Context: an optimization exercise on an open-source flow, tuned for a short achievable clock period and few clock cycles. The choices shown serve that exercise and are no tape-out recipe.
Only simulation tests tie the RTL to the original design; equivalence was not proved.
The series may have gaps, and a smaller design here may also do less where the tests do not look.

### flow/run.sh
#!/bin/bash
# synth_recipe.tcl (not shown) runs the flow's synth.tcl, then flattens the netlist and writes it again
# the make line also repeats each setting of config.mk as NAME=value (left out here)
make -C /OpenROAD-flow-scripts/flow DESIGN_CONFIG=/design/flow/config.mk WORK_HOME=/design/flow/orfs CLKGATE_MAP_FILE= SYNTH_SCRIPT=/design/flow/synth_recipe.tcl finish
### flow/config.mk
export PLATFORM = sky130hd
export DESIGN_NAME = cpu
export DESIGN_NICKNAME = cpu
export VERILOG_FILES = /design/flow/design.v
export SDC_FILE = /design/flow/constraint.sdc
export NUM_CORES = 4
export LEC_CHECK = 0
export CAP_MARGIN = 20
export CORE_MARGIN = 2
export CORE_UTILIZATION = 40
export SLEW_MARGIN = 20
### flow/constraint.sdc
create_clock -name core_clock -period 150.0 [get_ports {clk}]
set_input_delay 30.0000 -clock core_clock [delete_from_list [all_inputs] [get_ports {clk}]]
set_output_delay 30.0000 -clock core_clock [all_outputs]
set_load 0.01 [all_outputs]
### flow/design.v
module cpu(
    input  logic        clk, reset,
    output logic [31:0] pcF,
    input  logic [31:0] instrF,
    output logic        memwriteM,
    output logic [31:0] aluoutM, writedataM,
    input  logic [31:0] readdataM
);
    localparam int DSTEP = 8;             
    localparam int DCYC  = 32 / DSTEP;    
    logic rst_q;
    always_ff @(posedge clk or posedge reset) begin
        if (reset) rst_q <= 1'b1;
        else       rst_q <= 1'b0;
    end
    logic [7:0]   pc;                     
    assign pcF = {22'b0, pc, 2'b00};
    logic [7:0]   bt_tgt [0:255];
    logic [511:0] bt_ctr;
    logic [1:0]   ctr_f;
    logic [7:0]   pred_f;
    assign ctr_f  = bt_ctr[{pc, 1'b0} +: 2];
    assign pred_f = ctr_f[1] ? bt_tgt[pc] : pc + 8'd1;
    logic [31:0] ir;
    logic [7:0]  ir_pc, ir_pred;
    logic        ir_v;
    logic [31:0] h_i;
    logic [7:0]  h_pc, h_pred;
    logic        sel;
    logic [31:0] xi;
    logic [7:0]  xpc, xpred;
    logic        xv;
    assign xi    = sel ? h_i    : ir;
    assign xpc   = sel ? h_pc   : ir_pc;
    assign xpred = sel ? h_pred : ir_pred;
    assign xv    = sel | ir_v;
    logic [5:0] op, fn;
    logic [4:0] rs, rt, rd, dest;
    assign op = xi[31:26];
    assign fn = xi[5:0];
    assign rs = xi[25:21];
    assign rt = xi[20:16];
    assign rd = xi[15:11];
    logic is_r, is_addi, is_lw, is_sw, is_beq, is_j;
    logic f_sub, f_and, f_or, f_slt, f_mult, f_div, f_mflo, f_mfhi;
    assign is_r    = op == 6'h00;
    assign is_addi = op == 6'h08;
    assign is_lw   = op == 6'h23;
    assign is_sw   = op == 6'h2b;
    assign is_beq  = op == 6'h04;
    assign is_j    = op == 6'h02;
    assign f_sub   = fn == 6'h22;
    assign f_and   = fn == 6'h24;
    assign f_or    = fn == 6'h25;
    assign f_slt   = fn == 6'h2a;
    assign f_mult  = fn == 6'h18;
    assign f_div   = fn == 6'h1a;
    assign f_mflo  = fn == 6'h12;
    assign f_mfhi  = fn == 6'h10;
    logic uses_rs, uses_rt, regwrite, is_mdu;
    assign uses_rs  = is_r | is_addi | is_lw | is_sw | is_beq;
    assign uses_rt  = is_r | is_sw | is_beq;
    assign dest     = is_r ? rd : rt;
    assign regwrite = (is_r | is_addi | is_lw) & (dest != 5'd0);
    assign is_mdu   = is_r & (f_mult | f_div | f_mflo | f_mfhi);
    logic [31:0] rf [1:31];
    logic        m_rw, m_ld, w_rw, w_ld;
    logic [4:0]  m_dest, w_dest;
    logic [31:0] w_alu, w_rd, w_res;
    assign w_res = w_ld ? w_rd : w_alu;
    logic [31:0] A, B;
    always_comb begin
        if (rs == 5'd0)                 A = 32'd0;
        else if (m_rw && m_dest == rs)  A = aluoutM;
        else if (w_rw && w_dest == rs)  A = w_res;
        else                            A = rf[rs];
    end
    always_comb begin
        if (rt == 5'd0)                 B = 32'd0;
        else if (m_rw && m_dest == rt)  B = aluoutM;
        else if (w_rw && w_dest == rt)  B = w_res;
        else                            B = rf[rt];
    end
    logic [31:0] hi, lo;
    logic [63:0] prod;
    logic        busy, mul_p;
    logic stall;
    assign stall = xv & ((m_rw & m_ld & ((uses_rs & m_dest == rs) |
                                         (uses_rt & m_dest == rt))) |
                         (is_mdu & busy));
    logic go;
    assign go = xv & ~stall;
    logic [31:0] simm, res;
    assign simm = {{16{xi[15]}}, xi[15:0]};
    always_comb begin
        if (!is_r)       res = A + simm;
        else if (f_sub)  res = A - B;
        else if (f_and)  res = A & B;
        else if (f_or)   res = A | B;
        else if (f_slt)  res = {31'd0, (A[31] != B[31]) ? A[31] : (A < B)};
        else if (f_mflo) res = mul_p ? prod[31:0]  : lo;
        else if (f_mfhi) res = mul_p ? prod[63:32] : hi;
        else if (f_mult | f_div) res = 32'd0;
        else             res = A + B;
    end
    logic [7:0] seq, ttgt, actual;
    logic       taken, mispredict;
    assign seq    = xpc + 8'd1;
    assign ttgt   = is_j ? xi[7:0] : seq + xi[7:0];
    assign taken  = is_j | (is_beq & (A == B));
    assign actual = taken ? ttgt : seq;
    assign mispredict = go & (actual != xpred);
    always_ff @(posedge clk) begin
        if (rst_q) begin
            pc   <= 8'd0;
            ir_v <= 1'b0;
            sel  <= 1'b0;
        end else begin
            pc   <= mispredict ? actual : (stall ? pc : pred_f);
            ir_v <= ~mispredict;
            sel  <= stall;
        end
    end
    always_ff @(posedge clk) begin
        ir      <= instrF;
        ir_pc   <= pc;
        ir_pred <= pred_f;
        if (stall) begin
            h_i    <= xi;
            h_pc   <= xpc;
            h_pred <= xpred;
        end
    end
    logic bt_upd;
    logic [1:0] ctr_x, ctr_n;
    assign bt_upd = go & (is_beq | is_j);
    assign ctr_x  = bt_ctr[{xpc, 1'b0} +: 2];
    always_comb begin
        if (is_j)              ctr_n = 2'b11;
        else if (taken)        ctr_n = (ctr_x == 2'b11) ? 2'b11 : ctr_x + 2'b01;
        else                   ctr_n = (ctr_x == 2'b00) ? 2'b00 : ctr_x - 2'b01;
    end
    always_ff @(posedge clk) begin
        if (rst_q) bt_ctr <= '0;
        else if (bt_upd) bt_ctr[{xpc, 1'b0} +: 2] <= ctr_n;
    end
    always_ff @(posedge clk) begin
        if (bt_upd) bt_tgt[xpc] <= ttgt;
    end
    always_ff @(posedge clk or posedge reset) begin
        if (reset) memwriteM <= 1'b0;
        else       memwriteM <= go & is_sw & ~rst_q;
    end
    always_ff @(posedge clk) begin
        m_rw <= go & regwrite & ~rst_q;
        m_ld <= is_lw;
    end
    always_ff @(posedge clk) begin
        m_dest     <= dest;
        aluoutM    <= res;
        writedataM <= B;
    end
    always_ff @(posedge clk) begin
        w_rw <= m_rw & ~rst_q;
    end
    always_ff @(posedge clk) begin
        w_ld   <= m_ld;
        w_dest <= m_dest;
        w_alu  <= aluoutM;
        w_rd   <= readdataM;
        if (w_rw) rf[w_dest] <= w_res;
    end
    function automatic logic [63:0] dstep(input logic [63:0] rq, input logic [31:0] d,
                                          input logic [33:0] d3);
        logic [34:0] r4, s1, s2, s3;
        r4 = {1'b0, rq[63:30]};
        s1 = r4 - {3'b0, d};
        s2 = r4 - {2'b0, d, 1'b0};
        s3 = r4 - {1'b0, d3};
        if (!s3[34])      dstep = {s3[31:0], rq[29:0], 2'b11};
        else if (!s2[34]) dstep = {s2[31:0], rq[29:0], 2'b10};
        else if (!s1[34]) dstep = {s1[31:0], rq[29:0], 2'b01};
        else              dstep = {r4[31:0], rq[29:0], 2'b00};
    endfunction
    logic [31:0] ma, mb;
    logic [33:0] mb3;
    logic [3:0]  dcnt;
    assign busy = dcnt != 0;
    assign prod = {32'd0, ma} * {32'd0, mb};
    logic [63:0] dnext;
    always_comb begin
        dnext = {hi, lo};
        for (int k = 0; k < DSTEP / 2; k++) dnext = dstep(dnext, mb, mb3);
    end
    always_ff @(posedge clk) begin
        if (rst_q) begin
            mul_p <= 1'b0;
            dcnt  <= '0;
        end else begin
            mul_p <= go & is_r & f_mult;
            if (go & is_r & f_div) dcnt <= DCYC;
            else if (dcnt != 0)    dcnt <= dcnt - 1'b1;
        end
    end
    always_ff @(posedge clk) begin
        if (go & is_r & (f_mult | f_div)) begin
            ma  <= A;
            mb  <= B;
            mb3 <= {2'b0, B} + {1'b0, B, 1'b0};
        end
        if (go & is_r & f_div) begin
            hi <= 32'd0;
            lo <= A;
        end else if (mul_p) begin
            {hi, lo} <= prod;
        end else if (dcnt != 0) begin
            {hi, lo} <= dnext;
        end
    end
endmodule
**Run 1: signal routing as the flow saved it**

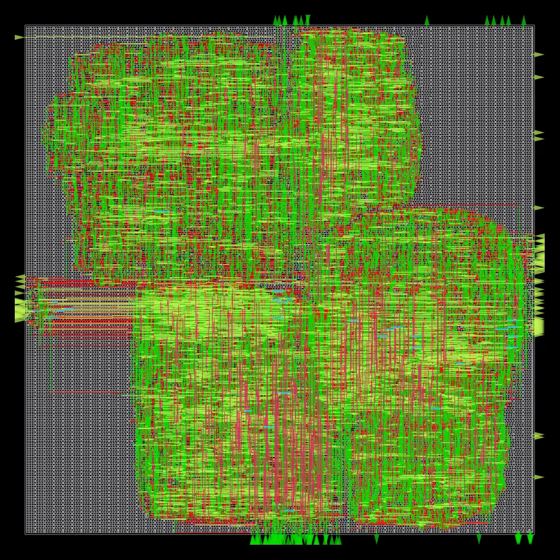
metal3 WL: 85,900 µm
DRT met1 WL: 318,000 µm
Global Route Usage Sum: 26.7%
vias post-DR: 174,000
Final Routed Wirelength: 800,000 µm

**Run 1: pin placement**

The bar under the picture is 200 µm long. Pins as bars across the die edge, other pins in gray.
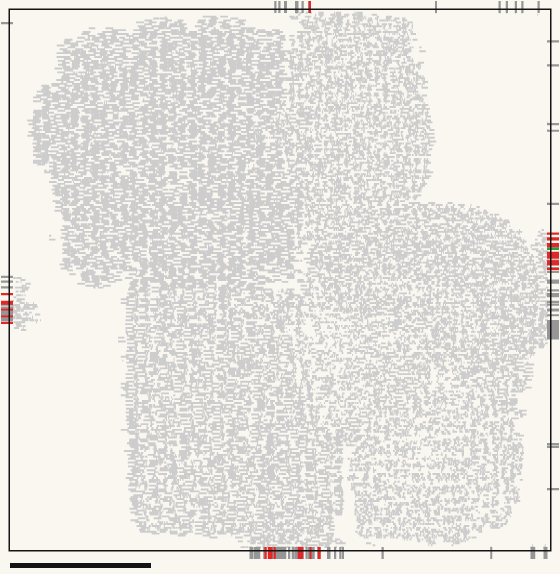
| color | port | pins | direction | edge |
|---|---|---|---|---|
| red | instrF | 32 | input | 13 right, 11 bottom, 7 left, 1 top |
| green | memwriteM | 1 | output | right |
# port buffers: 138
die width: 764 µm
chip height: 764 µm

**Run 1: register map, names as in the netlist**

The bar under the picture is 200 µm long.
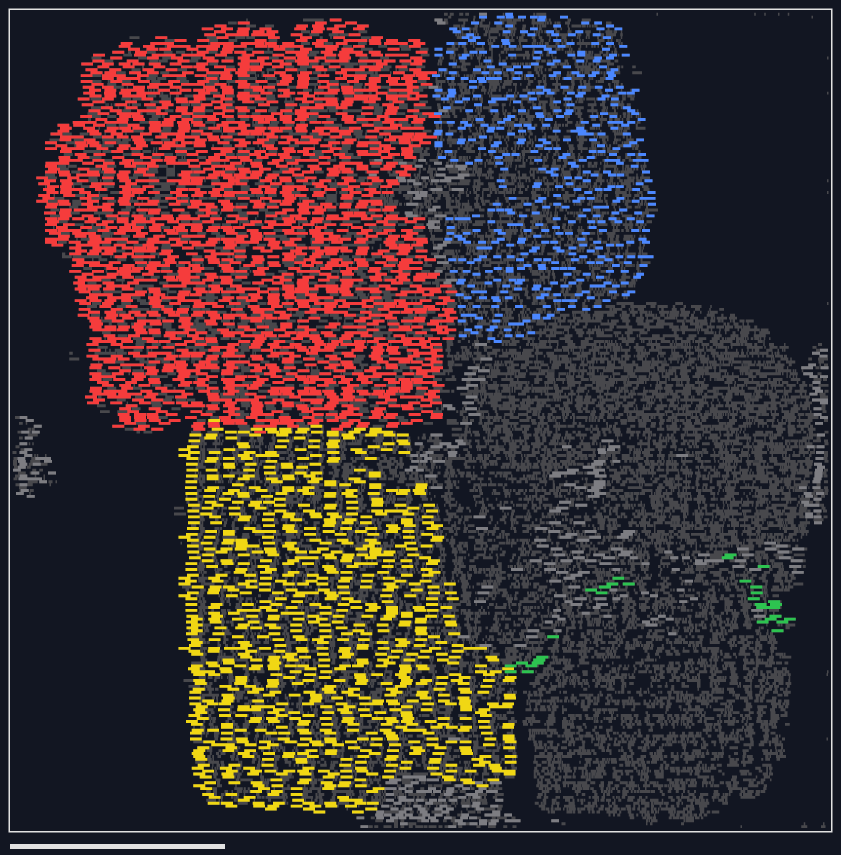
| color | netlist name | flops |
|---|---|---|
| red | bt_tgt | 2,048 |
| blue | bt_ctr | 512 |
| green | mb3 | 33 |
| yellow | rf | 992 |
Seq/total area: 43.8%
final design utilization: 44.3%

==> run 1: per-layer routing <==
metal,vias up,wire length [µm]
met5,-,349
met1,87000,318000
li1,75300,-
met2,9479,351000
met4,56,43800
met3,1888,85900
==> run 1: cell usage in the layout (no fill, tap or decap), types with 491 or more instances in the layout <==
cell type / instances
fa_1: 913
nor2_1: 1119
nand3_1: 1129
mux4_2: 764
nand2_1: 4243
a21oi_1: 1091
nor3_1: 491
inv_1: 1287
edfxtp_1: 3217
ha_1: 825
o21ai_0: 551
dfxtp_1: 745
==> run 1: logic make-up (layout without fill, tap and decap cells) <==
group | count (synthesis) | in the layout
xor+xnor | 510 | 510
simple gates | 8024 | 8024
fa+ha+maj | 1738 | 1738
other cells | 1 | 55
buf+inv | 2712 | 2622
compound gates | 3357 | 3357
mux | 970 | 970
flops | 3976 | 3976
==> run 1: final cells by class <==
class,count,area share [%]
sequential,3976,43.8
multi-input combinational,14600,43.1
clock buffer,549,4.50
tap,7727,3.79
inverter,1307,1.94
timing repair buffer,544,1.86
clock inverter,222,1.03
antenna,30,0.0294
==> run 1: worst min path at each step <==
stage,start,to,slack [ps],cells after the start
3_3_place_gp,m_ld,w_ld,340,0
4_1_cts,m_ld,w_ld,370,0
5_1_grt,m_ld,w_ld,380,0
6_report,m_ld,w_ld,350,0
3_5_place_dp,m_ld,w_ld,350,0
2_1_floorplan,m_ld,w_ld,330,0
==> run 1: registers in the layout, indices dropped and copies added (netlist names), 32 cells and up, named ones only <==
register,flops
bt_tgt,2048
ma,32
mb,32
bt_ctr,512
w_alu,32
mb3,33
lo,32
h_i,32
ir,32
w_rd,32
writedataM,32
aluoutM,32
hi,32
rf,992
==> run 1: metrics by stage <==
step | instance area [µm²]
after CTS | 255000
after floorplan | 231000
after global placement | 241000
final | 255000
after global routing | 255000
after detailed placement | 241000
==> run 1: worst reg2reg max path, delay by kind of cell, from the launching register on <==
family          cells  cell delay (ps)
compound gates     36            11390
fa+ha+maj           4             1430
buf+inv             8             2070
flops               1              320
mux                 3             1990
simple gates       14             3550
==> flow_summary_export.csv, run 1 <==
group,metric,value,unit
sta,setup_viol,0,
floorplanning,core,576000,µm²
placement,gp_congestion,0.974,
logic_synthesis,synthMuxAreaShare,8.37,%
route,viasPerCell,5.99,
clock_tree,clock_path_buffers,4,
route,detail-route-antenna-nets,0,
logic_synthesis,synth-edff-count,3217,
worst_setup_path,criticalPathCategory,"flop to output pin",
final_layout,regArea,112000,µm²
clock_tree,cts_root_buffer,"clkbuf_16",
flow_run,cap_violations,0,
sta,maxSlewViolCount,0,
route,wl_per_cell,27.6,µm
clock_tree,cts_hold_buffers,0,
grt,grt_pass1_wl,1160000,µm
placement,hpwl,522000,µm
worst_setup_path,worstPathMaxFanout,31,
grt,grtUsageMet2,40.4,%
final_layout,nNetsFinal,22700,
route,first_iter_violations,21700,
worst_setup_path,timing.rr.start,"mb[1]",
min_path,hp-class,"flop to flop",
final_layout,drive_above_1_share,9.68,%
grt,antenna_found_initial,76,
grt,grt-busiest-layer,"met2",
sta,maxSlewHeadroom,13.2,%
logic_synthesis,synth_top_area_share,41.8,%
logic_synthesis,synth_top_family_by_area,"simple AND/OR/NAND/NOR gates",
sta,clock_skew,125,ps
placement,pre_cts_ws,118560,ps
worst_setup_path,r2r_cells,65,
clock_tree,numCtsBuffers,419,
sta,worst_slack,117540,ps
clock_tree,cts_tree,"done",
worst_setup_path,endpoint,"pcF[3]",
logic_synthesis,synth_common_cells,"4,250 x nand2_1, 3,217 x edfxtp_1, 1,296 x inv_1",
logic_synthesis,synth_warnings,1,
logic_synthesis,synth_xor_area_share,1.93,%
logic_synthesis,yosysUniqueCellTypes,93,
worst_setup_path,endpoint_kind,"output pin",
worst_setup_path,r2r_end,"hi[13]",
worst_setup_path,ff2ff_setup_slack,129160,ps
final_layout,multi_input_area,110000,µm²
floorplanning,io_pins,163,
logic_synthesis,synthAdderAreaFrac,12.4,%
sta,clock.fmax,0.0308,GHz
logic_synthesis,syn_area,231000,µm²
floorplanning,initial_core_util,40.1,%
grt,grtUsageMet3,5.92,%
final_layout,finalNonFillerCells,29000,
sta,hold_viol,0,
worst_setup_path,cp_cell_sequence,"clkdlybuf4s50_1",
outcome,outcome,"finished clean",
worst_setup_path,worstSetupStartpoint,"pc[1]",
worst_setup_path,cp_data_required_time,120000,ps
Testbench counts for the RTL of run 1, summed over its fixed seeds: cycles 51,101.
==> inputs of run 2 (changes only) <==
--- a/flow/design.v
+++ b/flow/design.v
@@ -13,14 +13,25 @@
         if (reset) rst_q <= 1'b1;
         else       rst_q <= 1'b0;
     end
-    logic [7:0]   pc;                     
-    assign pcF = {22'b0, pc, 2'b00};
-    logic [7:0]   bt_tgt [0:255];
-    logic [511:0] bt_ctr;
-    logic [1:0]   ctr_f;
-    logic [7:0]   pred_f;
-    assign ctr_f  = bt_ctr[{pc, 1'b0} +: 2];
-    assign pred_f = ctr_f[1] ? bt_tgt[pc] : pc + 8'd1;
+    logic [7:0]   pc, pc_o;
+    logic [7:0]   npc;
+    assign pcF = {22'b0, pc_o, 2'b00};
+    localparam int NB = 32;
+    logic [NB-1:0] b_v;
+    logic [7:0]    b_tag [0:NB-1];
+    logic [7:0]    b_tgt [0:NB-1];
+    logic [1:0]    b_ctr [0:NB-1];
+    logic [4:0]    b_ptr;
+    logic [NB-1:0] hf;
+    logic [7:0]    tgt_f, pred_f;
+    always_comb begin
+        tgt_f = 8'd0;
+        for (int i = 0; i < NB; i++) begin
+            hf[i] = b_v[i] & (b_tag[i] == pc) & b_ctr[i][1];
+            tgt_f = tgt_f | ({8{hf[i]}} & b_tgt[i]);
+        end
+    end
+    assign pred_f = (|hf) ? tgt_f : pc + 8'd1;
     logic [31:0] ir;
     logic [7:0]  ir_pc, ir_pred;
     logic        ir_v;
@@ -66,18 +77,18 @@
     logic [31:0] rf [1:31];
     logic        m_rw, m_ld, w_rw, w_ld;
     logic [4:0]  m_dest, w_dest;
-    logic [31:0] w_alu, w_rd, w_res;
+    logic [31:0] w_alu, w_rd, w_res, m_res;
     assign w_res = w_ld ? w_rd : w_alu;
     logic [31:0] A, B;
     always_comb begin
         if (rs == 5'd0)                 A = 32'd0;
-        else if (m_rw && m_dest == rs)  A = aluoutM;
+        else if (m_rw && m_dest == rs)  A = m_res;
         else if (w_rw && w_dest == rs)  A = w_res;
         else                            A = rf[rs];
     end
     always_comb begin
         if (rt == 5'd0)                 B = 32'd0;
-        else if (m_rw && m_dest == rt)  B = aluoutM;
+        else if (m_rw && m_dest == rt)  B = m_res;
         else if (w_rw && w_dest == rt)  B = w_res;
         else                            B = rf[rt];
     end
@@ -116,10 +127,16 @@
             ir_v <= 1'b0;
             sel  <= 1'b0;
         end else begin
-            pc   <= mispredict ? actual : (stall ? pc : pred_f);
+            pc   <= npc;
             ir_v <= ~mispredict;
             sel  <= stall;
         end
+    end
+    assign npc = mispredict ? actual : (stall ? pc : pred_f);
+    always_ff @(posedge clk or posedge reset) begin
+        if (reset)      pc_o <= 8'd0;
+        else if (rst_q) pc_o <= 8'd0;
+        else            pc_o <= npc;
     end
     always_ff @(posedge clk) begin
         ir      <= instrF;
@@ -132,20 +149,33 @@
         end
     end
     logic bt_upd;
-    logic [1:0] ctr_x, ctr_n;
+    logic [NB-1:0] hx;
+    always_comb
+        for (int i = 0; i < NB; i++) hx[i] = b_v[i] & (b_tag[i] == xpc);
     assign bt_upd = go & (is_beq | is_j);
-    assign ctr_x  = bt_ctr[{xpc, 1'b0} +: 2];
-    always_comb begin
-        if (is_j)              ctr_n = 2'b11;
-        else if (taken)        ctr_n = (ctr_x == 2'b11) ? 2'b11 : ctr_x + 2'b01;
-        else                   ctr_n = (ctr_x == 2'b00) ? 2'b00 : ctr_x - 2'b01;
-    end
-    always_ff @(posedge clk) begin
-        if (rst_q) bt_ctr <= '0;
-        else if (bt_upd) bt_ctr[{xpc, 1'b0} +: 2] <= ctr_n;
-    end
-    always_ff @(posedge clk) begin
-        if (bt_upd) bt_tgt[xpc] <= ttgt;
+    always_ff @(posedge clk) begin
+        if (rst_q) begin
+            b_v   <= '0;
+            b_ptr <= '0;
+        end else if (bt_upd) begin
+            if (|hx) begin
+                for (int i = 0; i < NB; i++) if (hx[i]) begin
+                    b_tgt[i] <= ttgt;
+                    if (is_j | taken) b_ctr[i] <= (b_ctr[i] == 2'b11) ? 2'b11 : b_ctr[i] + 2'b01;
+                    else              b_ctr[i] <= (b_ctr[i] == 2'b00) ? 2'b00 : b_ctr[i] - 2'b01;
+                end
+            end else if (taken) begin
+                b_v[b_ptr % NB]   <= 1'b1;
+                b_tag[b_ptr % NB] <= xpc;
+                b_tgt[b_ptr % NB] <= ttgt;
+                b_ctr[b_ptr % NB] <= is_j ? 2'b11 : 2'b10;
+                b_ptr <= (b_ptr + 5'd1) % NB;
+            end
+        end
+    end
+    always_ff @(posedge clk or posedge reset) begin
+        if (reset) aluoutM <= 32'd0;
+        else       aluoutM <= res;
     end
     always_ff @(posedge clk or posedge reset) begin
         if (reset) memwriteM <= 1'b0;
@@ -157,7 +187,7 @@
     end
     always_ff @(posedge clk) begin
         m_dest     <= dest;
-        aluoutM    <= res;
+        m_res      <= res;
         writedataM <= B;
     end
     always_ff @(posedge clk) begin
@@ -166,7 +196,7 @@
     always_ff @(posedge clk) begin
         w_ld   <= m_ld;
         w_dest <= m_dest;
-        w_alu  <= aluoutM;
+        w_alu  <= m_res;
         w_rd   <= readdataM;
         if (w_rw) rf[w_dest] <= w_res;
     end
==> run 2 against run 1 <==
Compared with the run above: setup slack improved by 600 ps; hold slack got worse by 50 ps; largest cell class is now multi-input gates; register-to-register slack improved by 100 ps; count of clock-buffer cells in the layout decreased by 224; critical path type unchanged; maximum frequency increased by 1.9%; global-route usage increased by 1.6 points; routed wire length decreased by 29%; sequential share of layout area decreased by 9.3 points; highest routed layer unchanged; non-clock buffer count decreased by 71.
==> flow_summary_export.csv, run 2 <==
group,metric,value,unit
outcome,outcome,"finished clean",
min_path,hold_depth,0,
worst_setup_path,cp_data_required_time,120000,ps
sta,maxSlewHeadroom,7.92,%
sta,hold_viol,0,
final_layout,final_common_cell,"nand2_1",
logic_synthesis,synth_common_cells,"3,342 x nand2_1, 1,713 x edfxtp_1, 1,342 x inv_1",
clock_tree,cts_tree,"done",
final_layout,largest-register,"rf",
min_path,hp-class,"flop to flop",
route,detail-route-antenna-nets,0,
floorplanning,fp.dieH,626,µm
floorplanning,initial_core_util,40.1,%
final_layout,nNetsFinal,18000,
min_path,min_to,"w_alu[1]",
min_path,timing.hold.worst.start,"m_res[1]",
floorplanning,die_x,626,µm
logic_synthesis,synth_warnings,1,
clock_tree,clock_path_buffers,4,
clock_tree,numCtsBuffers,232,
grt,grtUsageTotal,28.2,%
final_layout,largest_register_ffs,992,
route,vias,129000,
sta,clock.fmax,0.0314,GHz
worst_setup_path,cp_cell_sequence,"clkdlybuf4s50_1",
worst_setup_path,endpoint_kind,"output pin",
worst_setup_path,worstPathMaxFanout,1,
final_layout,final_cell_mix,"3,340 x nand2_1, 1,713 x edfxtp_1, 1,336 x inv_1",
sta,clock_skew,144,ps
route,viasPerCell,5.95,
placement,numPortBuffers,138,
sta,maxSlewViolCount,0,
sta,setup_viol,0,
route,wl_per_cell,26.3,µm
placement,pre_cts_ws,118630,ps
logic_synthesis,yosysUniqueCellTypes,97,
clock_tree,cts_hold_buffers,0,
logic_synthesis,syn_area,155000,µm²
route,first_iter_violations,15300,
logic_synthesis,synth-edff-count,1713,
Testbench counts for the RTL of run 2, summed over its fixed seeds: cycles 50,859.
run 2: cell types whose count changed after synthesis, sizes merged, moves of 74 or more:
cell    before   now
mux4       764     0
o211ai     154    80
o21ai      573   448
nor3       496   190
edfxtp    3217  1713
a21oi     1094   857
dfxtp      757   306
buf        240   145
clkbuf    1165   791
nor2      1166   620
nand3     1136   737
nand2     4250  3343
xor2       175   261
xnor2      335   740
run 2: cell type report:
| class | count | area (µm²) | share of cell area (%) |
|---|---|---|---|
| clock buffers | 325 | 6600 | 3.88 |
| clock inverters | 105 | 1030 | 0.607 |
| well taps | 5175 | 6470 | 3.81 |
| multi-input cells | 12100 | 88300 | 51.9 |
| flip-flops and latches | 2061 | 58600 | 34.5 |
| inverters | 1350 | 5100 | 3.00 |
| repair buffers | 473 | 4010 | 2.36 |
| diodes | 23 | 57.6 | 0.0338 |
run 2: worst register-to-register path: cells and delay by family (launching register included):
kind,cells,cell delay [ps]
flops,1,360
fa+ha+maj,4,1560
buf+inv,6,2160
compound gates,38,11990
simple gates,16,4650
run 2: worst max path at each step:
stage	slack (ps)	cells after the start	start	end
final	118140	1	writedataM[17]	writedataM[17]
after CTS	118090	1	writedataM[17]	writedataM[17]
after global placement	118640	3	reset	aluoutM[24]
after global routing	118100	1	writedataM[17]	writedataM[17]
after detailed placement	118630	3	reset	aluoutM[24]
after floorplan	119030	1	reset	aluoutM[0]
run 2: routing by layer:
layer / global-route usage [%] / vias up / wire (µm)
li1: - / 56800 / -
met2: 44.1 / 6862 / 252000
met3: 4.91 / 1281 / 56500
met5: 0 / - / 77
met4: 15.3 / 12 / 35900
met1: 37.3 / 63600 / 224000
run 2: cells by family (layout without fill, tap and decap cells):
family | Yosys count | after routing | share of synthesized area (%)
flops | 2061 | 2061 | 37.9
mux | 273 | 273 | 1.87
compound gates | 3078 | 3078 | 13.3
fa+ha+maj | 1740 | 1740 | 18.5
xor+xnor | 1001 | 1001 | 5.67
simple gates | 5981 | 5981 | 17.1
other cells | 1 | 48 | 0.00242
buf+inv | 2286 | 2253 | 5.63
run 2: metrics by stage:
stage	instance area, µm²	utilization [%]
after floorplan	155000	-
after global placement	162000	42.2
after detailed placement	162000	42.2
after CTS	170000	44.1
after global routing	170000	44.1
final	170000	44.2
**Run 2: I/O nets highlighted**

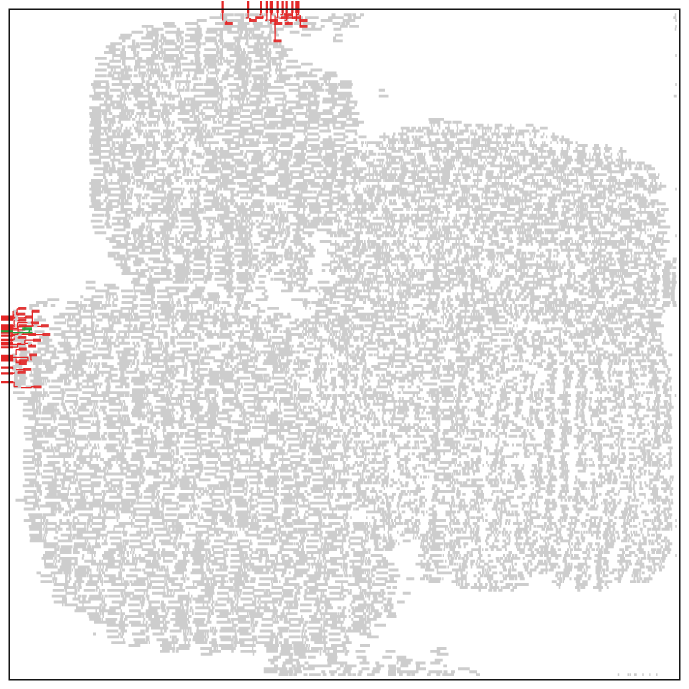
| color | port | bits | direction | edge | end cells | buffers | wire |
|---|---|---|---|---|---|---|---|
| green | memwriteM | 1 | output | left | 1 | 1 | 26.5 µm |
| red | instrF | 32 | input | 20 left, 12 top | 32 | 32 | 528 µm |
I/O Pins: 163

**Run 2: cells colored by class**

The bar under the picture is 200 µm long. Fill, decap, tap and diode cells in gray.
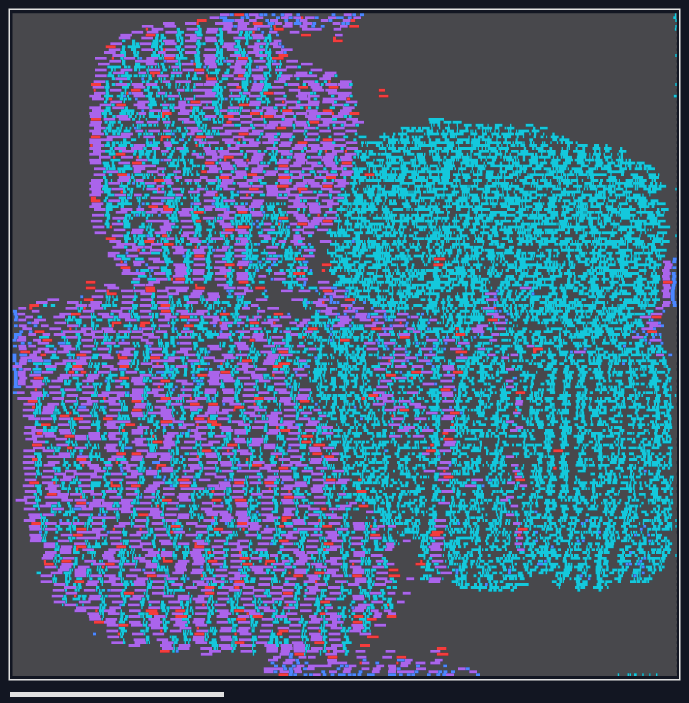
| color | class | cells | share of their area |
|---|---|---|---|
| blue | remaining buffers and delay cells | 473 | 2.4% |
| red | clock drivers and dummy loads | 430 | 4.7% |
| purple | sequential cells | 2,061 | 36% |
| cyan | combinational and other logic | 13,448 | 57% |
Seq/total area: 34.5%
FP Rows: 228
area of the core: 385,000 µm²
post-route cell area: 170,000 µm²
final design utilization: 44.2%

==> inputs of run 3 (changes only) <==
==> flow/flow/run.sh (new file) <==
#!/bin/bash
# Layout flow: the standard ORFS flow (standard.sh, unchanged synthesis)
# with two changes to how the layout is optimised:
#  - the port buffers are buf_4 cells instead of the default pick;
#  - the timing repair steps aim for SETUP_SLACK_MARGIN ns of setup slack, so
#    the resizer works on the I/O paths, which are met with a large slack at
#    the design's period and otherwise left unoptimised.
# The clock period, SDC and every other setting are the standard flow's.
set -uo pipefail
export BUFFER_PORTS_ARGS="-buffer_cell sky130_fd_sc_hd__buf_4"
export SETUP_SLACK_MARGIN=119.0
bash standard.sh > standard_flow.log 2>&1
status=$?
mkdir -p logs_orfs
cp -r orfs/logs/* logs_orfs/ 2>/dev/null || true
exit $status
==> flow/standard.sh (new file) <==
#!/bin/bash
# synth_recipe.tcl (not shown) runs the flow's synth.tcl, then flattens the netlist and writes it again
# the make line also repeats each setting of config.mk as NAME=value (left out here)
make -C /OpenROAD-flow-scripts/flow DESIGN_CONFIG=/design/flow/config.mk WORK_HOME=/design/flow/orfs CLKGATE_MAP_FILE= SYNTH_SCRIPT=/design/flow/synth_recipe.tcl "${@:-finish}"
removed: flow/run.sh
==> run 3 against run 2 <==
Compared with the run above: non-clock buffer count is 13 lower; maximum frequency grew 1.1%; critical path type unchanged; core utilization is essentially flat; register-to-register slack got worse by 140 ps; still clean on timing, DRC and antenna; synthesized area unchanged; global-route usage is essentially flat; die area unchanged; largest cell class unchanged.
==> flow_summary_export.csv, run 3 <==
group,metric,value,unit
outcome,outcome,"finished clean",
route,routed_wl,567000,µm
worst_setup_path,cp_data_required_time,120000,ps
grt,grtUsageTotal,28.2,%
sta,maxSlewViolCount,0,
clock_tree,clock_path_buffers,4,
final_layout,largest_register_ffs,992,
placement,gp_congestion,0.969,
worst_setup_path,worstPathMaxFanout,1,
route,wl_met1,225000,µm
worst_setup_path,criticalPathCategory,"flop to output pin",
clock_tree,cts_root_buffer,"clkbuf_16",
sta,clock.fmax,0.0317,GHz
clock_tree,numCtsBuffers,230,
worst_setup_path,endpoint_kind,"output pin",
route,highest_layer,"met5",
floorplanning,io_pins,163,
worst_setup_path,ff2ff_setup_slack,129120,ps
worst_setup_path,r2r_cells,63,
sta,hold_viol,0,
sta,worst_slack,118480,ps
sta,clock_skew,143,ps
placement,pre_cts_ws,118970,ps
final_layout,final_common_cell,"nand2_1",
min_path,hp-class,"flop to flop",
route,first_iter_violations,15200,
placement,numPortBuffers,138,
worst_setup_path,cp.depth,1,
floorplanning,rows,228,
logic_synthesis,yosysUniqueCellTypes,97,
final_layout,nNetsFinal,18000,
logic_synthesis,synth_top_area_share,33.2,%
==> run 3: cell counts after synthesis <==
No cell type changed its count.
==> run 3: metal layers <==
| layer | track usage, % | vias up |
|---|---|---|
| met1 | 37.7 | 63100 |
| met2 | 43.9 | 6899 |
| met4 | 14.7 | 16 |
| met5 | 0 | - |
| met3 | 4.95 | 1293 |
| li1 | - | 56700 |
==> run 3: logic make-up (layout without fill, tap and decap cells) <==
family,Yosys count,after routing,share of synthesized area (%)
flip-flops,2061,2061,37.9
AND/OR/NAND/NOR,5981,5981,17.1
multiplexers,273,273,1.87
other,1,37,0.00242
adder cells (fa/ha/maj),1740,1740,18.5
AO/OA/AOI/OAI,3078,3078,13.3
XOR/XNOR,1001,1001,5.67
buffers and inverters,2286,2240,5.63
==> run 3: path summary, 6_finish.rpt <==
check	start	to
max reg2reg	mb[6]	hi[16]
min in group asynchronous	reset	pc_o[2]
min reg2reg	m_res[3]	w_alu[3]
max in group asynchronous	reset	aluoutM[30]
max	aluoutM[14]	aluoutM[14]
min	m_res[3]	w_alu[3]
==> run 3: layout make-up <==
type / instances / area, µm² / share of cell area (%)
antenna: 12 / 30.0 / 0.0177
clock buffer: 309 / 6480 / 3.81
clock inverter: 121 / 1130 / 0.666
inverter: 1350 / 5100 / 3.00
multi-input combinational: 12100 / 88300 / 51.9
sequential: 2061 / 58700 / 34.5
tap: 5175 / 6470 / 3.81
timing repair buffer: 460 / 3870 / 2.28
==> run 3: metrics by stage <==
| stage | utilization (%) | hold slack [ps] | std cells | area (µm²) |
|---|---|---|---|---|
| after floorplan | - | 329 | 16400 | 155000 |
| after global placement | 42.0 | 337 | 21100 | 162000 |
| after detailed placement | 42.0 | 337 | 21100 | 162000 |
| after CTS | 44.1 | 346 | 21600 | 170000 |
| after global routing | 44.1 | 356 | 21600 | 170000 |
| final | 44.1 | 338 | 21600 | 170000 |
==> run 3: repair_timing <==
item | CTS | global route
pin swaps | 0 | 0
setup buffers | 0 | 0
gates resized for setup | 88 | 17
hold endpoints to repair | 0 | 0
gates cloned | 0 | 0
endpoints found under the setup margin | 73 | 73
**Run 3: pin placement**

The bar under the picture is 200 µm long. Pins as bars across the die edge, other pins in gray.
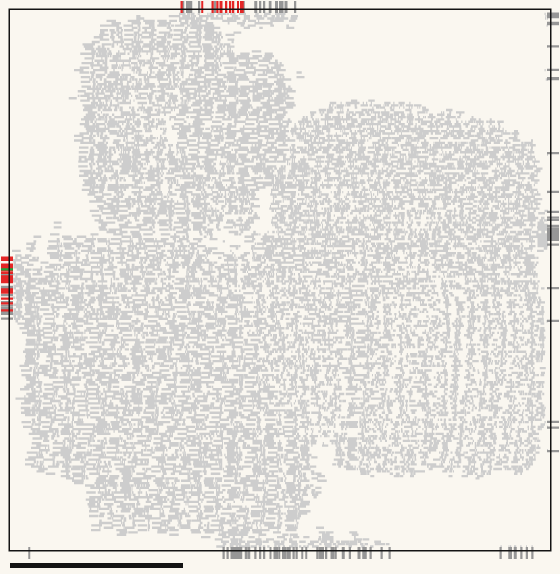
| color | port | pins | direction | edge |
|---|---|---|---|---|
| red | instrF | 32 | input | 20 left, 12 top |
| green | memwriteM | 1 | output | left |
die width: 626 µm
chip height: 626 µm

**Run 3: register map, names as in the netlist**

The bar under the picture is 200 µm long.
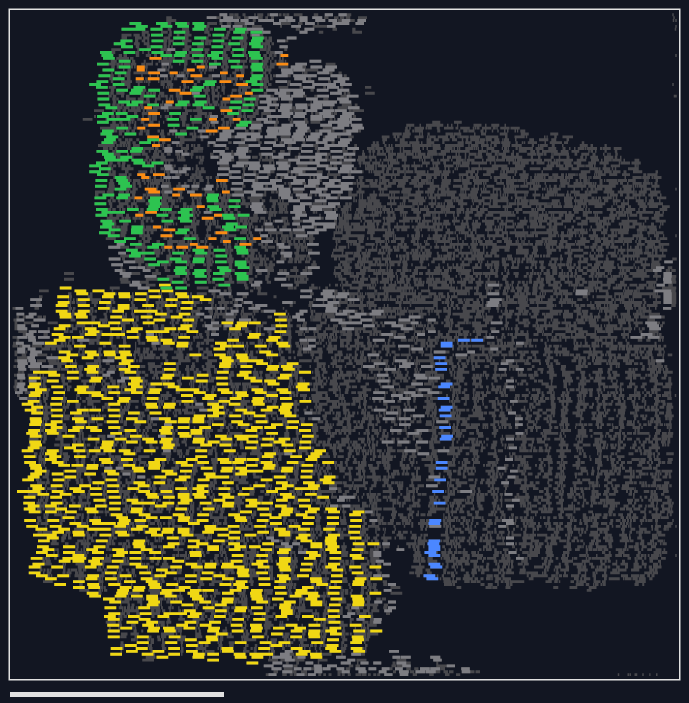
| color | netlist name | flops |
|---|---|---|
| orange | b_ctr | 64 |
| blue | mb3 | 33 |
| yellow | rf | 992 |
| green | b_tag | 256 |
FF/Latch Area: 58,700 µm²
Seq/total area: 34.5%

==> inputs of run 4 (changes only) <==
--- a/flow/design.v
+++ b/flow/design.v
@@ -94,7 +94,8 @@
     end
     logic [31:0] hi, lo;
     logic [63:0] prod;
-    logic        busy, mul_p;
+    logic        busy, dlast, mul_p;
+    logic [63:0] dnext;
     logic stall;
     assign stall = xv & ((m_rw & m_ld & ((uses_rs & m_dest == rs) |
                                          (uses_rt & m_dest == rt))) |
@@ -109,8 +110,8 @@
         else if (f_and)  res = A & B;
         else if (f_or)   res = A | B;
         else if (f_slt)  res = {31'd0, (A[31] != B[31]) ? A[31] : (A < B)};
-        else if (f_mflo) res = mul_p ? prod[31:0]  : lo;
-        else if (f_mfhi) res = mul_p ? prod[63:32] : hi;
+        else if (f_mflo) res = mul_p ? prod[31:0]  : dlast ? dnext[31:0]  : lo;
+        else if (f_mfhi) res = mul_p ? prod[63:32] : dlast ? dnext[63:32] : hi;
         else if (f_mult | f_div) res = 32'd0;
         else             res = A + B;
     end
@@ -132,7 +133,10 @@
             sel  <= stall;
         end
     end
-    assign npc = mispredict ? actual : (stall ? pc : pred_f);
+    logic jF, take_jF;
+    assign jF      = instrF[31:26] == 6'h02;
+    assign take_jF = jF & ~mispredict & ~stall;
+    assign npc = take_jF ? instrF[7:0] : (mispredict ? actual : (stall ? pc : pred_f));
     always_ff @(posedge clk or posedge reset) begin
         if (reset)      pc_o <= 8'd0;
         else if (rst_q) pc_o <= 8'd0;
@@ -141,7 +145,7 @@
     always_ff @(posedge clk) begin
         ir      <= instrF;
         ir_pc   <= pc;
-        ir_pred <= pred_f;
+        ir_pred <= jF ? instrF[7:0] : pred_f;
         if (stall) begin
             h_i    <= xi;
             h_pc   <= xpc;
@@ -164,7 +168,7 @@
                     if (is_j | taken) b_ctr[i] <= (b_ctr[i] == 2'b11) ? 2'b11 : b_ctr[i] + 2'b01;
                     else              b_ctr[i] <= (b_ctr[i] == 2'b00) ? 2'b00 : b_ctr[i] - 2'b01;
                 end
-            end else if (taken) begin
+            end else if (taken & ~is_j) begin
                 b_v[b_ptr % NB]   <= 1'b1;
                 b_tag[b_ptr % NB] <= xpc;
                 b_tgt[b_ptr % NB] <= ttgt;
@@ -215,12 +219,25 @@
     logic [31:0] ma, mb;
     logic [33:0] mb3;
     logic [3:0]  dcnt;
-    assign busy = dcnt != 0;
+    assign busy  = dcnt[3:1] != 3'd0;
+    assign dlast = dcnt == 4'd1;
     assign prod = {32'd0, ma} * {32'd0, mb};
-    logic [63:0] dnext;
     always_comb begin
         dnext = {hi, lo};
         for (int k = 0; k < DSTEP / 2; k++) dnext = dstep(dnext, mb, mb3);
+    end
+    logic [5:0] dskip;
+    logic [3:0] dcyc0;
+    always_comb begin
+        if (B[31:24] != 8'd0 || A[31:8] < B[23:0]) begin
+            dskip = 6'd24; dcyc0 = 4'd1;
+        end else if (B[31:16] != 16'd0 || A[31:16] < B[15:0]) begin
+            dskip = 6'd16; dcyc0 = 4'd2;
+        end else if (B[31:8] != 24'd0 || A[31:24] < B[7:0]) begin
+            dskip = 6'd8;  dcyc0 = 4'd3;
+        end else begin
+            dskip = 6'd0;  dcyc0 = 4'd4;
+        end
     end
     always_ff @(posedge clk) begin
         if (rst_q) begin
@@ -228,7 +245,7 @@
             dcnt  <= '0;
         end else begin
             mul_p <= go & is_r & f_mult;
-            if (go & is_r & f_div) dcnt <= DCYC;
+            if (go & is_r & f_div) dcnt <= dcyc0;
             else if (dcnt != 0)    dcnt <= dcnt - 1'b1;
         end
     end
@@ -239,8 +256,7 @@
             mb3 <= {2'b0, B} + {1'b0, B, 1'b0};
         end
         if (go & is_r & f_div) begin
-            hi <= 32'd0;
-            lo <= A;
+            {hi, lo} <= {32'd0, A} << dskip;
         end else if (mul_p) begin
             {hi, lo} <= prod;
         end else if (dcnt != 0) begin
--- a/flow/config.mk
+++ b/flow/config.mk
@@ -7,5 +7,5 @@
 export LEC_CHECK = 0
 export CAP_MARGIN = 20
 export CORE_MARGIN = 2
-export CORE_UTILIZATION = 40
+export CORE_UTILIZATION = 65
 export SLEW_MARGIN = 20
==> run 4 against run 3 <==
Compared with the run above: the layout now fails its checks (antenna rules); critical path depth did not move; first-iteration DRC count is 38% higher.
==> flow_summary_export.csv, run 4 <==
group,metric,value,unit
route,wl_met1,203000,µm
floorplanning,initial_core_util,65.5,%
outcome,check-failures,"antenna rules",
logic_synthesis,synth_top_family_by_area,"adder cells",
min_path,hp-class,"flop to flop",
sta,hold_viol,0,
logic_synthesis,synth_top_area_share,33.2,%
logic_synthesis,synthAdderAreaFrac,18.6,%
sta,worst_slack,118530,ps
floorplanning,die_x,497,µm
sta,clock.fmax,0.0318,GHz
clock_tree,cts_setup_buffers,0,
final_layout,largest_register_ffs,992,
sta,setup_viol,0,
clock_tree,cts_tree,"done",
route,dr_wl_met2,251000,µm
worst_setup_path,criticalPathCategory,"flop to output pin",
clock_tree,clock_path_buffers,3,
logic_synthesis,synth-simple-area-share,17.8,%
clock_tree,cts_root_buffer,"clkbuf_16",
final_layout,nNetsFinal,18600,
sta,maxSlewViolCount,0,
worst_setup_path,timing.rr.start,"mb[2]",
floorplanning,fp.dieH,497,µm
final_layout,largest-register,"rf",
logic_synthesis,synth_warnings,1,
route,viasPerCell,6.81,
logic_synthesis,synth-edff-count,1745,
placement,numPortBuffers,138,
logic_synthesis,synthMuxAreaShare,1.66,%
logic_synthesis,syn_area,158000,µm²
grt,antenna_found_initial,40,
logic_synthesis,synth_compound_area_share,13.3,%
min_path,min_to,"w_alu[27]",
route,wl_met3,84700,µm
route,first_iter_violations,21100,
worst_setup_path,cp_data_required_time,120000,ps
worst_setup_path,worstSetupStartpoint,"pc_o[6]",
outcome,outcome,"failed layout checks",
sta,maxSlewHeadroom,5.82,%
worst_setup_path,cp_cell_sequence,"buf_6",
logic_synthesis,yosysUniqueCellTypes,117,
final_layout,final_cell_mix,"3,318 x nand2_1, 1,745 x edfxtp_1, 1,351 x inv_1",
route,detail-route-antenna-nets,1,
worst_setup_path,ff2ff_setup_slack,127420,ps
logic_synthesis,synth_common_cells,"3,320 x nand2_1, 1,745 x edfxtp_1, 1,357 x inv_1",
min_path,hold_depth,0,
min_path,timing.hold.worst.start,"m_res[27]",
final_layout,final_common_cell,"nand2_1",
Testbench counts for the RTL of run 4, summed over its fixed seeds: cycles 49,718.
## run 4: cell types whose count changed after synthesis, moves of 38 or more
cell / change
nand3_1: +219
a311oi_1: -154
a21oi_1: -131
nor2_1: +101
o21ai_0: +96
and3_1: -92
nand4_1: +60
ha_1: +59
o211ai_1: +55
a211oi_1: -53
o21a_1: +46
a221oi_1: +44
clkbuf_1: -38
## run 4: logic make-up (layout without fill, tap and decap cells)
family | count (synthesis) | after routing
AOI/OAI and AO/OA | 3132 | 3132
xor gates and xnor gates | 1013 | 1013
adders and majority gates | 1799 | 1799
buffers and inverters | 2312 | 2290
DFF | 2061 | 2061
muxes | 247 | 247
other | 1 | 65
and+or+nand+nor | 6311 | 6311
## run 4: layout make-up
class                           count  area, µm²  area share (%)
Multi-Input combinational cell  12500      90900            53.2
Clock buffer                      292       6020            3.52
Inverter                         1367       5170            3.03
Tap cell                         3185       3990            2.33
Sequential cell                  2061      59000            34.5
Clock inverter                    101       1330           0.780
Antenna cell                       40        100          0.0586
Timing Repair Buffer              530       4380            2.56
## run 4: worst max-delay path by stage
stage | to | slack, ps | depth (start not counted)
4_1_cts | pcF[8] | 118490 | 1
5_1_grt | pcF[8] | 118520 | 1
2_1_floorplan | pc_o[1] | 118700 | 7
3_5_place_dp | pc_o[6] | 118360 | 8
6_report | pcF[8] | 118530 | 1
3_3_place_gp | pc_o[3] | 118370 | 8
## run 4: metrics by stage
step	util, %	instance area (µm²)	cells
floorplan	-	158000	16900
global placement	67.7	163000	19700
detailed placement	67.7	163000	19700
CTS	70.8	171000	20100
global route	70.9	171000	20100
finish	70.9	171000	20100
## run 4: worst reg2reg max path, delay by kind of cell, from the launching register on
kind,cells,cell delay (ps)
muxes,3,1580
adders and majority gates,4,1580
AOI/OAI and AO/OA,35,12750
buffers and inverters,6,1970
and+or+nand+nor,15,3990
DFF,1,320
## run 4: what timing repair did
item,CTS,global route
endpoints found under the setup margin,73,73
gates cloned,0,0
resized for setup,89,14
## run 4: layer usage
metal | GRT usage [%] | vias to the layer above
met2 | 70.1 | 10700
met1 | 59.1 | 65100
met5 | 0.463 | -
li1 | - | 58500
met3 | 14.4 | 2626
met4 | 35.0 | 24
**Run 4: register map, names as in the netlist**

The bar under the picture is 100 µm long.
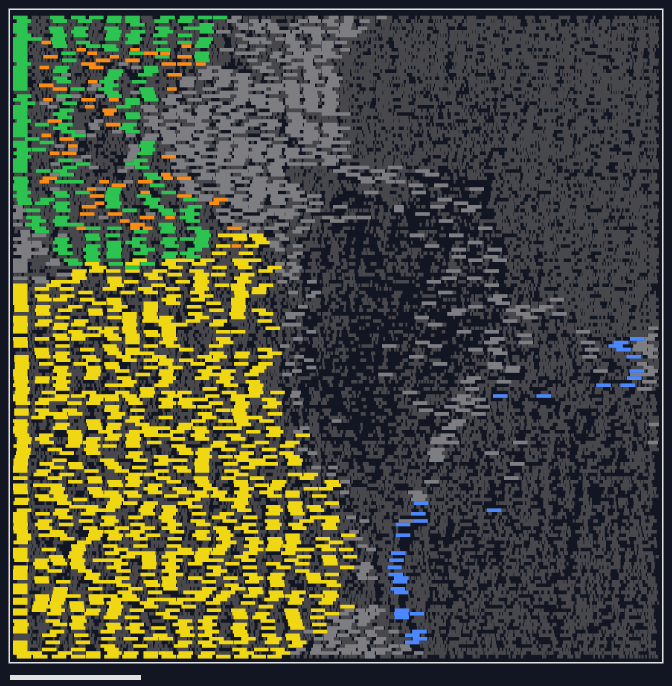
| color | netlist name | flops |
|---|---|---|
| yellow | rf | 992 |
| green | b_tag | 256 |
| orange | b_ctr | 64 |
| blue | mb3 | 33 |
not colored: 716
FF/Latch Area: 59,000 µm²
final design utilization: 70.9%

**Run 4: cells colored by class**

The bar under the picture is 100 µm long. Fill, decap, tap and diode cells in gray.
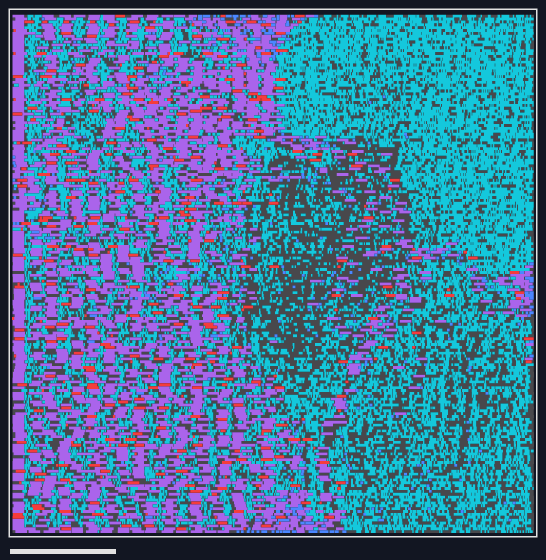
| color | class | cells | share of their area |
|---|---|---|---|
| blue | remaining buffers and delay cells | 530 | 2.6% |
| red | clock drivers and dummy loads | 393 | 4.4% |
| cyan | combinational and other logic | 13,894 | 58% |
| purple | sequential cells | 2,061 | 35% |
area of the core: 241,000 µm²
Seq/total area: 34.5%
post-route cell area: 171,000 µm²
FP Rows: 180

==> inputs of run 5 (changes only) <==
--- a/flow/design.v
+++ b/flow/design.v
@@ -77,18 +77,18 @@
     logic [31:0] rf [1:31];
     logic        m_rw, m_ld, w_rw, w_ld;
     logic [4:0]  m_dest, w_dest;
-    logic [31:0] w_alu, w_rd, w_res, m_res;
+    logic [31:0] w_alu, w_rd, w_res, m_res, m_fwd;
     assign w_res = w_ld ? w_rd : w_alu;
     logic [31:0] A, B;
     always_comb begin
         if (rs == 5'd0)                 A = 32'd0;
-        else if (m_rw && m_dest == rs)  A = m_res;
+        else if (m_rw && m_dest == rs)  A = m_fwd;
         else if (w_rw && w_dest == rs)  A = w_res;
         else                            A = rf[rs];
     end
     always_comb begin
         if (rt == 5'd0)                 B = 32'd0;
-        else if (m_rw && m_dest == rt)  B = m_res;
+        else if (m_rw && m_dest == rt)  B = m_fwd;
         else if (w_rw && w_dest == rt)  B = w_res;
         else                            B = rf[rt];
     end
@@ -96,10 +96,14 @@
     logic [63:0] prod;
     logic        busy, dlast, mul_p;
     logic [63:0] dnext;
+    logic dep_a, dep_b, alu_op, defer, sw_ld;
+    assign dep_a  = m_rw & m_ld & uses_rs & (m_dest == rs);
+    assign dep_b  = m_rw & m_ld & uses_rt & (m_dest == rt);
+    assign alu_op = is_addi | (is_r & ~is_mdu);
+    assign defer  = alu_op & (dep_a | dep_b);
+    assign sw_ld  = is_sw & dep_b & ~dep_a;
     logic stall;
-    assign stall = xv & ((m_rw & m_ld & ((uses_rs & m_dest == rs) |
-                                         (uses_rt & m_dest == rt))) |
-                         (is_mdu & busy));
+    assign stall = xv & (((dep_a | dep_b) & ~alu_op & ~sw_ld) | (is_mdu & busy));
     logic go;
     assign go = xv & ~stall;
     logic [31:0] simm, res;
@@ -192,15 +196,43 @@
     always_ff @(posedge clk) begin
         m_dest     <= dest;
         m_res      <= res;
-        writedataM <= B;
-    end
+        writedataM <= sw_ld ? readdataM : B;
+    end
+    logic        m_def, m_sela, m_selb;
+    logic [2:0]  m_ctl;
+    logic [31:0] m_opa, m_opb, la, lb, late;
+    always_ff @(posedge clk) begin
+        m_def  <= go & defer;
+        m_sela <= dep_a;
+        m_selb <= dep_b & is_r;
+        m_opa  <= A;
+        m_opb  <= is_r ? B : simm;
+        if (!is_r)      m_ctl <= 3'd0;
+        else if (f_sub) m_ctl <= 3'd1;
+        else if (f_and) m_ctl <= 3'd2;
+        else if (f_or)  m_ctl <= 3'd3;
+        else if (f_slt) m_ctl <= 3'd4;
+        else            m_ctl <= 3'd0;
+    end
+    assign la = m_sela ? w_rd : m_opa;
+    assign lb = m_selb ? w_rd : m_opb;
+    always_comb begin
+        case (m_ctl)
+            3'd1:    late = la - lb;
+            3'd2:    late = la & lb;
+            3'd3:    late = la | lb;
+            3'd4:    late = {31'd0, (la[31] != lb[31]) ? la[31] : (la < lb)};
+            default: late = la + lb;
+        endcase
+    end
+    assign m_fwd = m_def ? late : m_res;
     always_ff @(posedge clk) begin
         w_rw <= m_rw & ~rst_q;
     end
     always_ff @(posedge clk) begin
         w_ld   <= m_ld;
         w_dest <= m_dest;
-        w_alu  <= m_res;
+        w_alu  <= m_fwd;
         w_rd   <= readdataM;
         if (w_rw) rf[w_dest] <= w_res;
     end
--- a/flow/config.mk
+++ b/flow/config.mk
@@ -7,5 +7,5 @@
 export LEC_CHECK = 0
 export CAP_MARGIN = 20
 export CORE_MARGIN = 2
-export CORE_UTILIZATION = 65
+export CORE_UTILIZATION = 40
 export SLEW_MARGIN = 20
==> run 5 against run 4 <==
Compared with the run above: the run now finishes clean; clock skew increased by 28 ps; non-clock buffer count rose by 38; setup slack improved by 70 ps; first-iteration DRC count down 17%; global-route usage down 18 points; via count increased by 2.8%; cell count up 17%; flip-flop and latch count grew 70; final area rose by 6.1%; critical path depth did not move; highest routed layer unchanged.
==> flow_summary_export.csv, run 5 <==
group,metric,value,unit
outcome,outcome,"finished clean",
clock_tree,cts_hold_buffers,0,
placement,gp_congestion,1.03,
sta,clock_skew,140,ps
logic_synthesis,synthMuxAreaShare,1.56,%
route,highest_layer,"met5",
final_layout,largest_register_ffs,992,
route,detail-route-antenna-nets,0,
sta,clock.fmax,0.0319,GHz
grt,antenna_found_initial,23,
logic_synthesis,synthAdderAreaFrac,18.5,%
route,first_iter_violations,17600,
logic_synthesis,synth_top_area_share,31.7,%
logic_synthesis,synth_common_cells,"3,480 x nand2_1, 1,745 x edfxtp_1, 1,449 x inv_1",
sta,hold_viol,0,
logic_synthesis,synth-edff-count,1745,
logic_synthesis,yosysUniqueCellTypes,114,
final_layout,post-route-cell-area,181000,µm²
sta,hold_ws,401,ps
final_layout,drive_above_1_share,7.23,%
final_layout,nNetsFinal,19800,
logic_synthesis,synth_top_family_by_area,"adder cells",
route,vias,141000,
logic_synthesis,synth_xor_area_share,5.52,%
final_layout,largest-register,"rf",
logic_synthesis,synth_warnings,1,
min_path,hp-class,"flop to flop",
floorplanning,initial_core_util,40.2,%
worst_setup_path,ff2ff_setup_slack,127180,ps
grt,grt_pass1_wl,926000,µm
worst_setup_path,cp_data_required_time,120000,ps
Testbench counts for the RTL of run 5, summed over its fixed seeds: cycles 49,398.
[run 5: worst max path at each step]
stage,from,endpoint,slack (ps),cells after the start
after global placement,instrF[29],pc_o[7],118120,7
after floorplan,instrF[29],pc_o[6],118630,7
after CTS,pc_o[4],pcF[6],118560,1
after global routing,pc_o[4],pcF[6],118580,1
after detailed placement,instrF[29],pc_o[7],118110,7
final,pc_o[4],pcF[6],118600,1
[run 5: what timing repair did]
item | 4_1_cts | 5_1_grt
pin swaps | 0 | 1
hold endpoints to repair | 0 | 0
endpoints found under the setup margin | 73 | 87
setup buffers | 0 | 1
gates resized for setup | 90 | 10
[run 5: final cells by class]
type	count	area, µm²	area share (%)
antenna	34	85.1	0.0470
clock buffer	290	6160	3.40
clock inverter	119	1390	0.766
inverter	1455	5510	3.04
multi-input combinational	13400	96200	53.1
sequential	2131	60400	33.3
tap	5451	6820	3.76
timing repair buffer	568	4640	2.56
[run 5: kinds of logic after synthesis]
family	Yosys count
AND/OR/NAND/NOR	6840
AO/OA/AOI/OAI	3373
buffers and inverters	2483
flip-flops	2131
adder cells (fa/ha/maj)	1898
XOR/XNOR	1041
multiplexers	243
other	1
[run 5: metal layers]
layer  vias up  GRT usage, %
met4        10          18.1
li1      62200             -
met5         -             0
met3      1527          4.90
met1     69400          39.3
met2      7666          46.4
[run 5: worst register-to-register path, delay by kind of cell, from the launching register on]
kind / cells / cell delay (ps)
compound gates: 41 / 14560
buf+inv: 9 / 2730
simple gates: 12 / 2290
fa+ha+maj: 4 / 1600
flops: 1 / 790
mux: 1 / 530
[run 5: stage by stage]
| stage | setup slack [ps] | instances |
|---|---|---|
| 2_1_floorplan | 118630 | 18000 |
| 3_3_place_gp | 118120 | 23000 |
| 3_5_place_dp | 118110 | 23000 |
| 4_1_cts | 118560 | 23400 |
| 5_1_grt | 118580 | 23400 |
| 6_report | 118600 | 23500 |
**Run 5: cells colored by class**

The bar under the picture is 200 µm long. Fill, decap, tap and diode cells in gray.
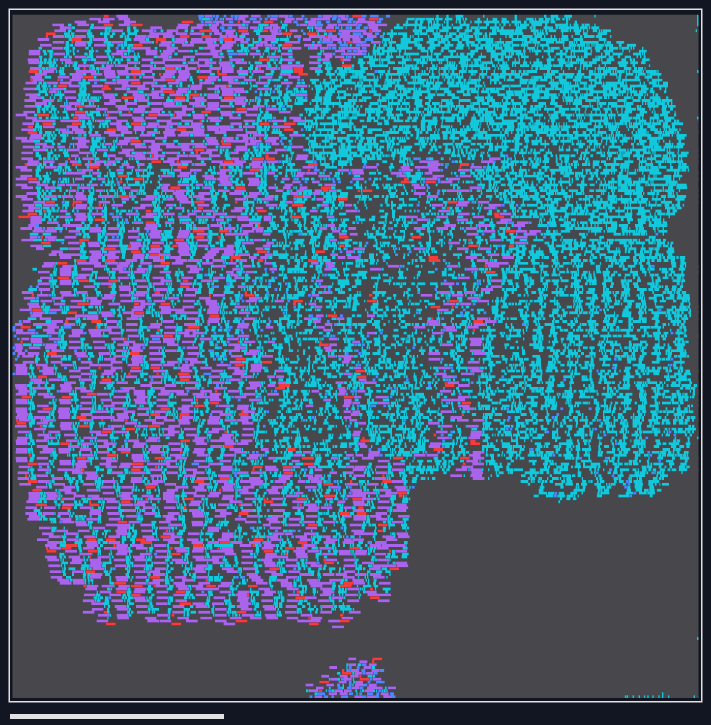
| color | class | cells | share of their area |
|---|---|---|---|
| blue | remaining buffers and delay cells | 568 | 2.7% |
| cyan | combinational and other logic | 14,875 | 58% |
| purple | sequential cells | 2,131 | 35% |
| red | clock drivers and dummy loads | 409 | 4.3% |
area of the core: 410,000 µm²
FP Rows: 235

**Run 5: signal routing as the flow saved it**

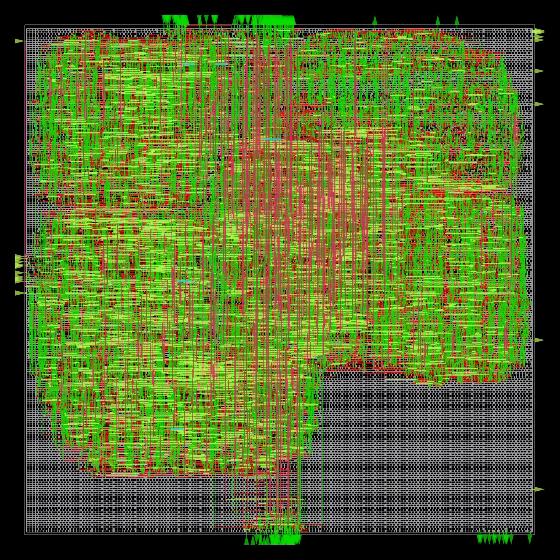
met2 WL: 284,000 µm
Global Route Usage Sum: 29.9%
DRT met1 WL: 251,000 µm
Final Routed Wirelength: 642,000 µm
metal3 WL: 62,600 µm

## Run 6: files that changed since run 5, shown whole
==> flow/design.v <==
module idec(
    input  logic [31:0] i,
    output logic [4:0]  rs, rt, dest,
    output logic        rw,              
    output logic        urs, urt,        
    output logic        lw, sw, mem, beq, j,
    output logic        mult, div, mflo, mfhi, mdu,
    output logic        imm,             
    output logic [2:0]  ctl              
);
    logic r, addi;
    logic [5:0] fn;
    assign fn   = i[5:0];
    assign r    = i[31:26] == 6'h00;
    assign addi = i[31:26] == 6'h08;
    assign lw   = i[31:26] == 6'h23;
    assign sw   = i[31:26] == 6'h2b;
    assign beq  = i[31:26] == 6'h04;
    assign j    = i[31:26] == 6'h02;
    assign mem  = lw | sw;
    assign mult = r & (fn == 6'h18);
    assign div  = r & (fn == 6'h1a);
    assign mflo = r & (fn == 6'h12);
    assign mfhi = r & (fn == 6'h10);
    assign mdu  = mult | div | mflo | mfhi;
    assign rs   = i[25:21];
    assign rt   = i[20:16];
    assign dest = r ? i[15:11] : i[20:16];
    assign rw   = (r | addi | lw) & (dest != 5'd0);
    assign urs  = r | addi | lw | sw | beq;
    assign urt  = r | sw | beq;
    assign imm  = ~r;
    always_comb begin
        if (!r)                ctl = 3'd0;
        else if (fn == 6'h22)  ctl = 3'd1;
        else if (fn == 6'h24)  ctl = 3'd2;
        else if (fn == 6'h25)  ctl = 3'd3;
        else if (fn == 6'h2a)  ctl = 3'd4;
        else if (mult | div)   ctl = 3'd5;
        else                   ctl = 3'd0;
    end
endmodule
module cpu(
    input  logic        clk, reset,
    output logic [31:0] pcF,
    input  logic [31:0] instrF,
    output logic        memwriteM,
    output logic [31:0] aluoutM, writedataM,
    input  logic [31:0] readdataM
);
    localparam int DSTEP = 8;             
    logic rst_q;
    always_ff @(posedge clk or posedge reset) begin
        if (reset) rst_q <= 1'b1;
        else       rst_q <= 1'b0;
    end
    logic [7:0]   pc_o;                   
    assign pcF = {22'b0, pc_o, 2'b00};
    logic [31:0]  fq;                     
    logic [7:0]   fq_pc;
    logic         fq_v;
    logic [31:0]  ice [0:127];            
    logic [31:0]  ico [0:127];            
    logic [255:0] icv;
    always_ff @(posedge clk) begin
        fq    <= instrF;
        fq_pc <= pc_o;
        if (fq_v) begin
            if (fq_pc[0]) ico[fq_pc[7:1]] <= fq;
            else          ice[fq_pc[7:1]] <= fq;
        end
    end
    always_ff @(posedge clk) begin
        if (rst_q) begin
            fq_v <= 1'b0;
            icv  <= '0;
        end else begin
            fq_v <= 1'b1;
            if (fq_v) icv[fq_pc] <= 1'b1;
        end
    end
    logic [7:0]  dpc, dpc1, dpc2;
    assign dpc1 = dpc + 8'd1;
    assign dpc2 = dpc + 8'd2;
    logic [6:0]  eidx, oidx;
    logic [31:0] ew, ow, i0, i1;
    logic        fe, fo, eav, oav, a0, a1;
    assign eidx = dpc[7:1] + {6'd0, dpc[0]};
    assign oidx = dpc[7:1];
    assign fe   = fq_v & ~fq_pc[0] & (fq_pc[7:1] == eidx);
    assign fo   = fq_v &  fq_pc[0] & (fq_pc[7:1] == oidx);
    assign ew   = fe ? fq : ice[eidx];
    assign ow   = fo ? fq : ico[oidx];
    assign eav  = fe | icv[{eidx, 1'b0}];
    assign oav  = fo | icv[{oidx, 1'b1}];
    assign i0   = dpc[0] ? ow : ew;
    assign i1   = dpc[0] ? ew : ow;
    assign a0   = dpc[0] ? oav : eav;
    assign a1   = dpc[0] ? eav : oav;
    logic [4:0] d0_rs, d0_rt, d0_dest, d1_rs, d1_rt, d1_dest;
    logic d0_rw, d0_urs, d0_urt, d0_lw, d0_sw, d0_mem, d0_beq, d0_j;
    logic d0_mult, d0_div, d0_mflo, d0_mfhi, d0_mdu, d0_imm;
    logic d1_rw, d1_urs, d1_urt, d1_lw, d1_sw, d1_mem, d1_beq, d1_j;
    logic d1_mult, d1_div, d1_mflo, d1_mfhi, d1_mdu, d1_imm;
    logic [2:0] d0_ctl, d1_ctl;
    idec dec_d0(.i(i0), .rs(d0_rs), .rt(d0_rt), .dest(d0_dest), .rw(d0_rw),
                .urs(d0_urs), .urt(d0_urt), .lw(d0_lw), .sw(d0_sw), .mem(d0_mem),
                .beq(d0_beq), .j(d0_j), .mult(d0_mult), .div(d0_div),
                .mflo(d0_mflo), .mfhi(d0_mfhi), .mdu(d0_mdu), .imm(d0_imm),
                .ctl(d0_ctl));
    idec dec_d1(.i(i1), .rs(d1_rs), .rt(d1_rt), .dest(d1_dest), .rw(d1_rw),
                .urs(d1_urs), .urt(d1_urt), .lw(d1_lw), .sw(d1_sw), .mem(d1_mem),
                .beq(d1_beq), .j(d1_j), .mult(d1_mult), .div(d1_div),
                .mflo(d1_mflo), .mfhi(d1_mfhi), .mdu(d1_mdu), .imm(d1_imm),
                .ctl(d1_ctl));
    logic [511:0] bctr;
    logic         p0, p1, tk0d, tk1d, pair;
    logic [7:0]   t0d, t1d, dnext;
    assign p0   = bctr[{dpc, 1'b1}];
    assign p1   = bctr[{dpc1, 1'b1}];
    assign t0d  = d0_j ? i0[7:0] : dpc1 + i0[7:0];
    assign t1d  = d1_j ? i1[7:0] : dpc2 + i1[7:0];
    assign tk0d = d0_j | (d0_beq & p0);
    assign tk1d = d1_j | (d1_beq & p1);
    assign pair = a1 & ~tk0d & ~(d0_mem & d1_mem) & ~(d0_mdu & d1_mdu) &
                  ~(d0_rw & ((d1_urs & d1_rs == d0_dest) |
                             (d1_urt & d1_rt == d0_dest) |
                             (d1_rw & d1_dest == d0_dest)));
    always_comb begin
        if (!a0)       dnext = dpc;
        else if (tk0d) dnext = t0d;
        else if (!pair) dnext = dpc1;
        else if (tk1d) dnext = t1d;
        else           dnext = dpc2;
    end
    logic [31:0] x0_i, x1_i;
    logic [7:0]  x0_pc, x_pred;
    logic        x0_v, x1_v;
    logic [7:0]  x1_pc;
    assign x1_pc = x0_pc + 8'd1;
    logic [4:0] e0_rs, e0_rt, e0_dest, e1_rs, e1_rt, e1_dest;
    logic e0_rw, e0_urs, e0_urt, e0_lw, e0_sw, e0_mem, e0_beq, e0_j;
    logic e0_mult, e0_div, e0_mflo, e0_mfhi, e0_mdu, e0_imm;
    logic e1_rw, e1_urs, e1_urt, e1_lw, e1_sw, e1_mem, e1_beq, e1_j;
    logic e1_mult, e1_div, e1_mflo, e1_mfhi, e1_mdu, e1_imm;
    logic [2:0] e0_ctl, e1_ctl;
    idec dec_x0(.i(x0_i), .rs(e0_rs), .rt(e0_rt), .dest(e0_dest), .rw(e0_rw),
                .urs(e0_urs), .urt(e0_urt), .lw(e0_lw), .sw(e0_sw), .mem(e0_mem),
                .beq(e0_beq), .j(e0_j), .mult(e0_mult), .div(e0_div),
                .mflo(e0_mflo), .mfhi(e0_mfhi), .mdu(e0_mdu), .imm(e0_imm),
                .ctl(e0_ctl));
    idec dec_x1(.i(x1_i), .rs(e1_rs), .rt(e1_rt), .dest(e1_dest), .rw(e1_rw),
                .urs(e1_urs), .urt(e1_urt), .lw(e1_lw), .sw(e1_sw), .mem(e1_mem),
                .beq(e1_beq), .j(e1_j), .mult(e1_mult), .div(e1_div),
                .mflo(e1_mflo), .mfhi(e1_mfhi), .mdu(e1_mdu), .imm(e1_imm),
                .ctl(e1_ctl));
    logic [31:0] rf [1:31];
    logic        m0_rw, m1_rw, m0_ld, m1_ld, w0_rw, w1_rw, w0_ld, w1_ld;
    logic [4:0]  m0_dest, m1_dest, w0_dest, w1_dest;
    logic [31:0] m0_res, m1_res, w0_alu, w1_alu, w_rd, w0_res, w1_res;
    assign w0_res = w0_ld ? w_rd : w0_alu;
    assign w1_res = w1_ld ? w_rd : w1_alu;
    function automatic logic [31:0] fwd(
        input logic [4:0] a,
        input logic m1rw, input logic [4:0] m1d, input logic [31:0] m1r,
        input logic m0rw, input logic [4:0] m0d, input logic [31:0] m0r,
        input logic w1rw, input logic [4:0] w1d, input logic [31:0] w1r,
        input logic w0rw, input logic [4:0] w0d, input logic [31:0] w0r,
        input logic [31:0] rfv);
        if (a == 5'd0)                fwd = 32'd0;
        else if (m1rw && m1d == a)    fwd = m1r;
        else if (m0rw && m0d == a)    fwd = m0r;
        else if (w1rw && w1d == a)    fwd = w1r;
        else if (w0rw && w0d == a)    fwd = w0r;
        else                          fwd = rfv;
    endfunction
    function automatic logic lwait(
        input logic u, input logic [4:0] a,
        input logic m1rw, input logic [4:0] m1d, input logic m1ld,
        input logic m0rw, input logic [4:0] m0d, input logic m0ld);
        if (!u || a == 5'd0)          lwait = 1'b0;
        else if (m1rw && m1d == a)    lwait = m1ld;
        else if (m0rw && m0d == a)    lwait = m0ld;
        else                          lwait = 1'b0;
    endfunction
    logic [31:0] A0, B0, A1, B1;
    always_comb begin
        A0 = fwd(e0_rs, m1_rw, m1_dest, m1_res, m0_rw, m0_dest, m0_res,
                 w1_rw, w1_dest, w1_res, w0_rw, w0_dest, w0_res, rf[e0_rs]);
        B0 = fwd(e0_rt, m1_rw, m1_dest, m1_res, m0_rw, m0_dest, m0_res,
                 w1_rw, w1_dest, w1_res, w0_rw, w0_dest, w0_res, rf[e0_rt]);
        A1 = fwd(e1_rs, m1_rw, m1_dest, m1_res, m0_rw, m0_dest, m0_res,
                 w1_rw, w1_dest, w1_res, w0_rw, w0_dest, w0_res, rf[e1_rs]);
        B1 = fwd(e1_rt, m1_rw, m1_dest, m1_res, m0_rw, m0_dest, m0_res,
                 w1_rw, w1_dest, w1_res, w0_rw, w0_dest, w0_res, rf[e1_rt]);
    end
    logic lu;
    always_comb begin
        lu = lwait(e0_urs, e0_rs, m1_rw, m1_dest, m1_ld, m0_rw, m0_dest, m0_ld) |
             lwait(e0_urt, e0_rt, m1_rw, m1_dest, m1_ld, m0_rw, m0_dest, m0_ld) |
             (x1_v & (lwait(e1_urs, e1_rs, m1_rw, m1_dest, m1_ld, m0_rw, m0_dest, m0_ld) |
                      lwait(e1_urt, e1_rt, m1_rw, m1_dest, m1_ld, m0_rw, m0_dest, m0_ld)));
    end
    logic [31:0] hi, lo;
    logic [63:0] prod, dnext_md;
    logic        busy, dlast, mul_p;
    logic xstall, go, go1;
    assign xstall = x0_v & (lu | (busy & (e0_mdu | (x1_v & e1_mdu))));
    assign go     = x0_v & ~xstall;
    function automatic logic [31:0] alu(
        input logic [31:0] a, input logic [31:0] b, input logic [2:0] c);
        case (c)
            3'd1:    alu = a - b;
            3'd2:    alu = a & b;
            3'd3:    alu = a | b;
            3'd4:    alu = {31'd0, (a[31] != b[31]) ? a[31] : (a < b)};
            3'd5:    alu = 32'd0;
            default: alu = a + b;
        endcase
    endfunction
    logic [31:0] lo_now, hi_now;          
    assign lo_now = mul_p ? prod[31:0]  : dlast ? dnext_md[31:0]  : lo;
    assign hi_now = mul_p ? prod[63:32] : dlast ? dnext_md[63:32] : hi;
    logic [31:0] s0, s1, res0, res1;
    assign s0 = {{16{x0_i[15]}}, x0_i[15:0]};
    assign s1 = {{16{x1_i[15]}}, x1_i[15:0]};
    always_comb begin
        if (e0_mflo)      res0 = lo_now;
        else if (e0_mfhi) res0 = hi_now;
        else              res0 = alu(A0, e0_imm ? s0 : B0, e0_ctl);
        if (e1_mflo)      res1 = lo_now;
        else if (e1_mfhi) res1 = hi_now;
        else              res1 = alu(A1, e1_imm ? s1 : B1, e1_ctl);
    end
    logic       tk0, tk1, mispredict;
    logic [7:0] t0, t1, actual;
    assign t0  = e0_j ? x0_i[7:0] : x1_pc + x0_i[7:0];
    assign t1  = e1_j ? x1_i[7:0] : x0_pc + 8'd2 + x1_i[7:0];
    assign tk0 = e0_j | (e0_beq & (A0 == B0));
    assign tk1 = e1_j | (e1_beq & (A1 == B1));
    always_comb begin
        if (tk0)        actual = t0;
        else if (!x1_v) actual = x1_pc;
        else if (tk1)   actual = t1;
        else            actual = x0_pc + 8'd2;
    end
    assign go1        = go & x1_v & ~tk0;
    assign mispredict = go & (actual != x_pred);
    logic [7:0] nd;
    assign nd = mispredict ? actual : (xstall ? dpc : dnext);
    always_ff @(posedge clk) begin
        if (rst_q) begin
            dpc  <= 8'd0;
            x0_v <= 1'b0;
            x1_v <= 1'b0;
        end else begin
            dpc <= nd;
            if (mispredict) begin
                x0_v <= 1'b0;
                x1_v <= 1'b0;
            end else if (!xstall) begin
                x0_v <= a0;
                x1_v <= a0 & ~tk0d & pair;
            end
        end
    end
    always_ff @(posedge clk) begin
        if (!xstall) begin
            x0_i   <= i0;
            x1_i   <= i1;
            x0_pc  <= dpc;
            x_pred <= dnext;
        end
    end
    function automatic logic have(input logic [7:0] a);
        have = icv[a] | (fq_v & fq_pc == a) | (pc_o == a);
    endfunction
    logic [7:0] pnext;
    always_comb begin
        if (!have(nd))                 pnext = nd;
        else if (!have(nd + 8'd1))     pnext = nd + 8'd1;
        else if (!have(nd + 8'd2))     pnext = nd + 8'd2;
        else                           pnext = nd + 8'd3;
    end
    always_ff @(posedge clk) begin
        if (rst_q) pc_o <= 8'd0;
        else       pc_o <= pnext;
    end
    always_ff @(posedge clk) begin
        if (rst_q) bctr <= {256{2'b01}};
        else begin
            if (go & e0_beq) begin
                if (tk0) bctr[{x0_pc, 1'b0} +: 2] <= (bctr[{x0_pc, 1'b0} +: 2] == 2'b11) ? 2'b11 : bctr[{x0_pc, 1'b0} +: 2] + 2'b01;
                else     bctr[{x0_pc, 1'b0} +: 2] <= (bctr[{x0_pc, 1'b0} +: 2] == 2'b00) ? 2'b00 : bctr[{x0_pc, 1'b0} +: 2] - 2'b01;
            end
            if (go1 & e1_beq) begin
                if (tk1) bctr[{x1_pc, 1'b0} +: 2] <= (bctr[{x1_pc, 1'b0} +: 2] == 2'b11) ? 2'b11 : bctr[{x1_pc, 1'b0} +: 2] + 2'b01;
                else     bctr[{x1_pc, 1'b0} +: 2] <= (bctr[{x1_pc, 1'b0} +: 2] == 2'b00) ? 2'b00 : bctr[{x1_pc, 1'b0} +: 2] - 2'b01;
            end
        end
    end
    logic msel;
    assign msel = ~e0_mem;
    always_ff @(posedge clk or posedge reset) begin
        if (reset) aluoutM <= 32'd0;
        else       aluoutM <= msel ? res1 : res0;
    end
    always_ff @(posedge clk or posedge reset) begin
        if (reset) memwriteM <= 1'b0;
        else       memwriteM <= ((go & e0_sw) | (go1 & e1_sw)) & ~rst_q;
    end
    always_ff @(posedge clk) begin
        writedataM <= msel ? B1 : B0;
        m0_rw   <= go & e0_rw & ~rst_q;
        m1_rw   <= go1 & e1_rw & ~rst_q;
        m0_ld   <= e0_lw;
        m1_ld   <= e1_lw;
        m0_dest <= e0_dest;
        m1_dest <= e1_dest;
        m0_res  <= res0;
        m1_res  <= res1;
    end
    always_ff @(posedge clk) begin
        w0_rw   <= m0_rw & ~rst_q;
        w1_rw   <= m1_rw & ~rst_q;
        w0_ld   <= m0_ld;
        w1_ld   <= m1_ld;
        w0_dest <= m0_dest;
        w1_dest <= m1_dest;
        w0_alu  <= m0_res;
        w1_alu  <= m1_res;
        w_rd    <= readdataM;
        if (w0_rw) rf[w0_dest] <= w0_res;
        if (w1_rw) rf[w1_dest] <= w1_res;
    end
    function automatic logic [63:0] dstep(input logic [63:0] rq, input logic [31:0] d,
                                          input logic [33:0] d3);
        logic [34:0] r4, q1, q2, q3;
        r4 = {1'b0, rq[63:30]};
        q1 = r4 - {3'b0, d};
        q2 = r4 - {2'b0, d, 1'b0};
        q3 = r4 - {1'b0, d3};
        if (!q3[34])      dstep = {q3[31:0], rq[29:0], 2'b11};
        else if (!q2[34]) dstep = {q2[31:0], rq[29:0], 2'b10};
        else if (!q1[34]) dstep = {q1[31:0], rq[29:0], 2'b01};
        else              dstep = {r4[31:0], rq[29:0], 2'b00};
    endfunction
    logic        mslot, mgo_mul, mgo_div;
    logic [31:0] MA, MB;
    assign mslot   = ~e0_mdu;
    assign MA      = mslot ? A1 : A0;
    assign MB      = mslot ? B1 : B0;
    assign mgo_mul = (go & e0_mult) | (go1 & e1_mult);
    assign mgo_div = (go & e0_div)  | (go1 & e1_div);
    logic [31:0] ma, mb;
    logic [33:0] mb3;
    logic [3:0]  dcnt;
    assign busy  = dcnt[3:1] != 3'd0;
    assign dlast = dcnt == 4'd1;
    assign prod  = {32'd0, ma} * {32'd0, mb};
    always_comb begin
        dnext_md = {hi, lo};
        for (int k = 0; k < DSTEP / 2; k++) dnext_md = dstep(dnext_md, mb, mb3);
    end
    logic [5:0] dskip;
    logic [3:0] dcyc0;
    always_comb begin
        if (MB[31:24] != 8'd0 || MA[31:8] < MB[23:0]) begin
            dskip = 6'd24; dcyc0 = 4'd1;
        end else if (MB[31:16] != 16'd0 || MA[31:16] < MB[15:0]) begin
            dskip = 6'd16; dcyc0 = 4'd2;
        end else if (MB[31:8] != 24'd0 || MA[31:24] < MB[7:0]) begin
            dskip = 6'd8;  dcyc0 = 4'd3;
        end else begin
            dskip = 6'd0;  dcyc0 = 4'd4;
        end
    end
    always_ff @(posedge clk) begin
        if (rst_q) begin
            mul_p <= 1'b0;
            dcnt  <= '0;
        end else begin
            mul_p <= mgo_mul;
            if (mgo_div)        dcnt <= dcyc0;
            else if (dcnt != 0) dcnt <= dcnt - 1'b1;
        end
    end
    always_ff @(posedge clk) begin
        if (mgo_mul | mgo_div) begin
            ma  <= MA;
            mb  <= MB;
            mb3 <= {2'b0, MB} + {1'b0, MB, 1'b0};
        end
        if (mgo_div) begin
            {hi, lo} <= {32'd0, MA} << dskip;
        end else if (mul_p) begin
            {hi, lo} <= prod;
        end else if (dcnt != 0) begin
            {hi, lo} <= dnext_md;
        end
    end
endmodule
==> flow/flow/run.sh <==
#!/bin/bash
# Layout flow: the standard ORFS flow (standard.sh, unchanged synthesis)
# with these changes to how the layout is made:
#  - the port buffers are buf_4 cells instead of the default pick;
#  - the timing repair steps aim for SETUP_SLACK_MARGIN ns of setup slack, so
#    the resizer works on the I/O paths, which are met with a large slack at
#    the design's period and otherwise left unoptimised;
#  - the tools run on 8 threads (the design is large and routing is slow).
# The clock period, SDC and every other setting are the standard flow's.
set -uo pipefail
export BUFFER_PORTS_ARGS="-buffer_cell sky130_fd_sc_hd__buf_4"
export SETUP_SLACK_MARGIN=119.0
bash standard.sh NUM_CORES=8 finish > standard_flow.log 2>&1
status=$?
mkdir -p logs_orfs
cp -r orfs/logs/* logs_orfs/ 2>/dev/null || true
exit $status
==> flow/config.mk <==
export PLATFORM = sky130hd
export DESIGN_NAME = cpu
export DESIGN_NICKNAME = cpu
export VERILOG_FILES = /design/flow/design.v
export SDC_FILE = /design/flow/constraint.sdc
export NUM_CORES = 4
export LEC_CHECK = 0
export CAP_MARGIN = 20
export CORE_MARGIN = 2
export CORE_UTILIZATION = 40
export PLACE_DENSITY = 0.5
export SLEW_MARGIN = 20
export SYNTH_MEMORY_MAX_BITS = 16384
==> run 6 against run 5 <==
Compared with the run above: still clean; cell count rose by 150%; hold slack got worse by 12 ps; register-to-register slack got worse by 3900 ps; routed wire length rose to 3.6 times the previous value; core utilization grew 0.97 points; flip-flop and latch count rose by 8400; count of clock-buffer cells in the layout increased by 1309; critical path type unchanged.
==> flow_summary_export.csv, run 6 <==
group,metric,value,unit
logic_synthesis,yosysUniqueCellTypes,127,
grt,grt-busiest-layer,"met2",
route,vias,374000,
logic_synthesis,synth_top_area_share,52.3,%
sta,worst_slack,118120,ps
floorplanning,core,1350000,µm²
sta,maxSlewViolCount,0,
floorplanning,rows,427,
min_path,hold_depth,0,
logic_synthesis,synth_warnings,2,
logic_synthesis,synth_top_family_by_area,"multiplexers",
final_layout,drive_above_1_share,20.8,%
min_path,timing.hold.worst.start,"m1_ld",
worst_setup_path,endpoint_kind,"output pin",
worst_setup_path,cp_cell_sequence,"buf_12",
worst_setup_path,timing.rr.start,"mb[2]",
placement,gp_congestion,1.00,
logic_synthesis,synthMuxAreaShare,18.5,%
worst_setup_path,worstPathMaxFanout,2,
logic_synthesis,synth_compound_area_share,8.22,%
clock_tree,cts_tree,"done",
min_path,hp-class,"flop to flop",
outcome,outcome,"finished clean",
placement,numPortBuffers,138,
logic_synthesis,synth_xor_area_share,1.03,%
logic_synthesis,synth_common_cells,"9,425 x edfxtp_1, 3,679 x mux4_2, 3,308 x nor2_1",
route,first_iter_violations,56400,
final_layout,final_common_cell,"edfxtp_1",
sta,setup_viol,0,
Testbench counts for the RTL of run 6, summed over its fixed seeds: cycles 33,971.
[run 6: cell types whose count changed in the layout (fill, tap and decap cells not counted), moves of 1083 or more]
| cell | previous run | this run |
|---|---|---|
| a21oi_1 | 855 | 2456 |
| buf_4 | 484 | 1567 |
| edfxtp_1 | 1745 | 9425 |
| mux2i_1 | 137 | 1448 |
| mux4_2 | 2 | 3679 |
| nor2_1 | 835 | 2961 |
[run 6: layout make-up]
type	count	area [µm²]	share of cell area, %
Inverter	1662	6290	1.03
Sequential cell	10500	306000	50.1
Clock inverter	575	4580	0.751
Antenna cell	158	395	0.0649
Tap cell	18000	22500	3.70
Clock buffer	1599	33900	5.56
Multi-Input combinational cell	23300	222000	36.4
Timing Repair Buffer	1733	14400	2.36
[run 6: repair_timing]
| action | CTS | global route |
|---|---|---|
| gates resized for setup | 116 | 3 |
| cloned | 0 | 0 |
| buffers inserted | 8 | 0 |
| endpoints found under the setup margin | 73 | 73 |
| pin swaps | 0 | 0 |
[run 6: per-layer routing]
metal,vias up,share of wire [%]
met4,62,7.2
met5,-,0.018
met2,23800,45
met3,5276,9.9
li1,148000,-
met1,197000,38
[run 6: kinds of logic after synthesis]
kind of cell | after synthesis
other cells | 1
mux | 5371
simple gates | 8382
compound gates | 6964
flops | 10500
xor+xnor | 636
fa+ha+maj | 1900
buf+inv | 4338
[run 6: per-stage QoR]
stage          hold WS (ps)  util [%]  cell area (µm²)
6_report                388      45.1           609000
5_1_grt                 400      45.1           609000
4_1_cts                 390      45.1           608000
3_5_place_dp            373      42.2           570000
3_3_place_gp            372      42.2           569000
2_1_floorplan           329         -           541000
[run 6: worst max-delay path by stage]
| stage | start | end | slack, ps | depth (start not counted) |
|---|---|---|---|---|
| floorplan | reset | aluoutM[0] | 119250 | 1 |
| global placement | pc_o[7] | pcF[9] | 119200 | 1 |
| detailed placement | pc_o[7] | pcF[9] | 119170 | 1 |
| CTS | pc_o[7] | pcF[9] | 118050 | 1 |
| global route | pc_o[7] | pcF[9] | 118100 | 1 |
| finish | pc_o[7] | pcF[9] | 118120 | 1 |
**Run 6: signal routing as the flow saved it**

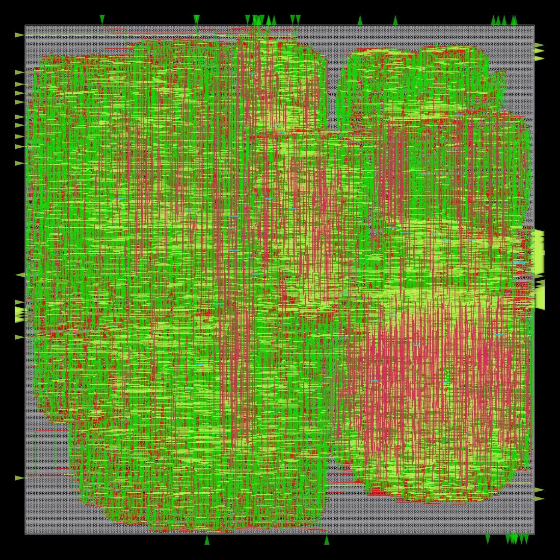
metal3 WL: 231,000 µm
DRT met1 WL: 884,000 µm
met2 WL: 1,040,000 µm
Final Routed Wirelength: 2,320,000 µm
routed len/inst: 40.3 µm

**Run 6: pin placement**

The bar under the picture is 200 µm long. Pins as bars across the die edge, other pins in gray.
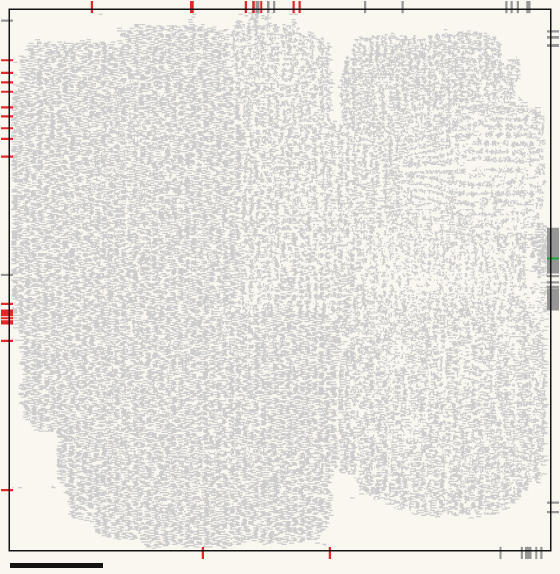
| color | port | pins | direction | edge |
|---|---|---|---|---|
| green | memwriteM | 1 | output | right |
| red | instrF | 32 | input | 22 left, 8 top, 2 bottom |
chip height: 1170 µm
die width: 1170 µm


==> gallery <==
Cells colored by class.
The bar under the picture is 200 µm long. Fill, decap, tap and diode cells in gray.
Plate I
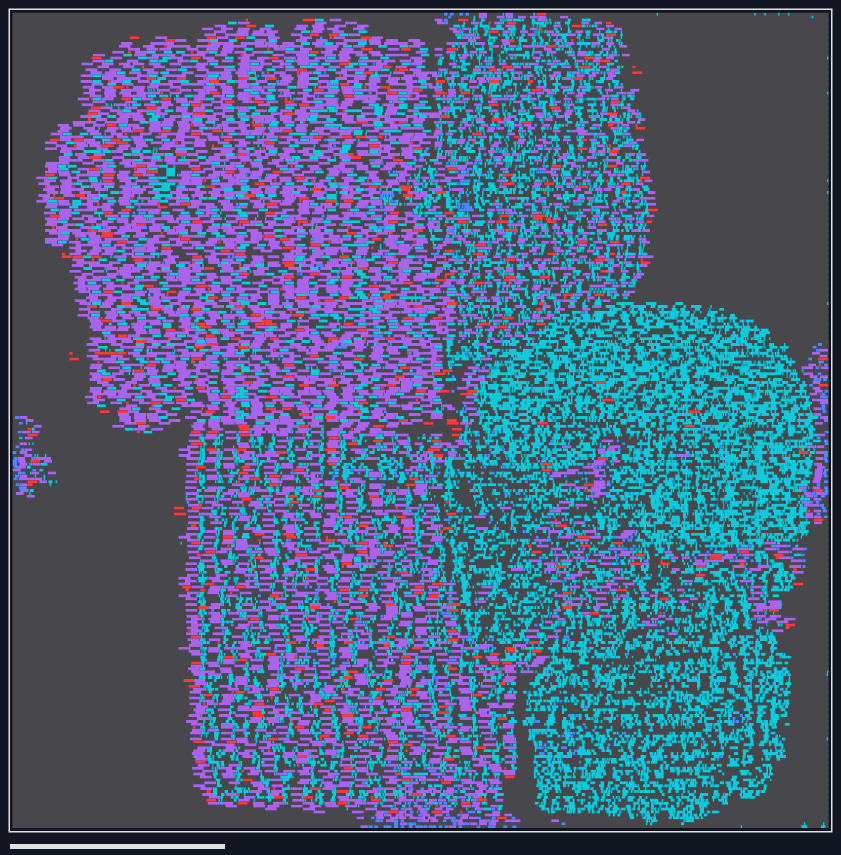
Plate II
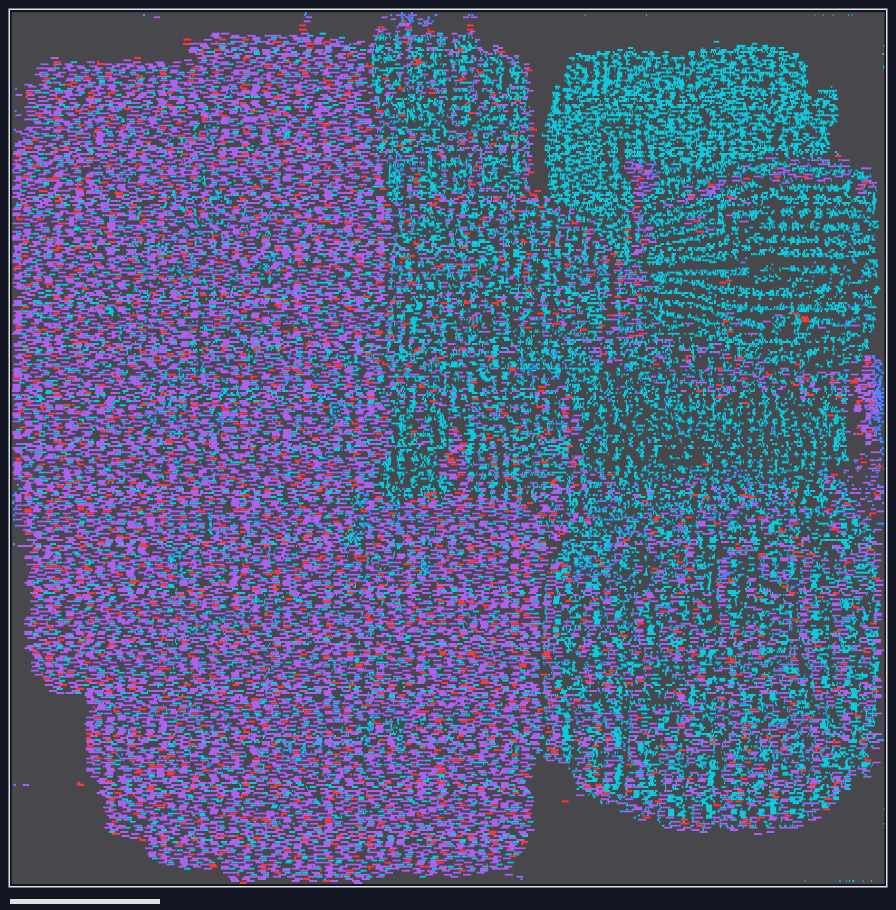
Plate III
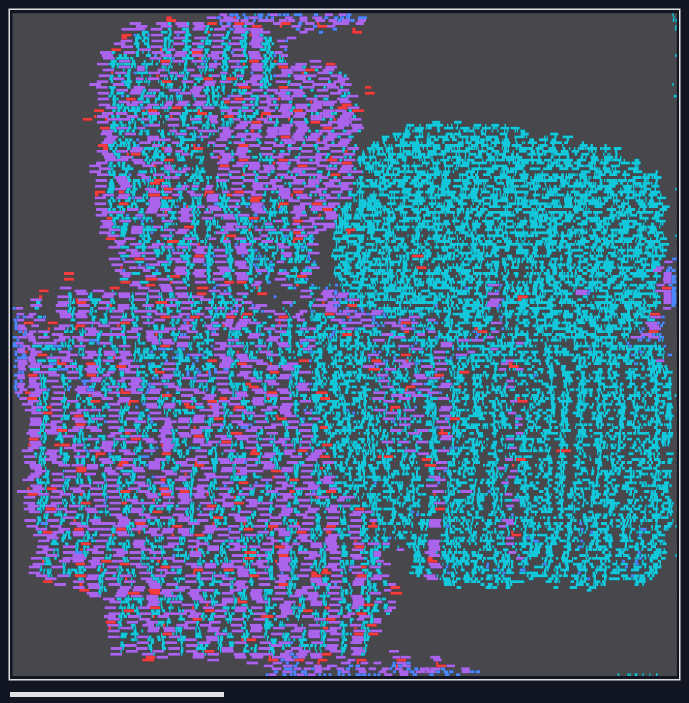
Of these, fewest cells: Plate III
| picture | from |
|---|---|
| Plate II | run 6 |
| Plate I | run 1 |
| Plate III | run 3 |

Key to Plate II:
| color | class | cells | share of their area |
|---|---|---|---|
| red | clock drivers and dummy loads | 2,174 | 6.6% |
| blue | remaining buffers and delay cells | 1,733 | 2.5% |
| cyan | combinational and other logic | 24,940 | 39% |
| purple | sequential cells | 10,531 | 52% |


==> gallery <==
Signal routing as the flow saved it.
image #1
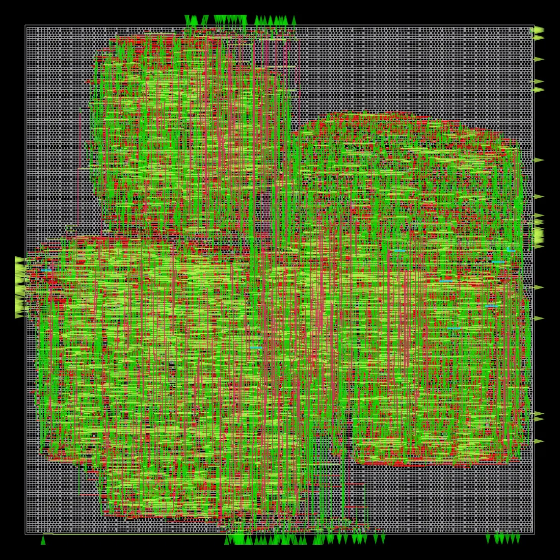
image #2
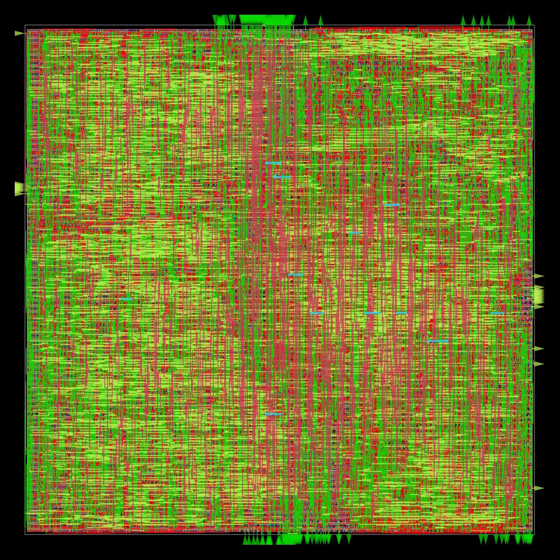
image #1: run 3
image #2: run 4

[port drivers added, routing unchanged]
Ports are ideal in the flow. The routed layouts listed here were re-timed in OpenROAD. Step 1 sets driving cells, clkbuf_16 on the clock port and buf_2 on the other inputs (assumed; they add their load-dependent delay and slew). Step 2 times the ports against the registers' clock, not the clock port: input delays grow and output delays shrink by t, the midpoint of the rising clock arrivals with the driver on. Slacks: no drivers / after step 1 / after step 2; pairs: no drivers / after step 1.
run	shift t [ns]	setup WS [ns]	clock arrival spread, ns
run 1	1.135	117.536 / 117.399 / 118.534	0.129 / 0.128
run 2	1.050	118.140 / 118.026 / 118.711	0.164 / 0.164
run 3	1.079	118.483 / 118.364 / 118.909	0.143 / 0.143
run 4	1.008	118.534 / 118.427 / 118.306	0.122 / 0.123
run 5	0.996	118.604 / 118.507 / 118.331	0.141 / 0.140
run 6	1.467	118.123 / 117.940 / 119.369	0.149 / 0.148
For run 5, which loses most, drivers alone change the setup slack by -0.097 ns; drivers and shift together by -0.273 ns. The worst setup slack also covers recovery checks on asynchronous resets.
